Context: an optimization exercise on an open-source flow, tuned for small area and a short achievable clock period. The choices shown serve that exercise and are no tape-out recipe.
In this exercise RTL edits were held to simulation tests only and were not proved equivalent to the original.
Some runs may be left out. An edit can pass the tests and still lose a function that they never use.

==> flow/design.v, too long to show whole: its modules and the start of the top module <==
// module Lorenz_axi: 17503 lines
// module lz_fa: 4 lines
// module lz_ha: 4 lines
// module Encryptor_axi: 28 lines
// module Lorenz_Encryptor_Top: 46 lines
module Lorenz_Encryptor_Top (
    input wire clk,
    input wire rst,
    input wire [7:0]  s_axis_key_tdata,    
    input wire        s_axis_key_tvalid,   
    output wire       s_axis_key_tready,   
    output wire [7:0] m_axis_key_tdata,    
    output wire       m_axis_key_tvalid,   
    input wire        m_axis_key_tready,   
    input wire [7:0]  s_axis_pixel_tdata,   
    input wire        s_axis_pixel_tvalid,  
    output wire       s_axis_pixel_tready,  
    output wire [7:0] m_axis_pixel_tdata,   
    output wire       m_axis_pixel_tvalid,  
    input wire        m_axis_pixel_tready,  
    output wire done
);
  // ...
==> flow/flow/run.sh <==
#!/bin/bash
# The standard layout (standard synthesis included), with the timing
# repair steps aiming at a setup slack of SETUP_SLACK_MARGIN ns instead of 0.
# The make output goes to flow_standard.log; each step's own log is under orfs/logs.
set -uo pipefail
bash standard.sh SETUP_SLACK_MARGIN=12 TNS_END_PERCENT=10 finish > flow_standard.log 2>&1
==> flow/standard.sh <==
#!/bin/bash
# synth_recipe.tcl (not shown) runs the flow's synth.tcl, then flattens the netlist and writes it again
# the make line also repeats each setting of config.mk as NAME=value (left out here)
make -C /OpenROAD-flow-scripts/flow DESIGN_CONFIG=/design/flow/config.mk WORK_HOME=/design/flow/orfs CLKGATE_MAP_FILE= SYNTH_SCRIPT=/design/flow/synth_recipe.tcl "${@:-finish}"
==> flow/config.mk <==
export PLATFORM = sky130hd
export DESIGN_NAME = Lorenz_Encryptor_Top
export DESIGN_NICKNAME = Lorenz_Encryptor_Top
export VERILOG_FILES = /design/flow/design.v
export SDC_FILE = /design/flow/constraint.sdc
export NUM_CORES = 4
export LEC_CHECK = 0
export ABC_AREA = 1
export CAP_MARGIN = 20
export CORE_MARGIN = 2
export CORE_UTILIZATION = 40
export SLEW_MARGIN = 20
export SYNTH_HIERARCHICAL = 1
export SYNTH_MINIMUM_KEEP_SIZE = 0
==> flow/constraint.sdc <==
create_clock -name core_clock -period 22.0 [get_ports {clk}]
set_input_delay 4.4000 -clock core_clock [delete_from_list [all_inputs] [get_ports {clk}]]
set_output_delay 4.4000 -clock core_clock [all_outputs]
set_load 0.01 [all_outputs]
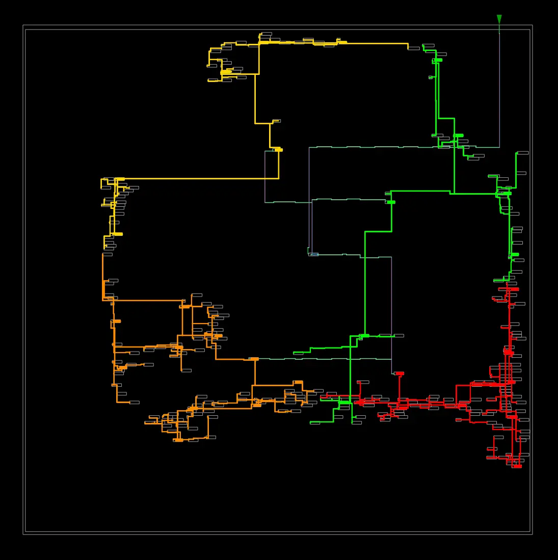
(run_1/cts_layout.png)
total CTS buffers: 34
CTS root buf: clkbuf_16
clk sinks: 232
Seq cells: 232
H-Tree Depth: 2

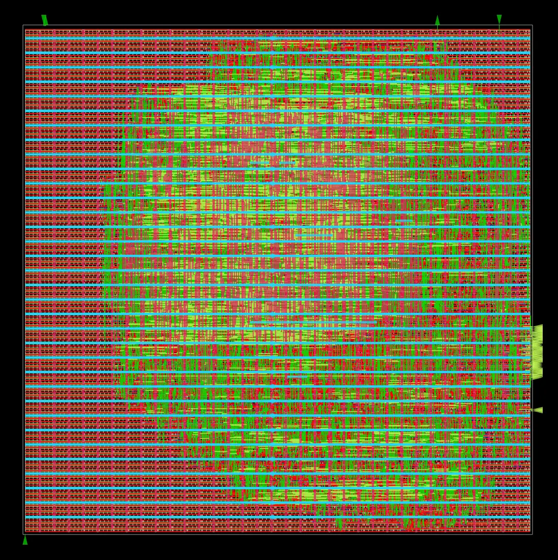
(run_1/final_all.png)
fraction of the core area covered by cells at the end of the flow: 0.461
overall routed net length: 361 mm
DIE WIDTH: 478 um
number of rows created at floorplan: 173

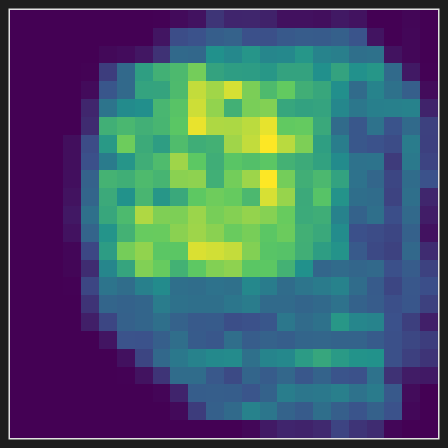
(run_1/wire_density.png)
The die is cut into 24 by 24 equal tiles; dark purple is low, yellow is high, scaled to the fullest tile. Values are wire area over tile area, all layers added.
mean over tiles: 0.29
densest ninth of the die: center
emptiest ninth of the die: south-west
tiles over half the peak: 27%
nearly empty tiles: 25%
fullest tile: 0.87

==> key figures, run 1 <==
Finish
  – Seq. cell area: 0.00604 sq mm
  – Fill count: 20413
  – Area growth from synthesis to layout: 14.2%
  – Share of cells above drive strength 1: 0.150
  – Area of the multi-input gates: 0.0812 sq mm
  – Final Instance Area: 0.102 sq mm

Synthesis
  – Post-synth net total: about 12000
  – Register area share after synthesis: 0.0653
  – Async set-or-reset flop fraction in the synthesized netlist: 0.966
  – Mux cell area share after synthesis: 0.00135
  – Post-synthesis compound-gate area fraction: 0.118
  – Top flip-flop cell by instance count after synthesis: dfrtp_1
  – Number of register bits inferred by synthesis: 232
  – Area share of and/or/nand/nor cells after synthesis: 0.0562
  – Adder-cell share of the synthesized area: 0.551
  – Yosys warns: 8
  – Synth Area per Inst: slightly above 10 sq um

Drt
  – Wirelength per Cell: around 30 um
  – Via total after detailed routing: 74449
  – # DRC: 0
  – Violation count after the first detailed-route iteration: roughly 9000
  – Via/cell ratio: 6.33

Global routing
  – Overall global routing resource usage: 0.314
  – Met3 Usage GRT: 0.126
  – GR Util met2: 0.457
  – Wire length of the first global-routing pass: 532 mm
  – Number of antenna violations at the first check in global routing: 10
  – Via count of the first global-routing pass: about 79000
  – GR Overflow Total: 0

Floorplan
  – Initial cell density of the core: 0.403
  – Number of ports placed on the die boundary: 43
  – Placeable core area: 0.223 sq mm

Timing
  – Remaining max-slew budget at the tightest pin: 0.330
  – Unrepaired setup endpoints after global routing: true
  – Transition time at the pin with the least slew margin: about 1.0 ns
  – Post-Route Setup TNS: 0 ns
  – Final count of hold timing violations: 0
  – Number of max-slew violations in the final report: 0
  – Largest clock skew in the final design: 0.0423 ns
  – # setup viols final: 0

Run status
  – Result of the run: no timing/DRC/antenna violations

Clock tree
  – Clock transition at the registers of the reported paths: approximately 0.060 ns
  – Post-CTS Hold Fix Bufs: 0

Setup path
  – Crit start category: register
  – Cell with the biggest individual delay on the critical path: o211ai_1
  – Worst setup path class: register to register
  – Number of buffers and inverters on the critical path: 6
  – Delay of the slowest cell on the worst path: around 0.71 ns
  – Largest fanout of any net on the critical path: 37
  – Kind of cell adding the most delay to the critical path: adder cells
  – Data required time of the worst path: around 23 ns

Flow run
  – # Max-Cap Violations: 0

Hold path
  – Min-Delay Path Class: register to register
  – Hold path depth: 2

Placement
  – Total half-perimeter wirelength after legalization and detailed placement: 239 mm
  – Post-DP Area: 0.0932 sq mm
  – I/O Buffers: 38
run 1: synthesized netlist by cell type (11+ instances only):
cell / n / area share
nand4_1: 72 / 0.0050
fa_1: 2073 / 0.46
o21ai_0: 66 / 0.0037
a221oi_1: 11 / 0.0011
a21o_1: 23 / 0.0019
mux2i_1: 11 / 0.0012
nor3_1: 22 / 0.0012
a211oi_1: 12 / 0.0010
nor2_1: 161 / 0.0067
buf_1: 151 / 0.0063
inv_2: 30 / 0.0013
nand2_2: 20 / 0.0014
or2_2: 17 / 0.0012
dfrtp_1: 216 / 0.060
nand2_1: 666 / 0.028
clkinv_1: 55 / 0.0023
a21oi_1: 195 / 0.011
ha_1: 636 / 0.089
o22ai_1: 1322 / 0.092
a31oi_1: 22 / 0.0015
xor2_1: 1408 / 0.14
inv_1: 757 / 0.032
o21ai_1: 12 / 0.00067
xnor2_1: 70 / 0.0068
nand3_1: 142 / 0.0079
clkbuf_1: 488 / 0.020
run 1: layout by cell type (no fill, tap or decap), types with 16 or more instances in the layout:
master / n
a21oi_1: 165
nor2_1: 152
buf_16: 23
xor2_2: 16
inv_4: 19
ha_1: 565
diode_2: 18
nand4_1: 72
buf_6: 37
dfrtp_4: 34
o22ai_2: 21
nand2_2: 58
inv_1: 663
clkinvlp_4: 45
dfrtp_2: 43
nand2_4: 17
inv_2: 59
buf_12: 84
nand2_1: 605
clkinv_1: 26
o21ai_0: 51
ha_4: 65
a21oi_2: 23
or2_2: 17
nand2_8: 16
a21o_1: 23
o22ai_1: 1299
xor2_1: 1388
a31oi_1: 21
bufbuf_16: 29
dfrtp_1: 139
fa_1: 1925
clkbuf_16: 35
xnor2_1: 50
clkdlybuf4s50_1: 38
nand3_1: 129
buf_8: 16
buf_4: 306
fa_2: 148
run 1: cells by family (layout without fill, tap and decap cells):
logic type	count (synthesis)	count (layout)
AO/OA/AOI/OAI	1725	1726
buffers and inverters	1494	1444
AND/OR/NAND/NOR	1151	1159
flip-flops	232	232
other	2	20
adder cells (fa/ha/maj)	2709	2709
multiplexers	12	12
XOR/XNOR	1478	1478
run 1: worst register-to-register path, delay by kind of cell, from the launching register on:
kind | cells | cell delay (ns)
flip-flops | 1 | 0.47
adder cells (fa/ha/maj) | 17 | 7.50
AND/OR/NAND/NOR | 4 | 0.67
buffers and inverters | 6 | 1.13
XOR/XNOR | 2 | 0.35
AO/OA/AOI/OAI | 4 | 1.32
run 1: per-stage QoR:
step                std cells  worst slack, ns
floorplan                8803            11.52
global placement        11329             8.36
detailed placement      11329             8.26
CTS                     11691            10.60
global route            11737            10.22
finish                  11755            10.41
run 1: routing by layer:
layer  vias to the layer above  share of wire
met3                      1634           0.14
met2                      5419           0.42
met4                        12          0.076
met1                     38240           0.36
met5                         -        0.00058
li1                      29144              -
run 1: area by class of cell:
cell class                 count  share of cell area
tap                         2975              0.0363
timing repair inverter         7            0.000610
multi-input combinational   7086               0.792
clock inverter                18             0.00263
inverter                     842              0.0352
sequential                   232              0.0590
clock buffer                  43             0.00912
timing repair buffer         534              0.0646
antenna                       18            0.000440
run 1: repair_timing:
| item | 4_1_cts | 5_1_grt |
|---|---|---|
| buffers inserted | 256 | 43 |
| gates cloned | 45 | 3 |
| setup endpoints to repair | 183 | 183 |
| resized for setup | 820 | 156 |
| pin swaps | 156 | 82 |
| endpoints found under the hold margin | 0 | 0 |
==> run 1 -> run 2 <==
--- a/flow/flow/run.sh
+++ b/flow/flow/run.sh
@@ -4,3 +4,3 @@
 # The make output goes to flow_standard.log; each step's own log is under orfs/logs.
 set -uo pipefail
-bash standard.sh SETUP_SLACK_MARGIN=12 TNS_END_PERCENT=10 finish > flow_standard.log 2>&1
+bash standard.sh SETUP_SLACK_MARGIN=10 TNS_END_PERCENT=10 finish > flow_standard.log 2>&1
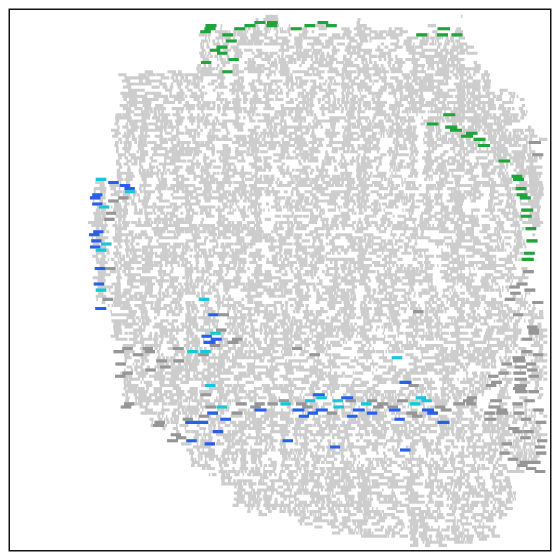
(run_2/registers.png)
| netlist name | color | placed flops |
|---|---|---|
| lorenz_inst.z | green | 44 |
| lorenz_inst.x | blue | 43 |
| lorenz_inst.btwo | cyan | 22 |
not colored: 123

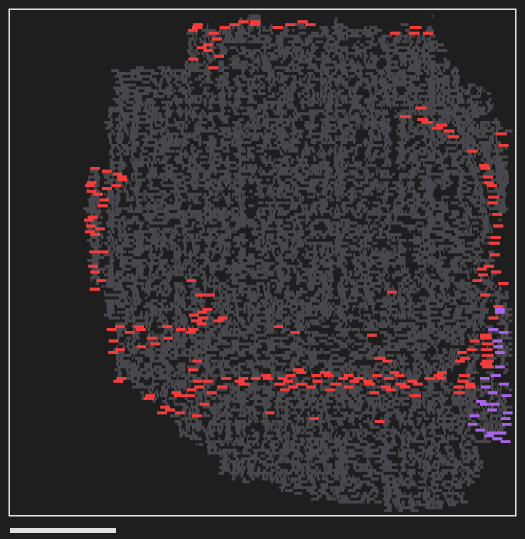
(run_2/hierarchy.png)
Scale bar: 100 um.
| scope | color | placed flops | where |
|---|---|---|---|
| lorenz_inst | red | 203 | all over the die |
| encryptor_inst | purple | 29 | south-east |

==> key figures, run 2 <==
Synthesis
  – Synth Area per Inst: 10.2 sq um (unchanged)
  – Top flip-flop cell by instance count after synthesis: dfrtp_1
  – Leading cell types by count after synthesis: 2073 x fa_1, 1408 x xor2_1, 1322 x o22ai_1
  – Count leader, synth: fa_1
  – Number of synthesized flops with an enable pin: 8
  – Cell type contributing the most total cell area after synthesis: fa_1
  – Area share of the largest cell type after synthesis: 0.463 (unchanged)
  – Unique masters post-synth: 57
  – Leading cell types by total area after synthesis: fa_1 46%, xor2_1 14%, o22ai_1 9.2%
  – Number of register bits inferred by synthesis: 232 (unchanged)
  – Area of the mapped netlist: 0.0897 sq mm
  – Yosys warns: 8 (unchanged)
  – Post-synth net total: 11534 (unchanged)
  – Synthesized instance count: 8803
  – Register area share after synthesis: 0.0653 (unchanged)
  – Async set-or-reset flop fraction in the synthesized netlist: 0.966 (unchanged)

Timing
  – Transition time at the pin with the least slew margin: 1.10 ns (+0.0964 ns)
  – Post-Route Setup TNS: 0 ns (unchanged)
  – Final period utilization: 0.542
  – # setup viols final: 0 (unchanged)
  – Number of max-slew violations in the final report: 0 (unchanged)
  – Time the worst path needs with I/O delays and setup: 11.93 ns
  – Largest clock skew in the final design: 0.0513 ns (+0.00893 ns)
  – Unrepaired setup endpoints after global routing: true
  – Final count of hold timing violations: 0 (unchanged)
  – Timing-limited maximum frequency: 83.8 MHz
  – Remaining max-slew budget at the tightest pin: 0.266 (-0.0643)

Hold path
  – Min-Delay Path Class: register to register
  – Hold path depth: 2 (unchanged)

Setup path
  – Critical path endpoint category: register
  – Minimum setup slack among reg-to-reg paths: between 10 and 15 ns
  – Crit start category: register
  – Cell with the biggest individual delay on the critical path: fa_2
  – Delay of the slowest cell on the worst path: 0.63 ns (-0.08 ns)
  – Depth of the worst register-to-register path: 38
  – Most repeated library cell on the critical path: fa_1
  – Data required time of the worst path: 22.51 ns (about the same)
  – Largest fanout of any net on the critical path: 37 (unchanged)
  – Worst setup path class: register to register
  – Critical path arrival: 12.44 ns

Clock tree
  – Clk sinks: 232 (unchanged)
  – Number of buffers on the longest clock path: 3
  – H-Tree Depth: 2 (unchanged)
  – CTS root buf: clkbuf_16
  – Clk latency of the worst-skew pair: 0.66 ns
  – Clock tree from TritonCTS: done
  – Clock transition at the registers of the reported paths: 0.07 ns (about the same)
  – Total CTS buffers: 35 (+2.9%)
  – Post-CTS Hold Fix Bufs: 0 (unchanged)

Global routing
  – Maximum number of pins on one net before global-route repair: 122
  – Wire length of the first global-routing pass: 501 mm (-5.9%)
  – Via count of the first global-routing pass: 76601 (-3.5%)
  – Number of antenna violations at the first check in global routing: 5 (-5)
  – GR Overflow Total: 0 (unchanged)
  – Overall global routing resource usage: 0.293 (-0.0214)

Flow run
  – # Max-Cap Violations: 0 (unchanged)

Finish
  – Area growth from synthesis to layout: 10.3%
  – Share of cells above drive strength 1: 0.106 (-0.0444)
  – Most common library cell in the layout ignoring fill and taps: fa_1
  – Nets: roughly 11000
  – Seq. cell area: 0.00603 sq mm (-0.31%)
  – Area of the multi-input gates: 0.0795 sq mm (-2.0%)
  – Fill count: 20962 (+2.7%)
  – Commonest non-fill, non-tap cells in the layout: 2024 x fa_1, 1395 x xor2_1, 1311 x o22ai_1

Drt
  – # DRC: 0 (unchanged)
  – Overall routed net length: 341 mm (-5.5%)
  – Wirelength per Cell: 29.3 um (-4.5%)
  – Violation count after the first detailed-route iteration: 9081 (+1.3%)
  – Via total after detailed routing: 72394 (-2.8%)
  – Via/cell ratio: 6.23 (-1.7%)
  – Remaining antenna violation count after routing: 0
  – Number of optimization iterations in the first detailed-route pass: 10

Floorplan
  – Chip Height: 478 um
  – Number of ports placed on the die boundary: 43 (unchanged)
  – DIE WIDTH: 478 um (unchanged)
  – Placeable core area: 0.223 sq mm (unchanged)
  – Initial cell density of the core: 0.403 (unchanged)
  – Full die area: between 0.2 and 0.25 sq mm
  – Number of rows created at floorplan: 173 (unchanged)

Run status
  – Result of the run: no timing/DRC/antenna violations

Placement
  – Total half-perimeter wirelength after legalization and detailed placement: 239 mm (about the same)
  – Final estimated routing congestion in global placement: a little under 1
  – I/O Buffers: 38 (unchanged)
run 2: per-layer routing:
layer | up-vias | global-route usage | share of wire
li1 | 28894 | - | -
met1 | 36983 | 0.373 | 0.37
met2 | 5109 | 0.436 | 0.43
met3 | 1394 | 0.0971 | 0.13
met4 | 14 | 0.165 | 0.072
met5 | - | 0.00966 | 0.0024
run 2: kinds of logic (layout without fill, tap and decap cells):
| logic type | Yosys count | in the layout | share of synthesized area |
|---|---|---|---|
| AOI/OAI and AO/OA | 1725 | 1726 | 0.118 |
| other | 2 | 5 | 0.0000837 |
| DFF | 232 | 232 | 0.0653 |
| muxes | 12 | 12 | 0.00135 |
| buffers and inverters | 1494 | 1338 | 0.0630 |
| adders and majority gates | 2709 | 2709 | 0.551 |
| xor gates and xnor gates | 1478 | 1478 | 0.144 |
| and+or+nand+nor | 1151 | 1153 | 0.0562 |
run 2: per-stage QoR:
step                worst slack, ns  hold slack [ns]  cell area (sq um)  utilization  std cells
finish                        10.07            0.469              98900        0.445      11628
detailed placement             8.25            0.459              92900        0.417      11350
global route                   9.90            0.488              98900        0.444      11625
CTS                            9.95            0.471              95800        0.430      11468
global placement               8.40            0.460              92900        0.417      11350
floorplan                     11.02            0.441              89700            -       8803
run 2: area by class of cell:
class / instances / area share
multi-input cells: 7080 / 0.804
flip-flops and latches: 232 / 0.0609
repair buffers: 429 / 0.0496
well taps: 2975 / 0.0376
inverters: 842 / 0.0346
clock buffers: 49 / 0.0103
clock inverters: 15 / 0.00282
repair inverters: 3 / 0.000202
diodes: 3 / 0.0000759
run 2: what timing repair did:
action,4_1_cts,5_1_grt
gates resized for setup,295,452
endpoints found under the setup margin,160,128
pin swaps,11,55
cloned,3,14
setup buffers,51,143
run 2: critical path: cells and delay by family, from the launching register on:
| family | cells | cell delay [ns] |
|---|---|---|
| fa+ha+maj | 17 | 7.34 |
| flops | 1 | 0.44 |
| simple gates | 7 | 1.13 |
| xor+xnor | 2 | 0.32 |
| compound gates | 8 | 1.43 |
| buf+inv | 4 | 1.02 |
==> run 2 -> run 3 <==
--- a/flow/flow/run.sh
+++ b/flow/flow/run.sh
@@ -4,3 +4,3 @@
 # The make output goes to flow_standard.log; each step's own log is under orfs/logs.
 set -uo pipefail
-bash standard.sh SETUP_SLACK_MARGIN=10 TNS_END_PERCENT=10 finish > flow_standard.log 2>&1
+bash standard.sh SETUP_SLACK_MARGIN=11 TNS_END_PERCENT=0 finish > flow_standard.log 2>&1
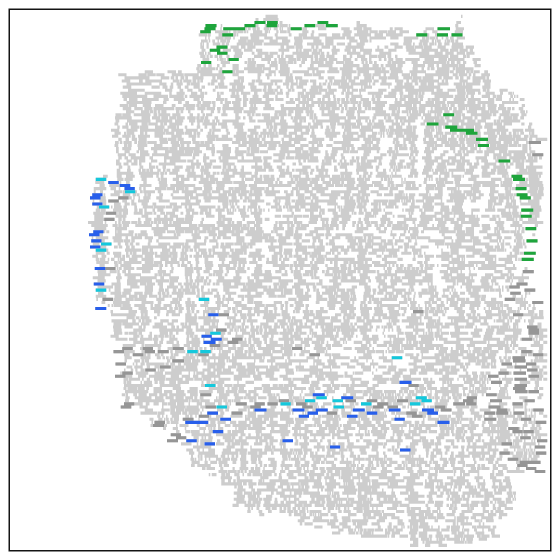
(run_3/registers.png)
| netlist name | color | placed flops |
|---|---|---|
| lorenz_inst.btwo | cyan | 22 |
| lorenz_inst.z | green | 44 |
| lorenz_inst.x | blue | 43 |
fraction of standard cell area that is sequential: 0.0599
Seq. cell area: 0.00603 sq mm
fraction of the core area covered by cells at the end of the flow: 0.452

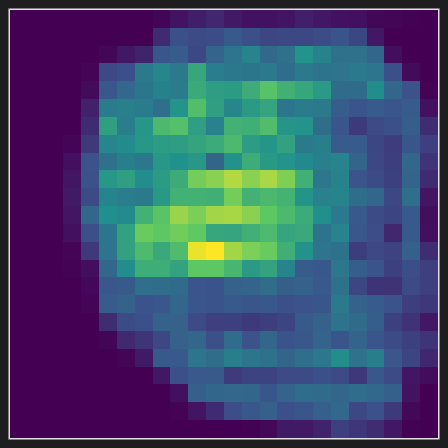
(run_3/wire_density.png)
The die is cut into 24 by 24 equal tiles; dark purple is low, yellow is high, scaled to the fullest tile. Values are wire area over tile area, all layers added.
emptiest ninth of the die: south-west
fullest tile: 1.1
mean over tiles: 0.28

==> key figures, run 3 <==
Setup path
  – Depth of the worst register-to-register path: 38 (unchanged)
  – Minimum setup slack among reg-to-reg paths: 10.42 ns (+0.35 ns)
  – Largest fanout of any net on the critical path: 23 (-38%)
  – Crit start category: register
  – Critical path endpoint category: register
  – Critical path arrival: 12.13 ns (-0.31 ns)

Timing
  – Time the worst path needs with I/O delays and setup: 11.58 ns (-0.349 ns)
  – Slack of the critical path: 10.42 ns (+0.349 ns)
  – Largest clock skew in the final design: 0.0487 ns (-0.00259 ns)
  – Timing-limited maximum frequency: 86.4 MHz (+3.0%)
  – Transition time at the pin with the least slew margin: 1.09 ns (-0.00863 ns)
  – Final count of hold timing violations: 0 (unchanged)
  – Unrepaired setup endpoints after global routing: true
  – Number of max-slew violations in the final report: 0 (unchanged)

Synthesis
  – Unique masters post-synth: 57 (unchanged)
  – Number of register bits inferred by synthesis: 232 (unchanged)
  – Count leader, synth: fa_1
  – Top flip-flop cell by instance count after synthesis: dfrtp_1
  – Leading cell types by count after synthesis: 2073 x fa_1, 1408 x xor2_1, 1322 x o22ai_1
  – Post-synth net total: 11534 (unchanged)
  – Yosys warns: 8 (unchanged)
  – Async set-or-reset flop fraction in the synthesized netlist: 0.966 (unchanged)
  – Leading cell types by total area after synthesis: fa_1 46%, xor2_1 14%, o22ai_1 9.2%
  – Number of synthesized flops with an enable pin: 8 (unchanged)
  – Cell type contributing the most total cell area after synthesis: fa_1
  – Largest family of logic cells by synthesized area: adder cells
  – Synthesized-area fraction occupied by xor and xnor cells: 0.144 (unchanged)
  – Post-synthesis compound-gate area fraction: 0.118 (unchanged)

Finish
  – Area growth from synthesis to layout: 12.2%
  – Filler-free cell count of the finished design: 11680 (+0.45%)
  – Commonest non-fill, non-tap cells in the layout: 1974 x fa_1, 1384 x xor2_1, 1299 x o22ai_1

Drt
  – Number of optimization iterations in the first detailed-route pass: 8 (-2)
  – Remaining antenna violation count after routing: 0 (unchanged)
  – Via total after detailed routing: 73021 (+0.87%)
  – Overall routed net length: 346 mm (+1.5%)
  – # DRC: 0 (unchanged)
  – Via/cell ratio: 6.25 (+0.42%)
  – Wirelength per Cell: 29.6 um (+1.0%)

Clock tree
  – Total CTS buffers: 35 (unchanged)
  – Clk latency of the worst-skew pair: 0.65 ns (about the same)
  – CTS root buf: clkbuf_16
  – H-Tree Depth: 2 (unchanged)
  – Clock transition at the registers of the reported paths: 0.06 ns (about the same)
  – Post-CTS Hold Fix Bufs: 0 (unchanged)
  – Number of buffers on the longest clock path: 3 (unchanged)
  – Clk sinks: 232 (unchanged)

Floorplan
  – Chip Height: 478 um (unchanged)
  – Initial cell density of the core: 0.403 (unchanged)
  – Full die area: 0.228 sq mm (unchanged)
  – Number of ports placed on the die boundary: 43 (unchanged)

Global routing
  – Number of antenna violations at the first check in global routing: 7 (+2)
  – Overall global routing resource usage: 0.299 (+0.00658)
  – Maximum number of pins on one net before global-route repair: 122 (unchanged)

Flow run
  – # Max-Cap Violations: 0 (unchanged)

Run status
  – Result of the run: no timing/DRC/antenna violations

Placement
  – I/O Buffers: 38 (unchanged)
  – Post-placement cell count: 11350 (unchanged)
-- run 3: cell counts after synthesis --
Identical to the previous run, type by type.
-- run 3: kinds of logic (layout without fill, tap and decap cells) --
family / count (synthesis) / count (layout)
AO/OA/AOI/OAI: 1725 / 1726
XOR/XNOR: 1478 / 1478
adder cells (fa/ha/maj): 2709 / 2709
buffers and inverters: 1494 / 1387
flip-flops: 232 / 232
multiplexers: 12 / 12
other: 2 / 5
AND/OR/NAND/NOR: 1151 / 1156
-- run 3: area by class of cell --
type,count,area [sq um]
fill,20741,122000
multi-input combinational,7083,80400
sequential,232,6030
timing repair buffer,479,5720
tap,2975,3720
inverter,842,3460
clock buffer,49,1020
clock inverter,15,279
timing repair inverter,2,15.0
antenna,3,7.51
-- run 3: stage by stage --
stage               hold slack, ns  cell area [sq um]
global route                 0.488             101000
finish                       0.468             101000
global placement             0.460              92900
CTS                          0.471              98600
floorplan                    0.441              89700
detailed placement           0.459              92900
-- run 3: worst max-delay path: cells and delay by family (launching register included) --
family	cells	cell delay, ns
buffers and inverters	7	1.50
AND/OR/NAND/NOR	10	1.29
AO/OA/AOI/OAI	1	0.16
adder cells (fa/ha/maj)	18	7.42
flip-flops	1	0.39
XOR/XNOR	2	0.65
-- run 3: repair_timing --
action	4_1_cts	5_1_grt
buffers inserted	146	90
pin swaps	86	108
cloned	15	12
gates resized for setup	677	253
hold endpoints to repair	0	0
setup endpoints to repair	183	170
-- run 3: layer usage --
layer | GRT usage | share of wire
met1 | 0.379 | 0.36
met5 | 0.00441 | 0.0032
met3 | 0.104 | 0.13
met4 | 0.176 | 0.075
met2 | 0.442 | 0.43
==> run 3 -> run 4 <==
--- a/flow/flow/run.sh
+++ b/flow/flow/run.sh
@@ -4,3 +4,3 @@
 # The make output goes to flow_standard.log; each step's own log is under orfs/logs.
 set -uo pipefail
-bash standard.sh SETUP_SLACK_MARGIN=11 TNS_END_PERCENT=0 finish > flow_standard.log 2>&1
+bash standard.sh SETUP_SLACK_MARGIN=11 TNS_END_PERCENT=10 SKIP_INCREMENTAL_REPAIR=1 finish > flow_standard.log 2>&1
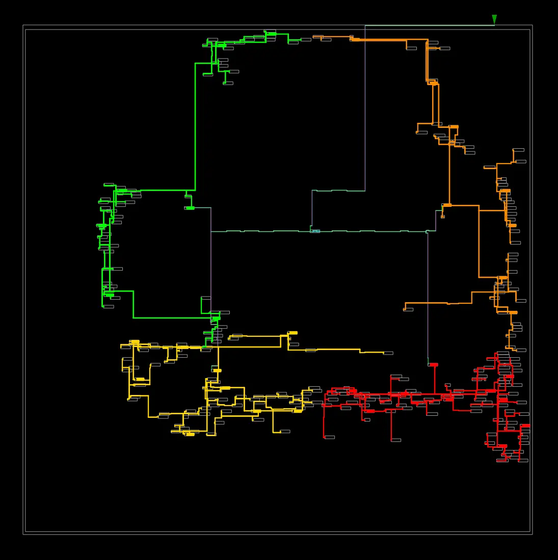
(run_4/cts_layout.png)
total CTS buffers: 35

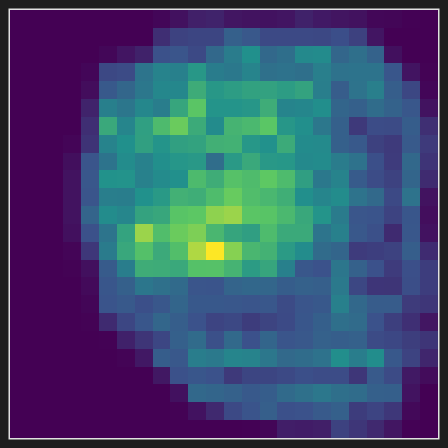
(run_4/wire_density.png)
The die is cut into 24 by 24 equal tiles; dark purple is low, yellow is high, scaled to the fullest tile. Values are wire area over tile area, all layers added.
fullest tile: 1.0
emptiest ninth of the die: south-west
tiles over half the peak: 17%
nearly empty tiles: 26%
densest ninth of the die: center
via total after detailed routing: 73032
overall routed net length: 347 mm
Wirelength per Cell: 29.8 um
overall global routing resource usage: 0.303

==> key figures, run 4 <==
Synthesis
  – Number of register bits inferred by synthesis: 232 (unchanged)
  – Unique masters post-synth: 57 (unchanged)
  – Count leader, synth: fa_1
  – Area share of the largest cell type after synthesis: 0.463
  – Synthesized instance count: 8803
  – Area of the mapped netlist: 0.0897 sq mm
  – Async set-or-reset flop fraction in the synthesized netlist: 0.966 (unchanged)
  – Number of synthesized flops with an enable pin: 8 (unchanged)
  – Register area share after synthesis: 0.0653
  – Synth Area per Inst: 10.2 sq um
  – Yosys warns: 8 (unchanged)
  – Cell type contributing the most total cell area after synthesis: fa_1
  – Leading cell types by total area after synthesis: fa_1 46%, xor2_1 14%, o22ai_1 9.2%
  – Leading cell types by count after synthesis: 2073 x fa_1, 1408 x xor2_1, 1322 x o22ai_1
  – Post-synth net total: 11534 (unchanged)
  – Top flip-flop cell by instance count after synthesis: dfrtp_1

Setup path
  – Most repeated library cell on the critical path: fa_1
  – Critical path endpoint category: register
  – Depth of the worst register-to-register path: 34 (-11%)
  – Largest fanout of any net on the critical path: 28 (+22%)
  – Data required time of the worst path: between 20 and 25 ns
  – Cell with the biggest individual delay on the critical path: xor2_1
  – Worst setup path class: register to register
  – Delay of the slowest cell on the worst path: between 0.9 and 1 ns
  – Minimum setup slack among reg-to-reg paths: 10.29 ns (-0.13 ns)
  – Crit start category: register
  – Critical path arrival: 12.26 ns (+0.13 ns)

Hold path
  – Min-Delay Path Class: register to register
  – Hold path depth: 2

Floorplan
  – Initial cell density of the core: 0.403 (unchanged)
  – Placeable core area: 0.223 sq mm
  – Full die area: 0.228 sq mm (unchanged)
  – Number of ports placed on the die boundary: 43 (unchanged)
  – Chip Height: 478 um (unchanged)
  – Number of rows created at floorplan: approximately 170
  – DIE WIDTH: 478 um

Timing
  – Time the worst path needs with I/O delays and setup: 11.71 ns (+0.126 ns)
  – Final period utilization: 0.532
  – Post-Route Setup TNS: 0 ns
  – Number of max-slew violations in the final report: 0 (unchanged)
  – Remaining max-slew budget at the tightest pin: 0.267
  – Final count of hold timing violations: 0 (unchanged)
  – Largest clock skew in the final design: 0.0572 ns (+0.00854 ns)
  – Transition time at the pin with the least slew margin: 1.10 ns (+0.00647 ns)
  – Timing-limited maximum frequency: 85.4 MHz (-1.1%)
  – # setup viols final: 0

Clock tree
  – Post-CTS Hold Fix Bufs: 0 (unchanged)
  – Clock transition at the registers of the reported paths: 0.05 ns (about the same)
  – Post-cts resize count: 811 (+20%)
  – Clk latency of the worst-skew pair: 0.65 ns (about the same)
  – Clock tree from TritonCTS: done
  – Number of buffers on the longest clock path: 3 (unchanged)
  – Number of setup buffers added after CTS: 192 (+32%)
  – CTS root buf: clkbuf_16
  – H-Tree Depth: 2 (unchanged)
  – Clk sinks: 232 (unchanged)

Drt
  – Violation count after the first detailed-route iteration: 9364
  – Met2 WL: 148 mm (-0.33%)
  – Top routing layer in use: met5
  – Remaining antenna violation count after routing: 0 (unchanged)
  – Via/cell ratio: 6.27 (+0.36%)
  – Detailed route wirelength on metal3: 46.3 mm (+3.6%)
  – Number of optimization iterations in the first detailed-route pass: 9 (+1)
  – # DRC: 0 (unchanged)
  – Wl on met1: 126 mm (about the same)

Placement
  – Total half-perimeter wirelength after legalization and detailed placement: about 240 mm
  – I/O Buffers: 38 (unchanged)
  – Final estimated routing congestion in global placement: 0.974

Global routing
  – GR Overflow Total: 0
  – Number of antenna violations at the first check in global routing: 12 (+5)
  – Maximum number of pins on one net before global-route repair: 122 (unchanged)
  – Via count of the first global-routing pass: about 80000
  – Wire length of the first global-routing pass: 517 mm

Finish
  – Fraction of the core area covered by cells at the end of the flow: 0.449 (-0.00322)
  – Nets: between 10000 and 15000
  – Area growth from synthesis to layout: 11.4%
  – Most common library cell in the layout ignoring fill and taps: fa_1
  – Share of cells above drive strength 1: 0.117
  – Commonest non-fill, non-tap cells in the layout: 1992 x fa_1, 1394 x xor2_1, 1308 x o22ai_1

Run status
  – Result of the run: no timing/DRC/antenna violations

Flow run
  – # Max-Cap Violations: 0 (unchanged)
## run 4: cell counts after synthesis
No cell type changed its count.
## run 4: logic make-up after synthesis
kind of cell / count (synthesis) / synth area share
AO/OA/AOI/OAI: 1725 / 0.118
other: 2 / 0.0000837
multiplexers: 12 / 0.00135
flip-flops: 232 / 0.0653
AND/OR/NAND/NOR: 1151 / 0.0562
buffers and inverters: 1494 / 0.0630
adder cells (fa/ha/maj): 2709 / 0.551
XOR/XNOR: 1478 / 0.144
## run 4: area by class of cell
| class | count | area [sq um] |
|---|---|---|
| multi-input cells | 7081 | 80100 |
| inverters | 842 | 3440 |
| diodes | 8 | 20.0 |
| clock buffers | 49 | 1020 |
| repair inverters | 2 | 15.0 |
| fillers | 20782 | 123000 |
| flip-flops and latches | 232 | 6020 |
| repair buffers | 436 | 5350 |
| well taps | 2975 | 3720 |
| clock inverters | 15 | 279 |
## run 4: layer usage
metal | global-route usage | vias up
met4 | 0.183 | 10
met3 | 0.109 | 1563
li1 | - | 28927
met5 | 0.000840 | -
met2 | 0.446 | 5331
met1 | 0.381 | 37201
## run 4: critical path, delay by kind of cell, from the launching register on
kind                     cells  cell delay (ns)
flip-flops                   1             0.44
buffers and inverters        6             1.24
adder cells (fa/ha/maj)     17             7.36
AND/OR/NAND/NOR              3             0.41
XOR/XNOR                     2             1.07
AO/OA/AOI/OAI                6             1.00
## run 4: per-stage QoR
step / hold slack, ns / area, sq um / worst slack [ns] / cells
5_1_grt: 0.488 / 99900 / 9.95 / 11632
2_1_floorplan: 0.441 / 89700 / 11.02 / 8803
6_report: 0.469 / 99900 / 10.29 / 11640
3_3_place_gp: 0.460 / 92900 / 8.40 / 11350
3_5_place_dp: 0.459 / 92900 / 8.25 / 11350
4_1_cts: 0.471 / 99900 / 10.57 / 11632
==> run 4 -> run 5 <==
==> flow/flow/run.sh (replaced) <==
#!/bin/bash
# The standard layout (standard synthesis included), with the timing
# repair steps aiming at a setup slack of SETUP_SLACK_MARGIN ns instead of 0.
# The make output goes to flow_standard.log; each step's own log is under orfs/logs.
set -uo pipefail
bash standard.sh SETUP_SLACK_MARGIN=10.5 TNS_END_PERCENT=0 finish > flow_standard.log 2>&1
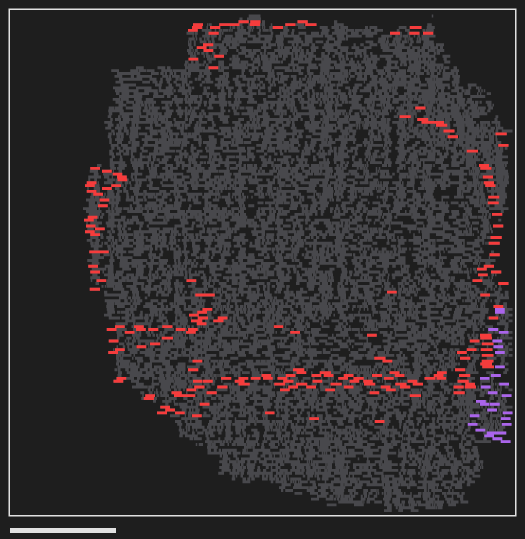
(run_5/hierarchy.png)
Scale bar: 100 um.
| scope | color | placed flops | where |
|---|---|---|---|
| lorenz_inst | red | 203 | all over the die |
| encryptor_inst | purple | 29 | south-east |
filler-free cell count of the finished design: 11737
full die area: 0.228 sq mm
fraction of the core area covered by cells at the end of the flow: 0.457

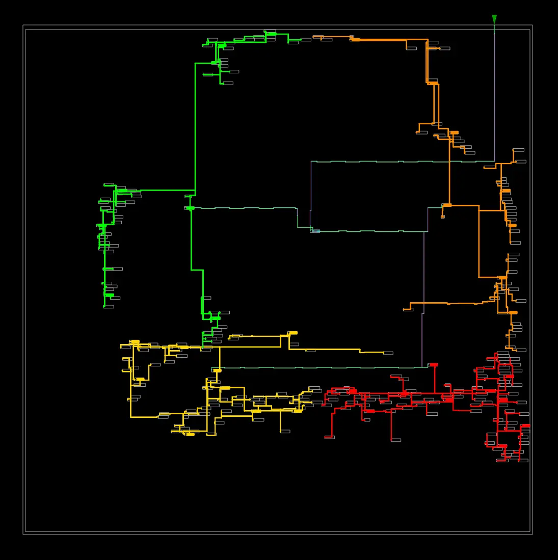
(run_5/cts_layout.png)

==> key figures, run 5 <==
Clock tree
  – Clock transition at the registers of the reported paths: 0.07 ns (+0.02 ns)
  – H-Tree Depth: 2 (unchanged)
  – Clock tree from TritonCTS: done
  – Clk latency of the worst-skew pair: 0.67 ns (+0.02 ns)
  – Number of buffers on the longest clock path: 3 (unchanged)
  – Total CTS buffers: 35 (unchanged)
  – Clk sinks: 232 (unchanged)
  – CTS root buf: clkbuf_16

Synthesis
  – Cell type contributing the most total cell area after synthesis: fa_1
  – Area share of the largest cell type after synthesis: 0.463 (unchanged)
  – Register area share after synthesis: 0.0653 (unchanged)
  – Number of register bits inferred by synthesis: 232 (unchanged)
  – Top flip-flop cell by instance count after synthesis: dfrtp_1
  – Async set-or-reset flop fraction in the synthesized netlist: 0.966 (unchanged)
  – Area of the mapped netlist: 0.0897 sq mm (unchanged)
  – Leading cell types by count after synthesis: 2073 x fa_1, 1408 x xor2_1, 1322 x o22ai_1
  – Leading cell types by total area after synthesis: fa_1 46%, xor2_1 14%, o22ai_1 9.2%
  – Number of synthesized flops with an enable pin: 8 (unchanged)
  – Count leader, synth: fa_1
  – Yosys warns: 8 (unchanged)
  – Unique masters post-synth: 57 (unchanged)
  – Synthesized instance count: 8803 (unchanged)
  – Synth Area per Inst: 10.2 sq um (unchanged)
  – Post-synth net total: 11534 (unchanged)

Drt
  – Number of optimization iterations in the first detailed-route pass: 8 (-1)
  – # DRC: 0 (unchanged)
  – Remaining antenna violation count after routing: 0 (unchanged)
  – Via total after detailed routing: 73341 (+0.42%)
  – Wirelength per Cell: 29.9 um (+0.20%)
  – Via/cell ratio: 6.25 (-0.41%)
  – Overall routed net length: 351 mm (+1.0%)
  – Violation count after the first detailed-route iteration: 9337 (-0.29%)

Placement
  – Total half-perimeter wirelength after legalization and detailed placement: 239 mm (unchanged)
  – Post-placement cell count: 11350 (unchanged)
  – I/O Buffers: 38 (unchanged)
  – Final estimated routing congestion in global placement: 0.974 (unchanged)
  – Post-DP Area: 0.0929 sq mm (unchanged)

Timing
  – Final count of hold timing violations: 0 (unchanged)
  – Final period utilization: 0.524 (-0.00842)
  – Unrepaired setup endpoints after global routing: true
  – Transition time at the pin with the least slew margin: 1.07 ns (-0.0245 ns)
  – Largest clock skew in the final design: 0.0487 ns (-0.00851 ns)
  – Timing-limited maximum frequency: 86.8 MHz (+1.6%)
  – Number of max-slew violations in the final report: 0 (unchanged)
  – Time the worst path needs with I/O delays and setup: 11.52 ns (-0.185 ns)
  – # setup viols final: 0 (unchanged)
  – Remaining max-slew budget at the tightest pin: 0.284 (+0.0164)
  – Post-Route Setup TNS: 0 ns (unchanged)

Flow run
  – # Max-Cap Violations: 0 (unchanged)

Finish
  – Nets: 11460 (+0.87%)
  – Area growth from synthesis to layout: 13.3%
  – Most common library cell in the layout ignoring fill and taps: fa_1
  – Commonest non-fill, non-tap cells in the layout: 1961 x fa_1, 1386 x xor2_1, 1297 x o22ai_1
  – Share of cells above drive strength 1: 0.140 (+0.0227)
  – Fill count: 20638 (-0.69%)
  – Final Instance Area: 0.102 sq mm (+1.7%)

Global routing
  – Maximum number of pins on one net before global-route repair: 122 (unchanged)
  – Number of antenna violations at the first check in global routing: 8 (-4)
  – Overall global routing resource usage: 0.299 (-0.00479)
  – GR Overflow Total: 0 (unchanged)
  – Wire length of the first global-routing pass: 509 mm (-1.4%)
  – Via count of the first global-routing pass: 77523 (-1.1%)

Setup path
  – Delay of the slowest cell on the worst path: 0.76 ns (-0.17 ns)
  – Cell with the biggest individual delay on the critical path: o211ai_1
  – Minimum setup slack among reg-to-reg paths: 10.48 ns (+0.19 ns)
  – Critical path endpoint category: register
  – Largest fanout of any net on the critical path: 28 (unchanged)
  – Worst setup path class: register to register
  – Critical path arrival: 12.04 ns (-0.22 ns)
  – Most repeated library cell on the critical path: fa_1
  – Data required time of the worst path: 22.52 ns (-0.03 ns)
  – Depth of the worst register-to-register path: 32 (-5.9%)
  – Crit start category: register

Hold path
  – Hold path depth: 2 (unchanged)
  – Min-Delay Path Class: register to register

Floorplan
  – Chip Height: 478 um (unchanged)
  – Initial cell density of the core: 0.403 (unchanged)
  – DIE WIDTH: 478 um (unchanged)
  – Number of ports placed on the die boundary: 43 (unchanged)
  – Number of rows created at floorplan: 173 (unchanged)
  – Placeable core area: 0.223 sq mm (unchanged)

Run status
  – Result of the run: no timing/DRC/antenna violations
## run 5: cell families (layout without fill, tap and decap cells)
kind of cell,count (synthesis),count (layout),share of synthesized area
other,2,8,0.0000837
AND/OR/NAND/NOR,1151,1155,0.0562
buffers and inverters,1494,1442,0.0630
XOR/XNOR,1478,1478,0.144
flip-flops,232,232,0.0653
multiplexers,12,12,0.00135
adder cells (fa/ha/maj),2709,2709,0.551
AO/OA/AOI/OAI,1725,1726,0.118
## run 5: metrics by stage
step,hold slack (ns),worst slack (ns)
floorplan,0.441,11.02
global placement,0.460,8.40
detailed placement,0.459,8.25
CTS,0.471,10.46
global route,0.488,10.28
finish,0.470,10.48
## run 5: final cells by class
cell class	count	area, sq um	area share
multi-input combinational	7082	80700	0.794
timing repair buffer	534	6380	0.0627
sequential	232	6040	0.0594
tap	2975	3720	0.0366
inverter	842	3500	0.0344
clock buffer	49	1020	0.0100
clock inverter	15	279	0.00274
timing repair inverter	2	15.0	0.000148
antenna	6	15.0	0.000148
## run 5: worst max-delay path, delay by kind of cell (launching register included)
| kind | cells | cell delay (ns) |
|---|---|---|
| buf+inv | 5 | 1.08 |
| simple gates | 4 | 0.49 |
| fa+ha+maj | 17 | 7.73 |
| flops | 1 | 0.49 |
| xor+xnor | 2 | 0.31 |
| compound gates | 4 | 1.23 |
## run 5: repair_timing
item                                    4_1_cts  5_1_grt
hold endpoints to repair                      0        0
resized for setup                           613      406
hold buffers                                  0        0
buffers inserted                            134      148
endpoints found under the setup margin      177      148
cloned                                       13       22
pin swaps                                    66      159
## run 5: routing by layer
metal / track usage / wire length [um]
met4: 0.174 / 26800
met1: 0.377 / 127000
met5: 0.00210 / 621
met3: 0.107 / 47600
met2: 0.440 / 149000
==> run 5 -> run 6 <==
--- a/flow/flow/run.sh
+++ b/flow/flow/run.sh
@@ -4,3 +4,3 @@
 # The make output goes to flow_standard.log; each step's own log is under orfs/logs.
 set -uo pipefail
-bash standard.sh SETUP_SLACK_MARGIN=10.5 TNS_END_PERCENT=0 finish > flow_standard.log 2>&1
+bash standard.sh SETUP_SLACK_MARGIN=11 TNS_END_PERCENT=10 finish > flow_standard.log 2>&1
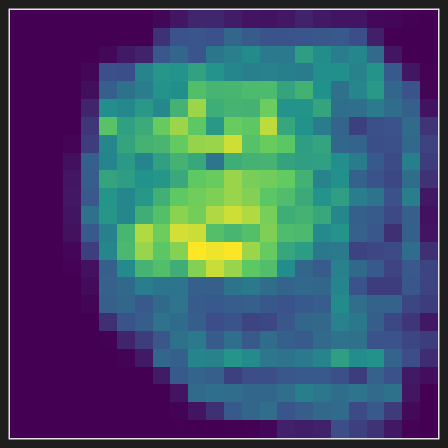
(run_6/wire_density.png)
The die is cut into 24 by 24 equal tiles; dark purple is low, yellow is high, scaled to the fullest tile. Values are wire area over tile area, all layers added.
nearly empty tiles: 26%
mean over tiles: 0.28
densest ninth of the die: center

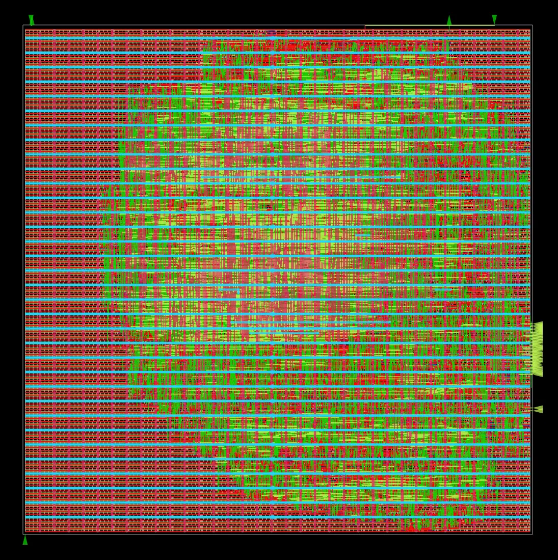
(run_6/final_all.png)
Final Instance Area: 0.102 sq mm
fraction of the core area covered by cells at the end of the flow: 0.458
Chip Height: 478 um

==> key figures, run 6 <==
Timing
  – Post-Route Setup TNS: 0 ns (unchanged)
  – Number of max-slew violations in the final report: 0 (unchanged)
  – # setup viols final: 0 (unchanged)
  – Timing-limited maximum frequency: 87.2 MHz (+0.45%)
  – Final count of hold timing violations: 0 (unchanged)
  – Time the worst path needs with I/O delays and setup: 11.47 ns (-0.0512 ns)
  – Unrepaired setup endpoints after global routing: true
  – Remaining max-slew budget at the tightest pin: 0.280 (-0.00360)
  – Largest clock skew in the final design: 0.0580 ns (+0.00926 ns)
  – Final period utilization: 0.521 (-0.00233)

Setup path
  – Depth of the worst register-to-register path: 44 (+38%)
  – Largest fanout of any net on the critical path: 5 (-82%)
  – Critical path endpoint category: register
  – Minimum setup slack among reg-to-reg paths: 10.53 ns (+0.05 ns)
  – Most repeated library cell on the critical path: fa_1
  – Critical path arrival: 12.01 ns (-0.03 ns)
  – Data required time of the worst path: 22.54 ns (+0.02 ns)
  – Crit start category: register
  – Worst setup path class: register to register
  – Delay of the slowest cell on the worst path: 0.64 ns (-0.12 ns)

Drt
  – # DRC: 0 (unchanged)
  – Via total after detailed routing: 73656 (+0.43%)
  – Number of optimization iterations in the first detailed-route pass: 8 (unchanged)

Global routing
  – Overall global routing resource usage: 0.303 (+0.00479)
  – GR Overflow Total: 0 (unchanged)
  – Wire length of the first global-routing pass: 517 mm (+1.4%)
  – Maximum number of pins on one net before global-route repair: 122 (unchanged)
  – Via count of the first global-routing pass: 78412 (+1.1%)
  – Number of antenna violations at the first check in global routing: 11 (+3)

Finish
  – Commonest non-fill, non-tap cells in the layout: 1953 x fa_1, 1387 x xor2_1, 1300 x o22ai_1
  – Area growth from synthesis to layout: 13.6%
  – Nets: 11480 (+0.17%)
  – Seq. cell area: 0.00603 sq mm (about the same)
  – Most common library cell in the layout ignoring fill and taps: fa_1
  – Area of the multi-input gates: 0.0808 sq mm (+0.11%)
  – Fill count: 20589 (-0.24%)

Synthesis
  – Area share of and/or/nand/nor cells after synthesis: 0.0562 (unchanged)
  – Adder-cell share of the synthesized area: 0.551 (unchanged)
  – Cell type contributing the most total cell area after synthesis: fa_1
  – Yosys warns: 8 (unchanged)
  – Area share of the largest cell type after synthesis: 0.463 (unchanged)
  – Number of register bits inferred by synthesis: 232 (unchanged)
  – Leading cell types by total area after synthesis: fa_1 46%, xor2_1 14%, o22ai_1 9.2%
  – Mux cell area share after synthesis: 0.00135 (unchanged)
  – Register area share after synthesis: 0.0653 (unchanged)
  – Synthesized-area fraction occupied by xor and xnor cells: 0.144 (unchanged)
  – Area of the mapped netlist: 0.0897 sq mm (unchanged)
  – Synth Area per Inst: 10.2 sq um (unchanged)
  – Count leader, synth: fa_1
  – Synthesized instance count: 8803 (unchanged)
  – Number of synthesized flops with an enable pin: 8 (unchanged)
  – Post-synthesis compound-gate area fraction: 0.118 (unchanged)
  – Top flip-flop cell by instance count after synthesis: dfrtp_1
  – Unique masters post-synth: 57 (unchanged)

Placement
  – I/O Buffers: 38 (unchanged)
  – Total half-perimeter wirelength after legalization and detailed placement: 239 mm (unchanged)
  – Final estimated routing congestion in global placement: 0.974 (unchanged)

Clock tree
  – Clock transition at the registers of the reported paths: 0.06 ns (about the same)
  – Clock tree from TritonCTS: done
  – Total CTS buffers: 35 (unchanged)
  – Post-CTS Hold Fix Bufs: 0 (unchanged)
  – Clk latency of the worst-skew pair: 0.66 ns (about the same)
  – CTS root buf: clkbuf_16

Floorplan
  – Full die area: 0.228 sq mm (unchanged)
  – Placeable core area: 0.223 sq mm (unchanged)
  – Number of rows created at floorplan: 173 (unchanged)
  – DIE WIDTH: 478 um (unchanged)
  – Number of ports placed on the die boundary: 43 (unchanged)
  – Initial cell density of the core: 0.403 (unchanged)

Hold path
  – Min-Delay Path Class: register to register

Flow run
  – # Max-Cap Violations: 0 (unchanged)

Run status
  – Result of the run: no timing/DRC/antenna violations
-- run 6: cell types whose count changed in the layout (fill, tap and decap cells not counted), sizes merged --
cell / delta
bufinv: +1
nand2: +2
inv: -4
clkbuf: -14
buf: +23
bufbuf: +9
clkinv: +3
-- run 6: critical path, delay by kind of cell, from the launching register on --
| family | cells | cell delay (ns) |
|---|---|---|
| adder cells (fa/ha/maj) | 17 | 7.59 |
| flip-flops | 1 | 0.52 |
| buffers and inverters | 7 | 0.90 |
| AO/OA/AOI/OAI | 6 | 0.94 |
| AND/OR/NAND/NOR | 14 | 1.34 |
-- run 6: final cells by class --
cell class	instances	share of cell area
clock buffers	49	0.0100
repair inverters	2	0.000147
inverters	842	0.0346
flip-flops and latches	232	0.0592
repair buffers	552	0.0639
multi-input cells	7084	0.793
diodes	6	0.000147
clock inverters	15	0.00274
well taps	2975	0.0365
-- run 6: logic make-up (layout without fill, tap and decap cells) --
logic type,count (synthesis),count (layout)
compound gates,1725,1726
flops,232,232
mux,12,12
fa+ha+maj,2709,2709
buf+inv,1494,1460
other cells,2,8
simple gates,1151,1157
xor+xnor,1478,1478
-- run 6: timing repair --
action,4_1_cts,5_1_grt
setup buffers,192,111
gates resized for setup,811,238
hold endpoints to repair,0,0
pin swaps,137,137
setup endpoints to repair,183,167
gates cloned,26,8
-- run 6: metrics by stage --
step                instance area, sq um  worst slack, ns   util  instances
finish                            102000            10.53  0.458      11757
global route                      102000            10.31  0.458      11751
CTS                                99900            10.57  0.449      11632
detailed placement                 92900             8.25  0.417      11350
global placement                   92900             8.40  0.417      11350
floorplan                          89700            11.02      -       8803
-- run 6: layer usage --
metal	up-vias	wire length (um)	global-route usage
met4	12	27500	0.183
met1	37458	127000	0.381
met2	5398	149000	0.446
met3	1632	46800	0.109
li1	29156	-	-
met5	-	443	0.000840
==> run 6 -> run 7 <==
--- a/flow/flow/run.sh
+++ b/flow/flow/run.sh
@@ -4,3 +4,3 @@
 # The make output goes to flow_standard.log; each step's own log is under orfs/logs.
 set -uo pipefail
-bash standard.sh SETUP_SLACK_MARGIN=11 TNS_END_PERCENT=10 finish > flow_standard.log 2>&1
+bash standard.sh SETUP_SLACK_MARGIN=11.5 TNS_END_PERCENT=0 finish > flow_standard.log 2>&1
--- a/flow/config.mk
+++ b/flow/config.mk
@@ -9,5 +9,5 @@
 export CAP_MARGIN = 20
 export CORE_MARGIN = 2
-export CORE_UTILIZATION = 40
+export CORE_UTILIZATION = 50
 export SLEW_MARGIN = 20
 export SYNTH_HIERARCHICAL = 1
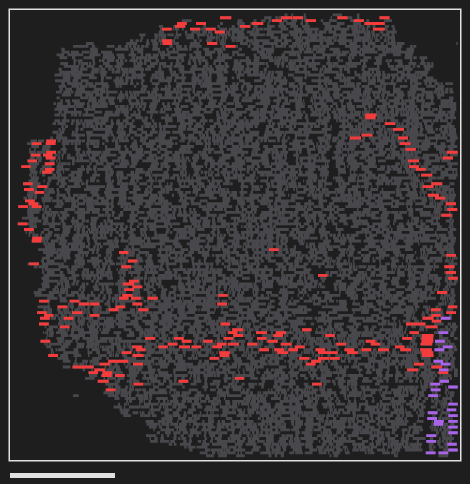
(run_7/hierarchy.png)
Scale bar: 100 um.
| scope | color | placed flops | where |
|---|---|---|---|
| encryptor_inst | purple | 29 | south-east |
| lorenz_inst | red | 203 | all over the die |
fraction of the core area covered by cells at the end of the flow: 0.559
full die area: 0.183 sq mm

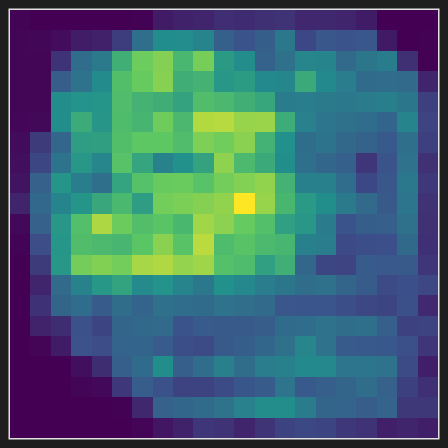
(run_7/wire_density.png)
The die is cut into 21 by 21 equal tiles; dark purple is low, yellow is high, scaled to the fullest tile. Values are wire area over tile area, all layers added.
emptiest ninth of the die: south-west
mean over tiles: 0.36
fullest tile: 0.99
tiles over half the peak: 26%
densest ninth of the die: center

==> key figures, run 7 <==
Run status
  – Result of the run: no timing/DRC/antenna violations

Global routing
  – Most Crowded Layer GR: met2
  – Maximum number of pins on one net before global-route repair: 117 (-4.1%)
  – Met3 Usage GRT: 0.153 (+0.0442)
  – GR Overflow Total: 0 (unchanged)
  – GRT met1 Usage: 0.496 (+0.115)
  – Wire length of the first global-routing pass: 516 mm (-0.16%)
  – Overall global routing resource usage: 0.386 (+0.0828)
  – Via count of the first global-routing pass: 77777 (-0.81%)
  – GR Util met2: 0.549 (+0.103)

Placement
  – Total half-perimeter wirelength after legalization and detailed placement: 235 mm (-1.6%)
  – I/O Buffers: 38 (unchanged)
  – Post-placement cell count: 10713 (-5.6%)

Synthesis
  – Post-synth net total: between 10000 and 15000
  – Synth Area per Inst: 10.2 sq um (unchanged)
  – Area of the mapped netlist: 0.0897 sq mm (unchanged)
  – Top flip-flop cell by instance count after synthesis: dfrtp_1
  – Leading cell types by count after synthesis: 2073 x fa_1, 1408 x xor2_1, 1322 x o22ai_1
  – Leading cell types by total area after synthesis: fa_1 46%, xor2_1 14%, o22ai_1 9.2%
  – Unique masters post-synth: 57 (unchanged)
  – Synthesized instance count: 8803 (unchanged)
  – Register area share after synthesis: 0.0653 (unchanged)
  – Area share of the largest cell type after synthesis: 0.463 (unchanged)
  – Number of register bits inferred by synthesis: 232 (unchanged)
  – Number of synthesized flops with an enable pin: 8 (unchanged)
  – Count leader, synth: fa_1

Setup path
  – Most repeated library cell on the critical path: fa_1
  – Crit start category: register
  – Delay of the slowest cell on the worst path: 0.62 ns (-0.02 ns)
  – Critical path arrival: 12.19 ns (+0.18 ns)
  – Worst setup path class: register to register
  – Critical path endpoint category: register
  – Minimum setup slack among reg-to-reg paths: 10.33 ns (-0.20 ns)
  – Depth of the worst register-to-register path: 36 (-18%)
  – Kind of cell adding the most delay to the critical path: adder cells
  – Critical path depth in cells: 36 (-18%)
  – Number of buffers and inverters on the critical path: 8 (+1)
  – Largest fanout of any net on the critical path: 37 (+32)
  – Data required time of the worst path: 22.52 ns (-0.02 ns)

Floorplan
  – Initial cell density of the core: 0.503 (+0.0996)
  – Placeable core area: 0.178 sq mm (-20%)
  – Number of ports placed on the die boundary: 43 (unchanged)
  – Chip Height: 428 um (-10%)

Timing
  – Unrepaired setup endpoints after global routing: true
  – Number of max-slew violations in the final report: 0 (unchanged)
  – Timing-limited maximum frequency: 85.7 MHz (-1.7%)
  – Final period utilization: 0.530 (+0.00915)
  – Time the worst path needs with I/O delays and setup: 11.67 ns (+0.201 ns)
  – Remaining max-slew budget at the tightest pin: 0.231 (-0.0492)
  – Largest clock skew in the final design: 0.0938 ns (+0.0359 ns)
  – # setup viols final: 0 (unchanged)
  – Final count of hold timing violations: 0 (unchanged)
  – Post-Route Setup TNS: 0 ns (unchanged)

Finish
  – Commonest non-fill, non-tap cells in the layout: 2007 x fa_1, 1393 x xor2_1, 1309 x o22ai_1
  – Area growth from synthesis to layout: 11.2%
  – Most common library cell in the layout ignoring fill and taps: fa_1
  – Filler-free cell count of the finished design: 11068 (-5.9%)
  – Fill count: 15339 (-25%)

Drt
  – Overall routed net length: 356 mm
  – Via total after detailed routing: 73926 (+0.37%)
  – Number of optimization iterations in the first detailed-route pass: 12 (+4)
  – # DRC: 0 (unchanged)

Clock tree
  – Clk latency of the worst-skew pair: 0.72 ns (+0.06 ns)
  – Clock transition at the registers of the reported paths: 0.07 ns (about the same)
  – Post-CTS Hold Fix Bufs: 0 (unchanged)
  – Total CTS buffers: 36 (+2.9%)
  – CTS root buf: clkbuf_16

Hold path
  – Min-Delay Path Class: register to register

Flow run
  – # Max-Cap Violations: 0 (unchanged)
run 7: cells by family (layout without fill, tap and decap cells):
logic type / Yosys count / in the layout / synth area share
muxes: 12 / 12 / 0.00135
and+or+nand+nor: 1151 / 1153 / 0.0562
adders and majority gates: 2709 / 2709 / 0.551
xor gates and xnor gates: 1478 / 1478 / 0.144
other: 2 / 15 / 0.0000837
DFF: 232 / 232 / 0.0653
AOI/OAI and AO/OA: 1725 / 1727 / 0.118
buffers and inverters: 1494 / 1387 / 0.0630
run 7: final cells by class:
type	instances	area, sq um	area share
Inverter	842	3600	0.0361
Clock buffer	45	1010	0.0101
Sequential cell	232	6050	0.0606
Antenna cell	13	32.5	0.000326
Clock inverter	21	251	0.00252
Timing Repair inverter	6	53.8	0.000539
Timing Repair Buffer	473	6030	0.0605
Tap cell	2355	2950	0.0295
Multi-Input combinational cell	7081	79800	0.800
run 7: routing by layer:
metal  vias to the layer above  routed length, um
met5                         -                729
met3                      1737              52400
met2                      5780             146000
li1                      29020                  -
met4                        26              27900
met1                     37363             129000
run 7: what timing repair did:
item	4_1_cts	5_1_grt
setup buffers	158	73
resized for setup	655	148
gates cloned	29	16
pin swaps	55	66
setup endpoints to repair	183	181
run 7: stage by stage:
| stage | util | setup slack (ns) | instance area, sq um | hold slack [ns] |
|---|---|---|---|---|
| 5_1_grt | 0.559 | 10.15 | 99700 | 0.507 |
| 2_1_floorplan | - | 11.38 | 89900 | 0.441 |
| 3_3_place_gp | 0.516 | 8.62 | 92100 | 0.459 |
| 6_report | 0.559 | 10.33 | 99800 | 0.475 |
| 4_1_cts | 0.551 | 10.60 | 98200 | 0.480 |
| 3_5_place_dp | 0.516 | 8.53 | 92100 | 0.467 |
run 7: worst min-delay path, cell delays in order, from the launching register on:
cell	delay, ns
dfrtp_1	0.34
nand2_1	0.05
nand2_1	0.05
==> run 7 -> run 8 <==
--- a/flow/config.mk
+++ b/flow/config.mk
@@ -9,5 +9,5 @@
 export CAP_MARGIN = 20
 export CORE_MARGIN = 2
-export CORE_UTILIZATION = 50
+export CORE_UTILIZATION = 33
 export SLEW_MARGIN = 20
 export SYNTH_HIERARCHICAL = 1
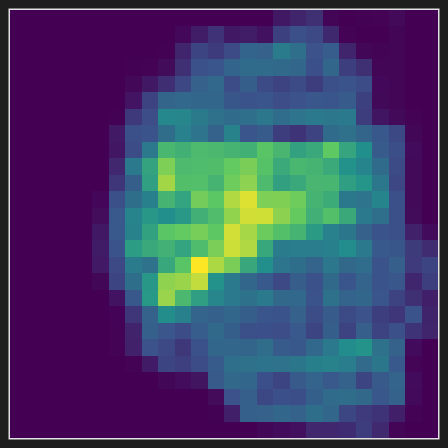
(run_8/wire_density.png)
The die is cut into 26 by 26 equal tiles; dark purple is low, yellow is high, scaled to the fullest tile. Values are wire area over tile area, all layers added.
via total after detailed routing: 73751
overall routed net length: 354 mm
Wirelength per Cell: 28.8 um
overall global routing resource usage: 0.247

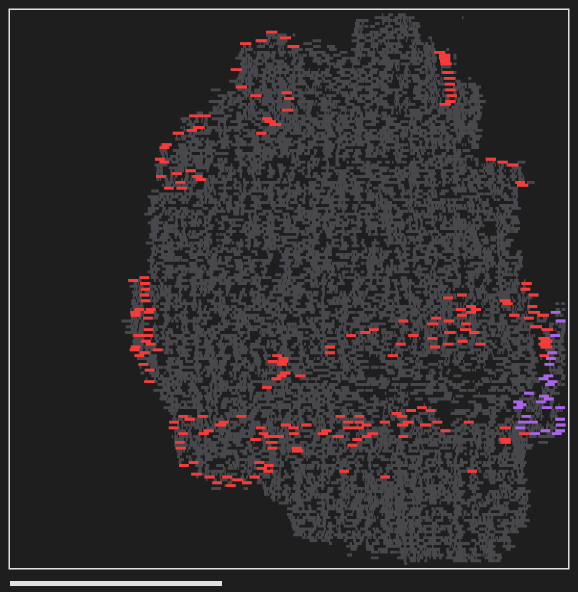
(run_8/hierarchy.png)
Scale bar: 200 um.
| scope | color | placed flops |
|---|---|---|
| lorenz_inst | red | 203 |
| encryptor_inst | purple | 29 |

==> key figures, run 8 <==
Floorplan
  – Full die area: 0.276 sq mm (+51%)
  – Placeable core area: 0.271 sq mm (+52%)
  – Chip Height: 525 um (+23%)
  – DIE WIDTH: between 500 and 600 um
  – Number of ports placed on the die boundary: 43 (unchanged)
  – Initial cell density of the core: 0.332 (-0.171)
  – Number of rows created at floorplan: between 150 and 200

Global routing
  – Number of antenna violations at the first check in global routing: 11
  – Via count of the first global-routing pass: 78557 (+1.0%)
  – GR Overflow Total: 0 (unchanged)
  – Maximum number of pins on one net before global-route repair: 83 (-29%)
  – Wire length of the first global-routing pass: 514 mm (-0.34%)

Drt
  – Number of optimization iterations in the first detailed-route pass: 10 (-2)
  – Via/cell ratio: ~6.0
  – Violation count after the first detailed-route iteration: 10140
  – Remaining antenna violation count after routing: 0
  – # DRC: 0 (unchanged)

Timing
  – Final period utilization: 0.529 (-0.00109)
  – # setup viols final: 0 (unchanged)
  – Timing-limited maximum frequency: 85.9 MHz (+0.21%)
  – Post-Route Setup TNS: 0 ns (unchanged)
  – Transition time at the pin with the least slew margin: 1.03 ns
  – Number of max-slew violations in the final report: 0 (unchanged)
  – Time the worst path needs with I/O delays and setup: 11.65 ns (-0.0240 ns)
  – Slack of the critical path: 10.35 ns (+0.0240 ns)
  – Unrepaired setup endpoints after global routing: true
  – Largest clock skew in the final design: 0.0511 ns (-0.0428 ns)
  – Remaining max-slew budget at the tightest pin: 0.311 (+0.0804)
  – Final count of hold timing violations: 0 (unchanged)

Setup path
  – Crit start category: register
  – Critical path arrival: 12.18 ns (about the same)
  – Worst setup path class: register to register
  – Kind of cell adding the most delay to the critical path: adder cells
  – Number of buffers and inverters on the critical path: 6 (-2)
  – Delay of the slowest cell on the worst path: 0.72 ns (+0.10 ns)
  – Most repeated library cell on the critical path: fa_1
  – Depth of the worst register-to-register path: 33 (-8.3%)
  – Data required time of the worst path: 22.53 ns (about the same)
  – Cell with the biggest individual delay on the critical path: o211ai_1
  – Minimum setup slack among reg-to-reg paths: 10.35 ns (+0.02 ns)
  – Largest fanout of any net on the critical path: 37 (unchanged)
  – Critical path depth in cells: 33 (-8.3%)
  – Critical path endpoint category: register

Synthesis
  – Synthesized instance count: 8803 (unchanged)
  – Async set-or-reset flop fraction in the synthesized netlist: 0.966
  – Yosys warns: 8
  – Register area share after synthesis: 0.0653 (unchanged)
  – Number of synthesized flops with an enable pin: 8 (unchanged)
  – Number of register bits inferred by synthesis: 232 (unchanged)
  – Synth Area per Inst: 10.2 sq um (unchanged)
  – Unique masters post-synth: 57 (unchanged)
  – Area share of the largest cell type after synthesis: 0.463 (unchanged)
  – Area of the mapped netlist: 0.0897 sq mm (unchanged)
  – Leading cell types by count after synthesis: 2073 x fa_1, 1408 x xor2_1, 1322 x o22ai_1
  – Top flip-flop cell by instance count after synthesis: dfrtp_1
  – Post-synth net total: 11534 (unchanged)
  – Cell type contributing the most total cell area after synthesis: fa_1
  – Count leader, synth: fa_1
  – Leading cell types by total area after synthesis: fa_1 46%, xor2_1 14%, o22ai_1 9.2%

Clock tree
  – Total CTS buffers: 37 (+2.8%)
  – Clk sinks: about 230
  – Number of buffers on the longest clock path: 3
  – Clk latency of the worst-skew pair: 0.68 ns (-0.04 ns)
  – CTS root buf: clkbuf_16
  – Clock transition at the registers of the reported paths: 0.06 ns (about the same)
  – Clock tree from TritonCTS: done
  – H-Tree Depth: 2

Finish
  – Seq. cell area: 0.00608 sq mm (+0.54%)
  – Commonest non-fill, non-tap cells in the layout: 1990 x fa_1, 1390 x xor2_1, 1299 x o22ai_1
  – Area growth from synthesis to layout: 13.5%
  – Fraction of the core area covered by cells at the end of the flow: 0.376 (-0.183)
  – Fill count: 26347 (+72%)
  – Area of the multi-input gates: 0.0802 sq mm (+0.56%)
  – Most common library cell in the layout ignoring fill and taps: fa_1
  – Nets: 11418
  – Share of cells above drive strength 1: 0.129

Hold path
  – Hold path depth: 2
  – Min-Delay Path Class: register to register

Placement
  – Final estimated routing congestion in global placement: 0.968
  – I/O Buffers: 38 (unchanged)
  – Total half-perimeter wirelength after legalization and detailed placement: 238 mm (+1.2%)
  – Placement-stage worst setup slack: 8.50 ns (-0.0289 ns)

Flow run
  – # Max-Cap Violations: 0 (unchanged)

Run status
  – Result of the run: no timing/DRC/antenna violations
-- run 8: per-layer routing --
| layer | global-route usage | routed length [um] | vias to the layer above |
|---|---|---|---|
| met5 | 0.00537 | 805 | - |
| met3 | 0.0773 | 44900 | 1642 |
| met2 | 0.377 | 153000 | 5468 |
| met1 | 0.306 | 126000 | 37588 |
| li1 | - | - | 29035 |
| met4 | 0.148 | 28800 | 18 |
-- run 8: layout make-up --
type                       instances  share of cell area
antenna                           11            0.000270
sequential                       232              0.0597
tap                             3570              0.0439
multi-input combinational       7078               0.788
clock inverter                    22             0.00236
timing repair buffer             495              0.0613
timing repair inverter             1           0.0000738
inverter                         842              0.0341
clock buffer                      45             0.00999
-- run 8: repair_timing --
| action | CTS | global route |
|---|---|---|
| buffers inserted | 101 | 153 |
| hold endpoints to repair | 0 | 0 |
| pin swaps | 40 | 129 |
| hold buffers | 0 | 0 |
| endpoints found under the setup margin | 183 | 183 |
| resized for setup | 485 | 447 |
| gates cloned | 12 | 24 |
-- run 8: through the flow --
stage / instance area (sq um) / hold slack, ns / cells
CTS: 97900 / 0.472 / 12108
global route: 102000 / 0.509 / 12288
floorplan: 89900 / 0.441 / 8803
global placement: 93600 / 0.464 / 11928
finish: 102000 / 0.472 / 12296
detailed placement: 93600 / 0.460 / 11928
-- run 8: cell families (layout without fill, tap and decap cells) --
| family | after synthesis | in the layout | synth area share |
|---|---|---|---|
| muxes | 12 | 12 | 0.00135 |
| adders and majority gates | 2709 | 2709 | 0.551 |
| xor gates and xnor gates | 1478 | 1478 | 0.144 |
| AOI/OAI and AO/OA | 1725 | 1725 | 0.118 |
| DFF | 232 | 232 | 0.0653 |
| and+or+nand+nor | 1151 | 1152 | 0.0562 |
| buffers and inverters | 1494 | 1405 | 0.0630 |
| other | 2 | 13 | 0.0000837 |
-- run 8: worst register-to-register path: cells and delay by family (launching register included) --
family	cells	cell delay [ns]
adder cells (fa/ha/maj)	18	7.68
XOR/XNOR	2	0.53
flip-flops	1	0.47
buffers and inverters	6	1.15
AND/OR/NAND/NOR	4	0.54
AO/OA/AOI/OAI	3	1.13
==> run 8 -> run 9 <==
--- a/flow/config.mk
+++ b/flow/config.mk
@@ -9,5 +9,5 @@
 export CAP_MARGIN = 20
 export CORE_MARGIN = 2
-export CORE_UTILIZATION = 33
+export CORE_UTILIZATION = 40
 export SLEW_MARGIN = 20
 export SYNTH_HIERARCHICAL = 1
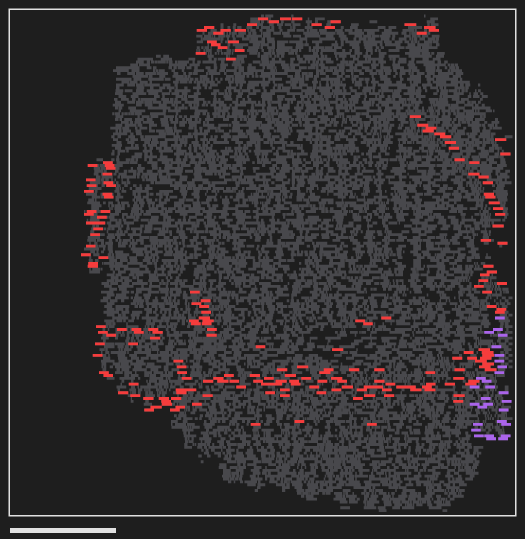
(run_9/hierarchy.png)
Scale bar: 100 um.
| scope | color | placed flops | where |
|---|---|---|---|
| encryptor_inst | purple | 29 | south-east |
| lorenz_inst | red | 203 | all over the die |
full die area: 0.228 sq mm
filler-free cell count of the finished design: 11698
fraction of the core area covered by cells at the end of the flow: 0.452

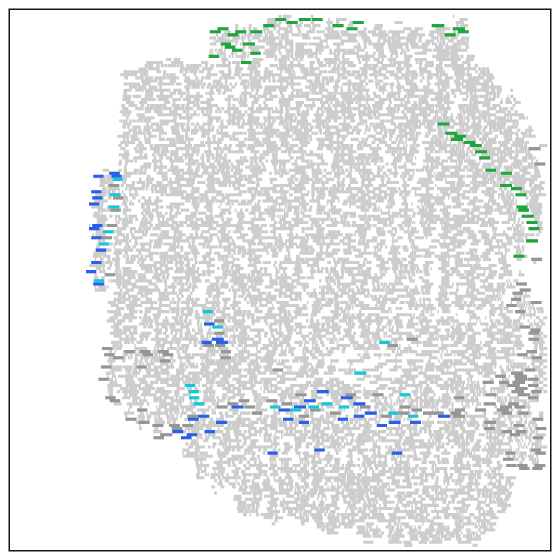
(run_9/registers.png)
fraction of standard cell area that is sequential: 0.0601

==> key figures, run 9 <==
Timing
  – Timing-limited maximum frequency: 86.1 MHz (+0.26%)
  – Final period utilization: 0.528 (-0.00137)
  – Final count of hold timing violations: 0 (unchanged)
  – # setup viols final: 0 (unchanged)
  – Transition time at the pin with the least slew margin: 1.10 ns (+0.0644 ns)
  – Number of max-slew violations in the final report: 0 (unchanged)
  – Largest clock skew in the final design: 0.0459 ns (-0.00515 ns)
  – Remaining max-slew budget at the tightest pin: 0.266 (-0.0454)
  – Unrepaired setup endpoints after global routing: true
  – Post-Route Setup TNS: 0 ns (unchanged)
  – Time the worst path needs with I/O delays and setup: 11.62 ns (-0.0302 ns)

Setup path
  – Delay of the slowest cell on the worst path: 0.68 ns (-0.04 ns)
  – Crit start category: register
  – Most repeated library cell on the critical path: fa_1
  – Cell with the biggest individual delay on the critical path: dfrtp_4
  – Depth of the worst register-to-register path: 36 (+9.1%)
  – Worst setup path class: register to register
  – Data required time of the worst path: 22.48 ns (-0.05 ns)
  – Critical path arrival: 12.10 ns (-0.08 ns)
  – Critical path endpoint category: register
  – Minimum setup slack among reg-to-reg paths: 10.38 ns (+0.03 ns)
  – Largest fanout of any net on the critical path: 12 (-68%)

Synthesis
  – Synth Area per Inst: 10.2 sq um (unchanged)
  – Cell type contributing the most total cell area after synthesis: fa_1
  – Async set-or-reset flop fraction in the synthesized netlist: 0.966 (unchanged)
  – Yosys warns: 8 (unchanged)
  – Unique masters post-synth: 57 (unchanged)
  – Leading cell types by total area after synthesis: fa_1 46%, xor2_1 14%, o22ai_1 9.2%
  – Top flip-flop cell by instance count after synthesis: dfrtp_1
  – Number of register bits inferred by synthesis: 232 (unchanged)
  – Leading cell types by count after synthesis: 2073 x fa_1, 1408 x xor2_1, 1322 x o22ai_1
  – Area share of the largest cell type after synthesis: 0.463 (unchanged)
  – Synthesized instance count: 8803 (unchanged)
  – Count leader, synth: fa_1
  – Post-synth net total: 11534 (unchanged)
  – Area of the mapped netlist: 0.0897 sq mm (unchanged)
  – Register area share after synthesis: 0.0653 (unchanged)
  – Number of synthesized flops with an enable pin: 8 (unchanged)

Clock tree
  – Clk sinks: 232 (unchanged)
  – Number of buffers on the longest clock path: 3 (unchanged)
  – Clock tree from TritonCTS: done
  – Post-CTS Hold Fix Bufs: 0 (unchanged)
  – Total CTS buffers: 35 (-5.4%)
  – H-Tree Depth: 2 (unchanged)
  – Clk latency of the worst-skew pair: 0.64 ns (-0.04 ns)
  – CTS root buf: clkbuf_16
  – Clock transition at the registers of the reported paths: 0.05 ns (about the same)

Finish
  – Nets: 11426 (+0.070%)
  – Most common library cell in the layout ignoring fill and taps: fa_1
  – Share of cells above drive strength 1: 0.128 (-0.000991)
  – Commonest non-fill, non-tap cells in the layout: 1981 x fa_1, 1392 x xor2_1, 1300 x o22ai_1
  – Area growth from synthesis to layout: 12.2%

Drt
  – Overall routed net length: 357 mm (+0.81%)
  – Remaining antenna violation count after routing: 0 (unchanged)
  – Wirelength per Cell: 30.5 um (+6.0%)
  – Violation count after the first detailed-route iteration: 9588 (-5.4%)
  – # DRC: 0 (unchanged)
  – Number of optimization iterations in the first detailed-route pass: 9 (-1)
  – Via total after detailed routing: 73885 (+0.18%)
  – Via/cell ratio: 6.32 (+5.3%)

Floorplan
  – Initial cell density of the core: 0.403 (+0.0715)
  – Number of rows created at floorplan: 173 (-9.4%)
  – DIE WIDTH: 478 um (-9.1%)
  – Chip Height: 478 um (-9.1%)
  – Number of ports placed on the die boundary: 43 (unchanged)
  – Placeable core area: 0.223 sq mm (-18%)

Hold path
  – Hold path depth: 2 (unchanged)
  – Min-Delay Path Class: register to register

Global routing
  – Maximum number of pins on one net before global-route repair: 79 (-4.8%)
  – Via count of the first global-routing pass: 78660 (+0.13%)
  – Wire length of the first global-routing pass: 526 mm (+2.3%)
  – GR Overflow Total: 0 (unchanged)
  – Number of antenna violations at the first check in global routing: 10 (-1)
  – Overall global routing resource usage: 0.310 (+0.0624)

Flow run
  – # Max-Cap Violations: 0 (unchanged)

Placement
  – I/O Buffers: 38 (unchanged)
  – Total half-perimeter wirelength after legalization and detailed placement: 240 mm (+1.0%)
  – Final estimated routing congestion in global placement: 0.990 (+2.2%)

Run status
  – Result of the run: no timing/DRC/antenna violations
run 9: per-stage QoR:
stage                     hold WS [ns]  setup WS [ns]  instances  cell area (sq um)
after floorplan                  0.441          11.38       8803              89900
after global placement           0.462           8.18      11332              92900
after detailed placement         0.461           8.06      11332              92900
after CTS                        0.474          10.50      11629              99200
after global routing             0.512          10.11      11695             101000
final                            0.473          10.38      11698             101000
run 9: routing by layer:
layer  up-vias  routed length, um  track usage  share of wire
li1      29059                  -            -              -
met2      5587             151000        0.454           0.42
met4        12              28700        0.190          0.080
met3      1643              47700        0.102           0.13
met1     37584             130000        0.395           0.36
met5         -                265      0.00609        0.00074
run 9: worst max-delay path, delay by kind of cell, from the launching register on:
kind	cells	cell delay, ns
adder cells (fa/ha/maj)	19	7.95
AO/OA/AOI/OAI	6	0.94
XOR/XNOR	2	0.76
flip-flops	1	0.68
buffers and inverters	5	0.66
AND/OR/NAND/NOR	4	0.48
run 9: logic make-up after synthesis:
family | count (synthesis) | synth area share
buf+inv | 1494 | 0.0630
mux | 12 | 0.00135
compound gates | 1725 | 0.118
xor+xnor | 1478 | 0.144
fa+ha+maj | 2709 | 0.551
other cells | 2 | 0.0000837
simple gates | 1151 | 0.0562
flops | 232 | 0.0653
run 9: what timing repair did:
action / 4_1_cts / 5_1_grt
buffers inserted: 202 / 58
setup endpoints to repair: 183 / 181
gates resized for setup: 610 / 202
gates cloned: 33 / 7
pin swaps: 69 / 63
run 9: final cells by class:
cell class                 instances  area [sq um]
fill                           20816        122000
clock buffer                      43           967
timing repair buffer             494          5940
sequential                       232          6050
tap                             2975          3720
timing repair inverter             7          60.1
multi-input combinational       7083         80200
clock inverter                    19           215
inverter                         842          3540
antenna                            3          7.51
--- run 10: outline of the changes from run 9 ---
flow/design.v: 17586 -> 17527 lines; modules unchanged: 4
  Lorenz_axi: edited, 17503 -> 17444 lines
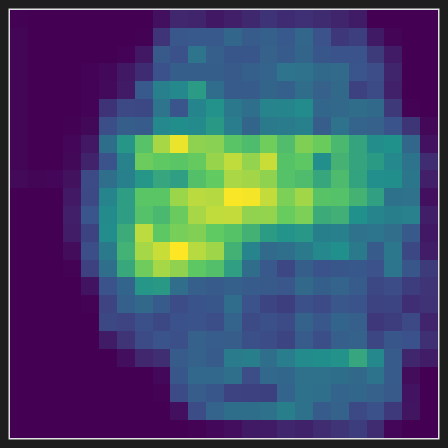
(run_10/wire_density.png)
The die is cut into 24 by 24 equal tiles; dark purple is low, yellow is high, scaled to the fullest tile. Values are wire area over tile area, all layers added.
overall global routing resource usage: 0.305
Wirelength per Cell: 30.4 um
via total after detailed routing: 74921
overall routed net length: 358 mm

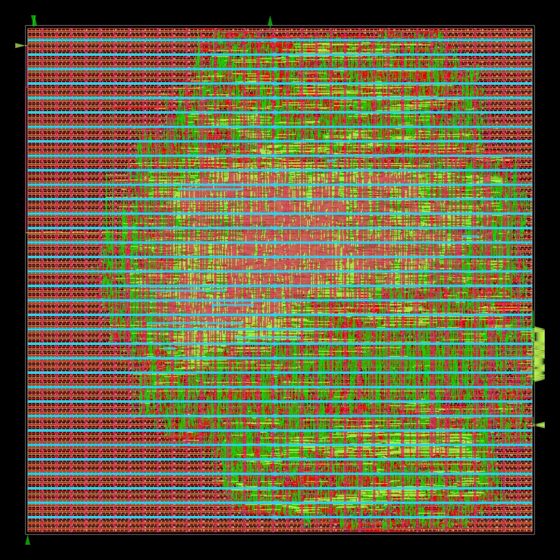
(run_10/final_all.png)
filler-free cell count of the finished design: 11763
DIE WIDTH: 479 um
full die area: 0.229 sq mm
Final Instance Area: 0.102 sq mm

==> key figures, run 10 <==
Run status
  – Result of the run: no timing/DRC/antenna violations

Finish
  – Seq. cell area: 0.00606 sq mm (+0.21%)
  – Fill count: 20494 (-1.5%)
  – Commonest non-fill, non-tap cells in the layout: 2037 x fa_1, 1382 x xor2_1, 1300 x o22ai_1
  – Nets: 11484 (+0.51%)
  – Share of cells above drive strength 1: 0.121 (-0.00647)
  – Most common library cell in the layout ignoring fill and taps: fa_1
  – Area of the multi-input gates: 0.0803 sq mm (+0.20%)
  – Area growth from synthesis to layout: 13.1%

Setup path
  – Largest fanout of any net on the critical path: 25 (+13)
  – Worst setup path class: register to register
  – Critical path arrival: 11.84 ns (-0.26 ns)
  – Data required time of the worst path: 22.51 ns (+0.03 ns)
  – Depth of the worst register-to-register path: 33 (-8.3%)
  – Cell with the biggest individual delay on the critical path: fa_1
  – Most repeated library cell on the critical path: fa_1
  – Crit start category: register
  – Delay of the slowest cell on the worst path: 0.62 ns (-0.06 ns)
  – Critical path endpoint category: register
  – Minimum setup slack among reg-to-reg paths: 10.67 ns (+0.29 ns)

Synthesis
  – Leading cell types by count after synthesis: 2099 x fa_1, 1405 x xor2_1, 1322 x o22ai_1
  – Synth Area per Inst: 10.2 sq um (+0.21%)
  – Number of register bits inferred by synthesis: 232 (unchanged)
  – Unique masters post-synth: 61 (+7.0%)
  – Leading cell types by total area after synthesis: fa_1 47%, xor2_1 14%, o22ai_1 9.2%
  – Register area share after synthesis: 0.0649 (-0.000376)
  – Post-synth net total: 11598 (+0.55%)
  – Async set-or-reset flop fraction in the synthesized netlist: 0.966 (unchanged)
  – Yosys warns: 8 (unchanged)
  – Cell type contributing the most total cell area after synthesis: fa_1
  – Count leader, synth: fa_1
  – Number of synthesized flops with an enable pin: 8 (unchanged)
  – Synthesized instance count: 8835 (+0.36%)
  – Area of the mapped netlist: 0.0902 sq mm (+0.58%)
  – Area share of the largest cell type after synthesis: 0.466 (+0.00311)
  – Top flip-flop cell by instance count after synthesis: dfrtp_1

Clock tree
  – Clock transition at the registers of the reported paths: 0.07 ns (+0.02 ns)
  – Total CTS buffers: 35 (unchanged)
  – Clk sinks: 232 (unchanged)
  – Clk latency of the worst-skew pair: 0.66 ns (+0.02 ns)
  – CTS root buf: clkbuf_16
  – Clock tree from TritonCTS: done
  – Number of buffers on the longest clock path: 3 (unchanged)
  – H-Tree Depth: 2 (unchanged)
  – Post-CTS Hold Fix Bufs: 0 (unchanged)

Floorplan
  – Initial cell density of the core: 0.402 (-0.00117)
  – Number of ports placed on the die boundary: 43 (unchanged)
  – Placeable core area: 0.224 sq mm (+0.87%)
  – Number of rows created at floorplan: 174 (+0.58%)

Timing
  – Largest clock skew in the final design: 0.0492 ns (+0.00331 ns)
  – Post-Route Setup TNS: 0 ns (unchanged)
  – Time the worst path needs with I/O delays and setup: 11.33 ns (-0.285 ns)
  – Transition time at the pin with the least slew margin: 1.12 ns (+0.0241 ns)
  – Final count of hold timing violations: 0 (unchanged)
  – Final period utilization: 0.515 (-0.0130)
  – Remaining max-slew budget at the tightest pin: 0.250 (-0.0160)
  – Timing-limited maximum frequency: 88.3 MHz (+2.5%)
  – Unrepaired setup endpoints after global routing: true
  – Number of max-slew violations in the final report: 0 (unchanged)
  – # setup viols final: 0 (unchanged)

Placement
  – Post-DP Area: 0.0934 sq mm (+0.55%)
  – I/O Buffers: 38 (unchanged)
  – Total half-perimeter wirelength after legalization and detailed placement: 238 mm (-1.1%)
  – Final estimated routing congestion in global placement: 0.943 (-4.7%)

Drt
  – Violation count after the first detailed-route iteration: 10911 (+14%)
  – # DRC: 0 (unchanged)
  – Number of optimization iterations in the first detailed-route pass: 10 (+1)
  – Via/cell ratio: 6.37 (+0.84%)
  – Remaining antenna violation count after routing: 0 (unchanged)

Global routing
  – GR Overflow Total: 0 (unchanged)
  – Number of antenna violations at the first check in global routing: 15 (+5)
  – Wire length of the first global-routing pass: 519 mm (-1.3%)
  – Via count of the first global-routing pass: 78498 (-0.21%)
  – Maximum number of pins on one net before global-route repair: 82 (+3.8%)

Hold path
  – Hold path depth: 2 (unchanged)
  – Min-Delay Path Class: register to register

Flow run
  – # Max-Cap Violations: 0 (unchanged)
-- run 10: cell types whose count changed in the layout (fill, tap and decap cells not counted), sizes merged, moves of 13 or more --
cell / change
inv: +37
buf: -29
fa: +26
diode: +20
clkbuf: +16
nand2: -13
nor2: -13
-- run 10: cell type report --
cell class / count / share of cell area
sequential: 232 / 0.0594
tap: 2992 / 0.0367
clock inverter: 23 / 0.00434
timing repair inverter: 8 / 0.000662
inverter: 878 / 0.0361
multi-input combinational: 7073 / 0.787
antenna: 23 / 0.000564
timing repair buffer: 493 / 0.0658
clock buffer: 41 / 0.00910
-- run 10: kinds of logic (layout without fill, tap and decap cells) --
group                    after synthesis  after routing  synth area share
AO/OA/AOI/OAI                       1720           1720             0.117
adder cells (fa/ha/maj)             2741           2741             0.555
other                                  2             25         0.0000832
XOR/XNOR                            1465           1465             0.142
flip-flops                           232            232            0.0649
AND/OR/NAND/NOR                     1132           1133            0.0551
buffers and inverters               1531           1443            0.0643
multiplexers                          12             12           0.00135
-- run 10: layer usage --
layer	up-vias	global-route usage	routed length [um]
met2	5846	0.440	147000
met5	-	0.00808	345
met1	38076	0.394	131000
met3	1862	0.113	49500
li1	29121	-	-
met4	16	0.166	29900
-- run 10: through the flow --
stage	hold WS, ns	util	setup WS [ns]	cells
2_1_floorplan	0.441	-	11.44	8835
3_3_place_gp	0.460	0.416	8.33	11393
3_5_place_dp	0.459	0.416	8.20	11393
4_1_cts	0.472	0.442	10.66	11608
5_1_grt	0.504	0.454	10.40	11742
6_report	0.470	0.455	10.67	11763
-- run 10: repair_timing --
action	4_1_cts	5_1_grt
pin swaps	57	91
endpoints found under the setup margin	183	179
gates cloned	37	25
gates resized for setup	601	306
setup buffers	114	107
-- run 10: critical path: cells and delay by family, from the launching register on --
family,cells,cell delay [ns]
buffers and inverters,4,0.79
AO/OA/AOI/OAI,1,0.20
XOR/XNOR,2,0.35
flip-flops,1,0.54
AND/OR/NAND/NOR,8,1.29
adder cells (fa/ha/maj),18,8.00

## Gallery

Clock tree branches.
panel A
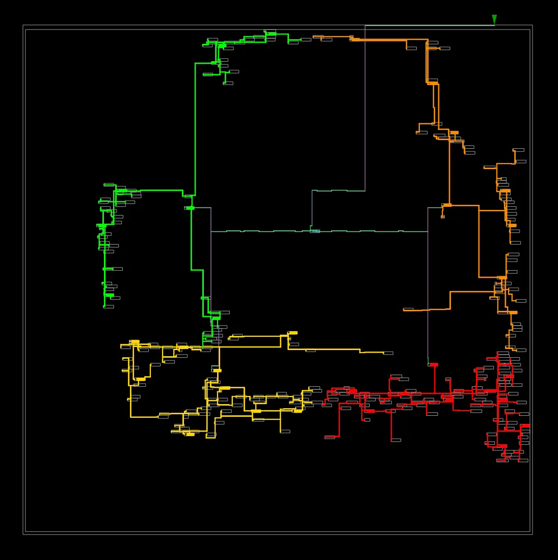
panel B
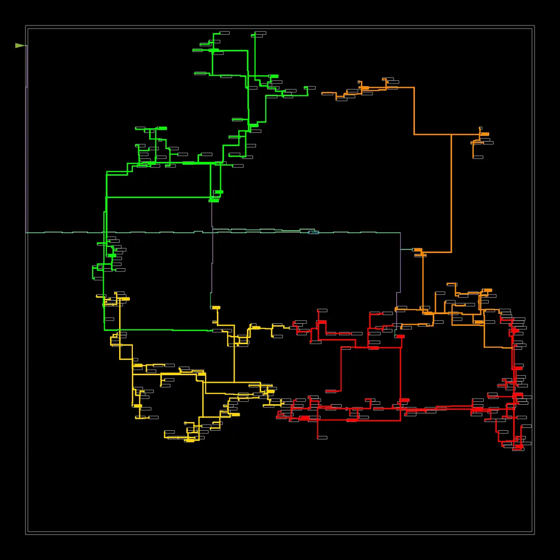
panel C
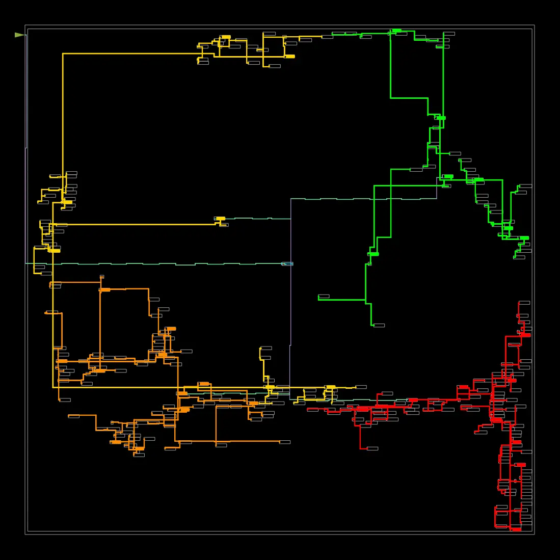
panel D
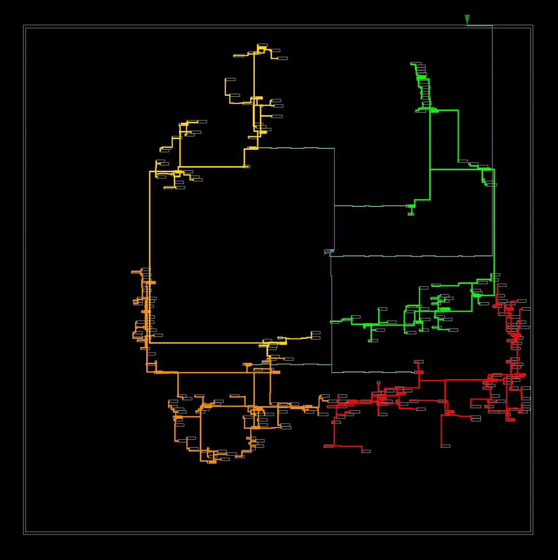
| picture | from |
|---|---|
| panel A | run 3 |
| panel C | run 7 |
| panel B | run 10 |
| panel D | run 8 |

[port drivers added, routing unchanged]
How much do the figures lean on ideal ports? The routed layouts below were timed once more, with nothing changed but the port constraints.
Step 1, drivers: a clkbuf_16 drives clk and a buf_2 each remaining input, both assumed.
Step 2 adds t to the input delays and takes it off the output delays; t is the mean of the earliest and latest rising clock arrival at the registers after step 1. Input paths then give back, and output paths get back, about the clock's delay inside the block.
a / b / c = ideal / step 1 / step 2; a / b = the first two.
run | t, ns | setup WS [ns] | slew at the worst register clock pin (ns)
run 1 | 0.734 | 10.414 / 10.414 / 10.414 | 0.08 / 0.08
run 2 | 0.712 | 10.072 / 10.072 / 10.072 | 0.07 / 0.07
run 3 | 0.706 | 10.420 / 10.420 / 10.420 | 0.07 / 0.07
run 4 | 0.703 | 10.294 / 10.294 / 10.294 | 0.07 / 0.07
run 5 | 0.730 | 10.479 / 10.479 / 10.479 | 0.07 / 0.07
run 6 | 0.706 | 10.531 / 10.531 / 10.531 | 0.07 / 0.07
run 7 | 0.762 | 10.329 / 10.329 / 10.329 | 0.07 / 0.07
run 8 | 0.754 | 10.353 / 10.353 / 10.353 | 0.07 / 0.07
run 9 | 0.712 | 10.384 / 10.384 / 10.384 | 0.07 / 0.07
run 10 | 0.724 | 10.669 / 10.669 / 10.669 | 0.11 / 0.11
After both steps every run listed still meets setup and hold.
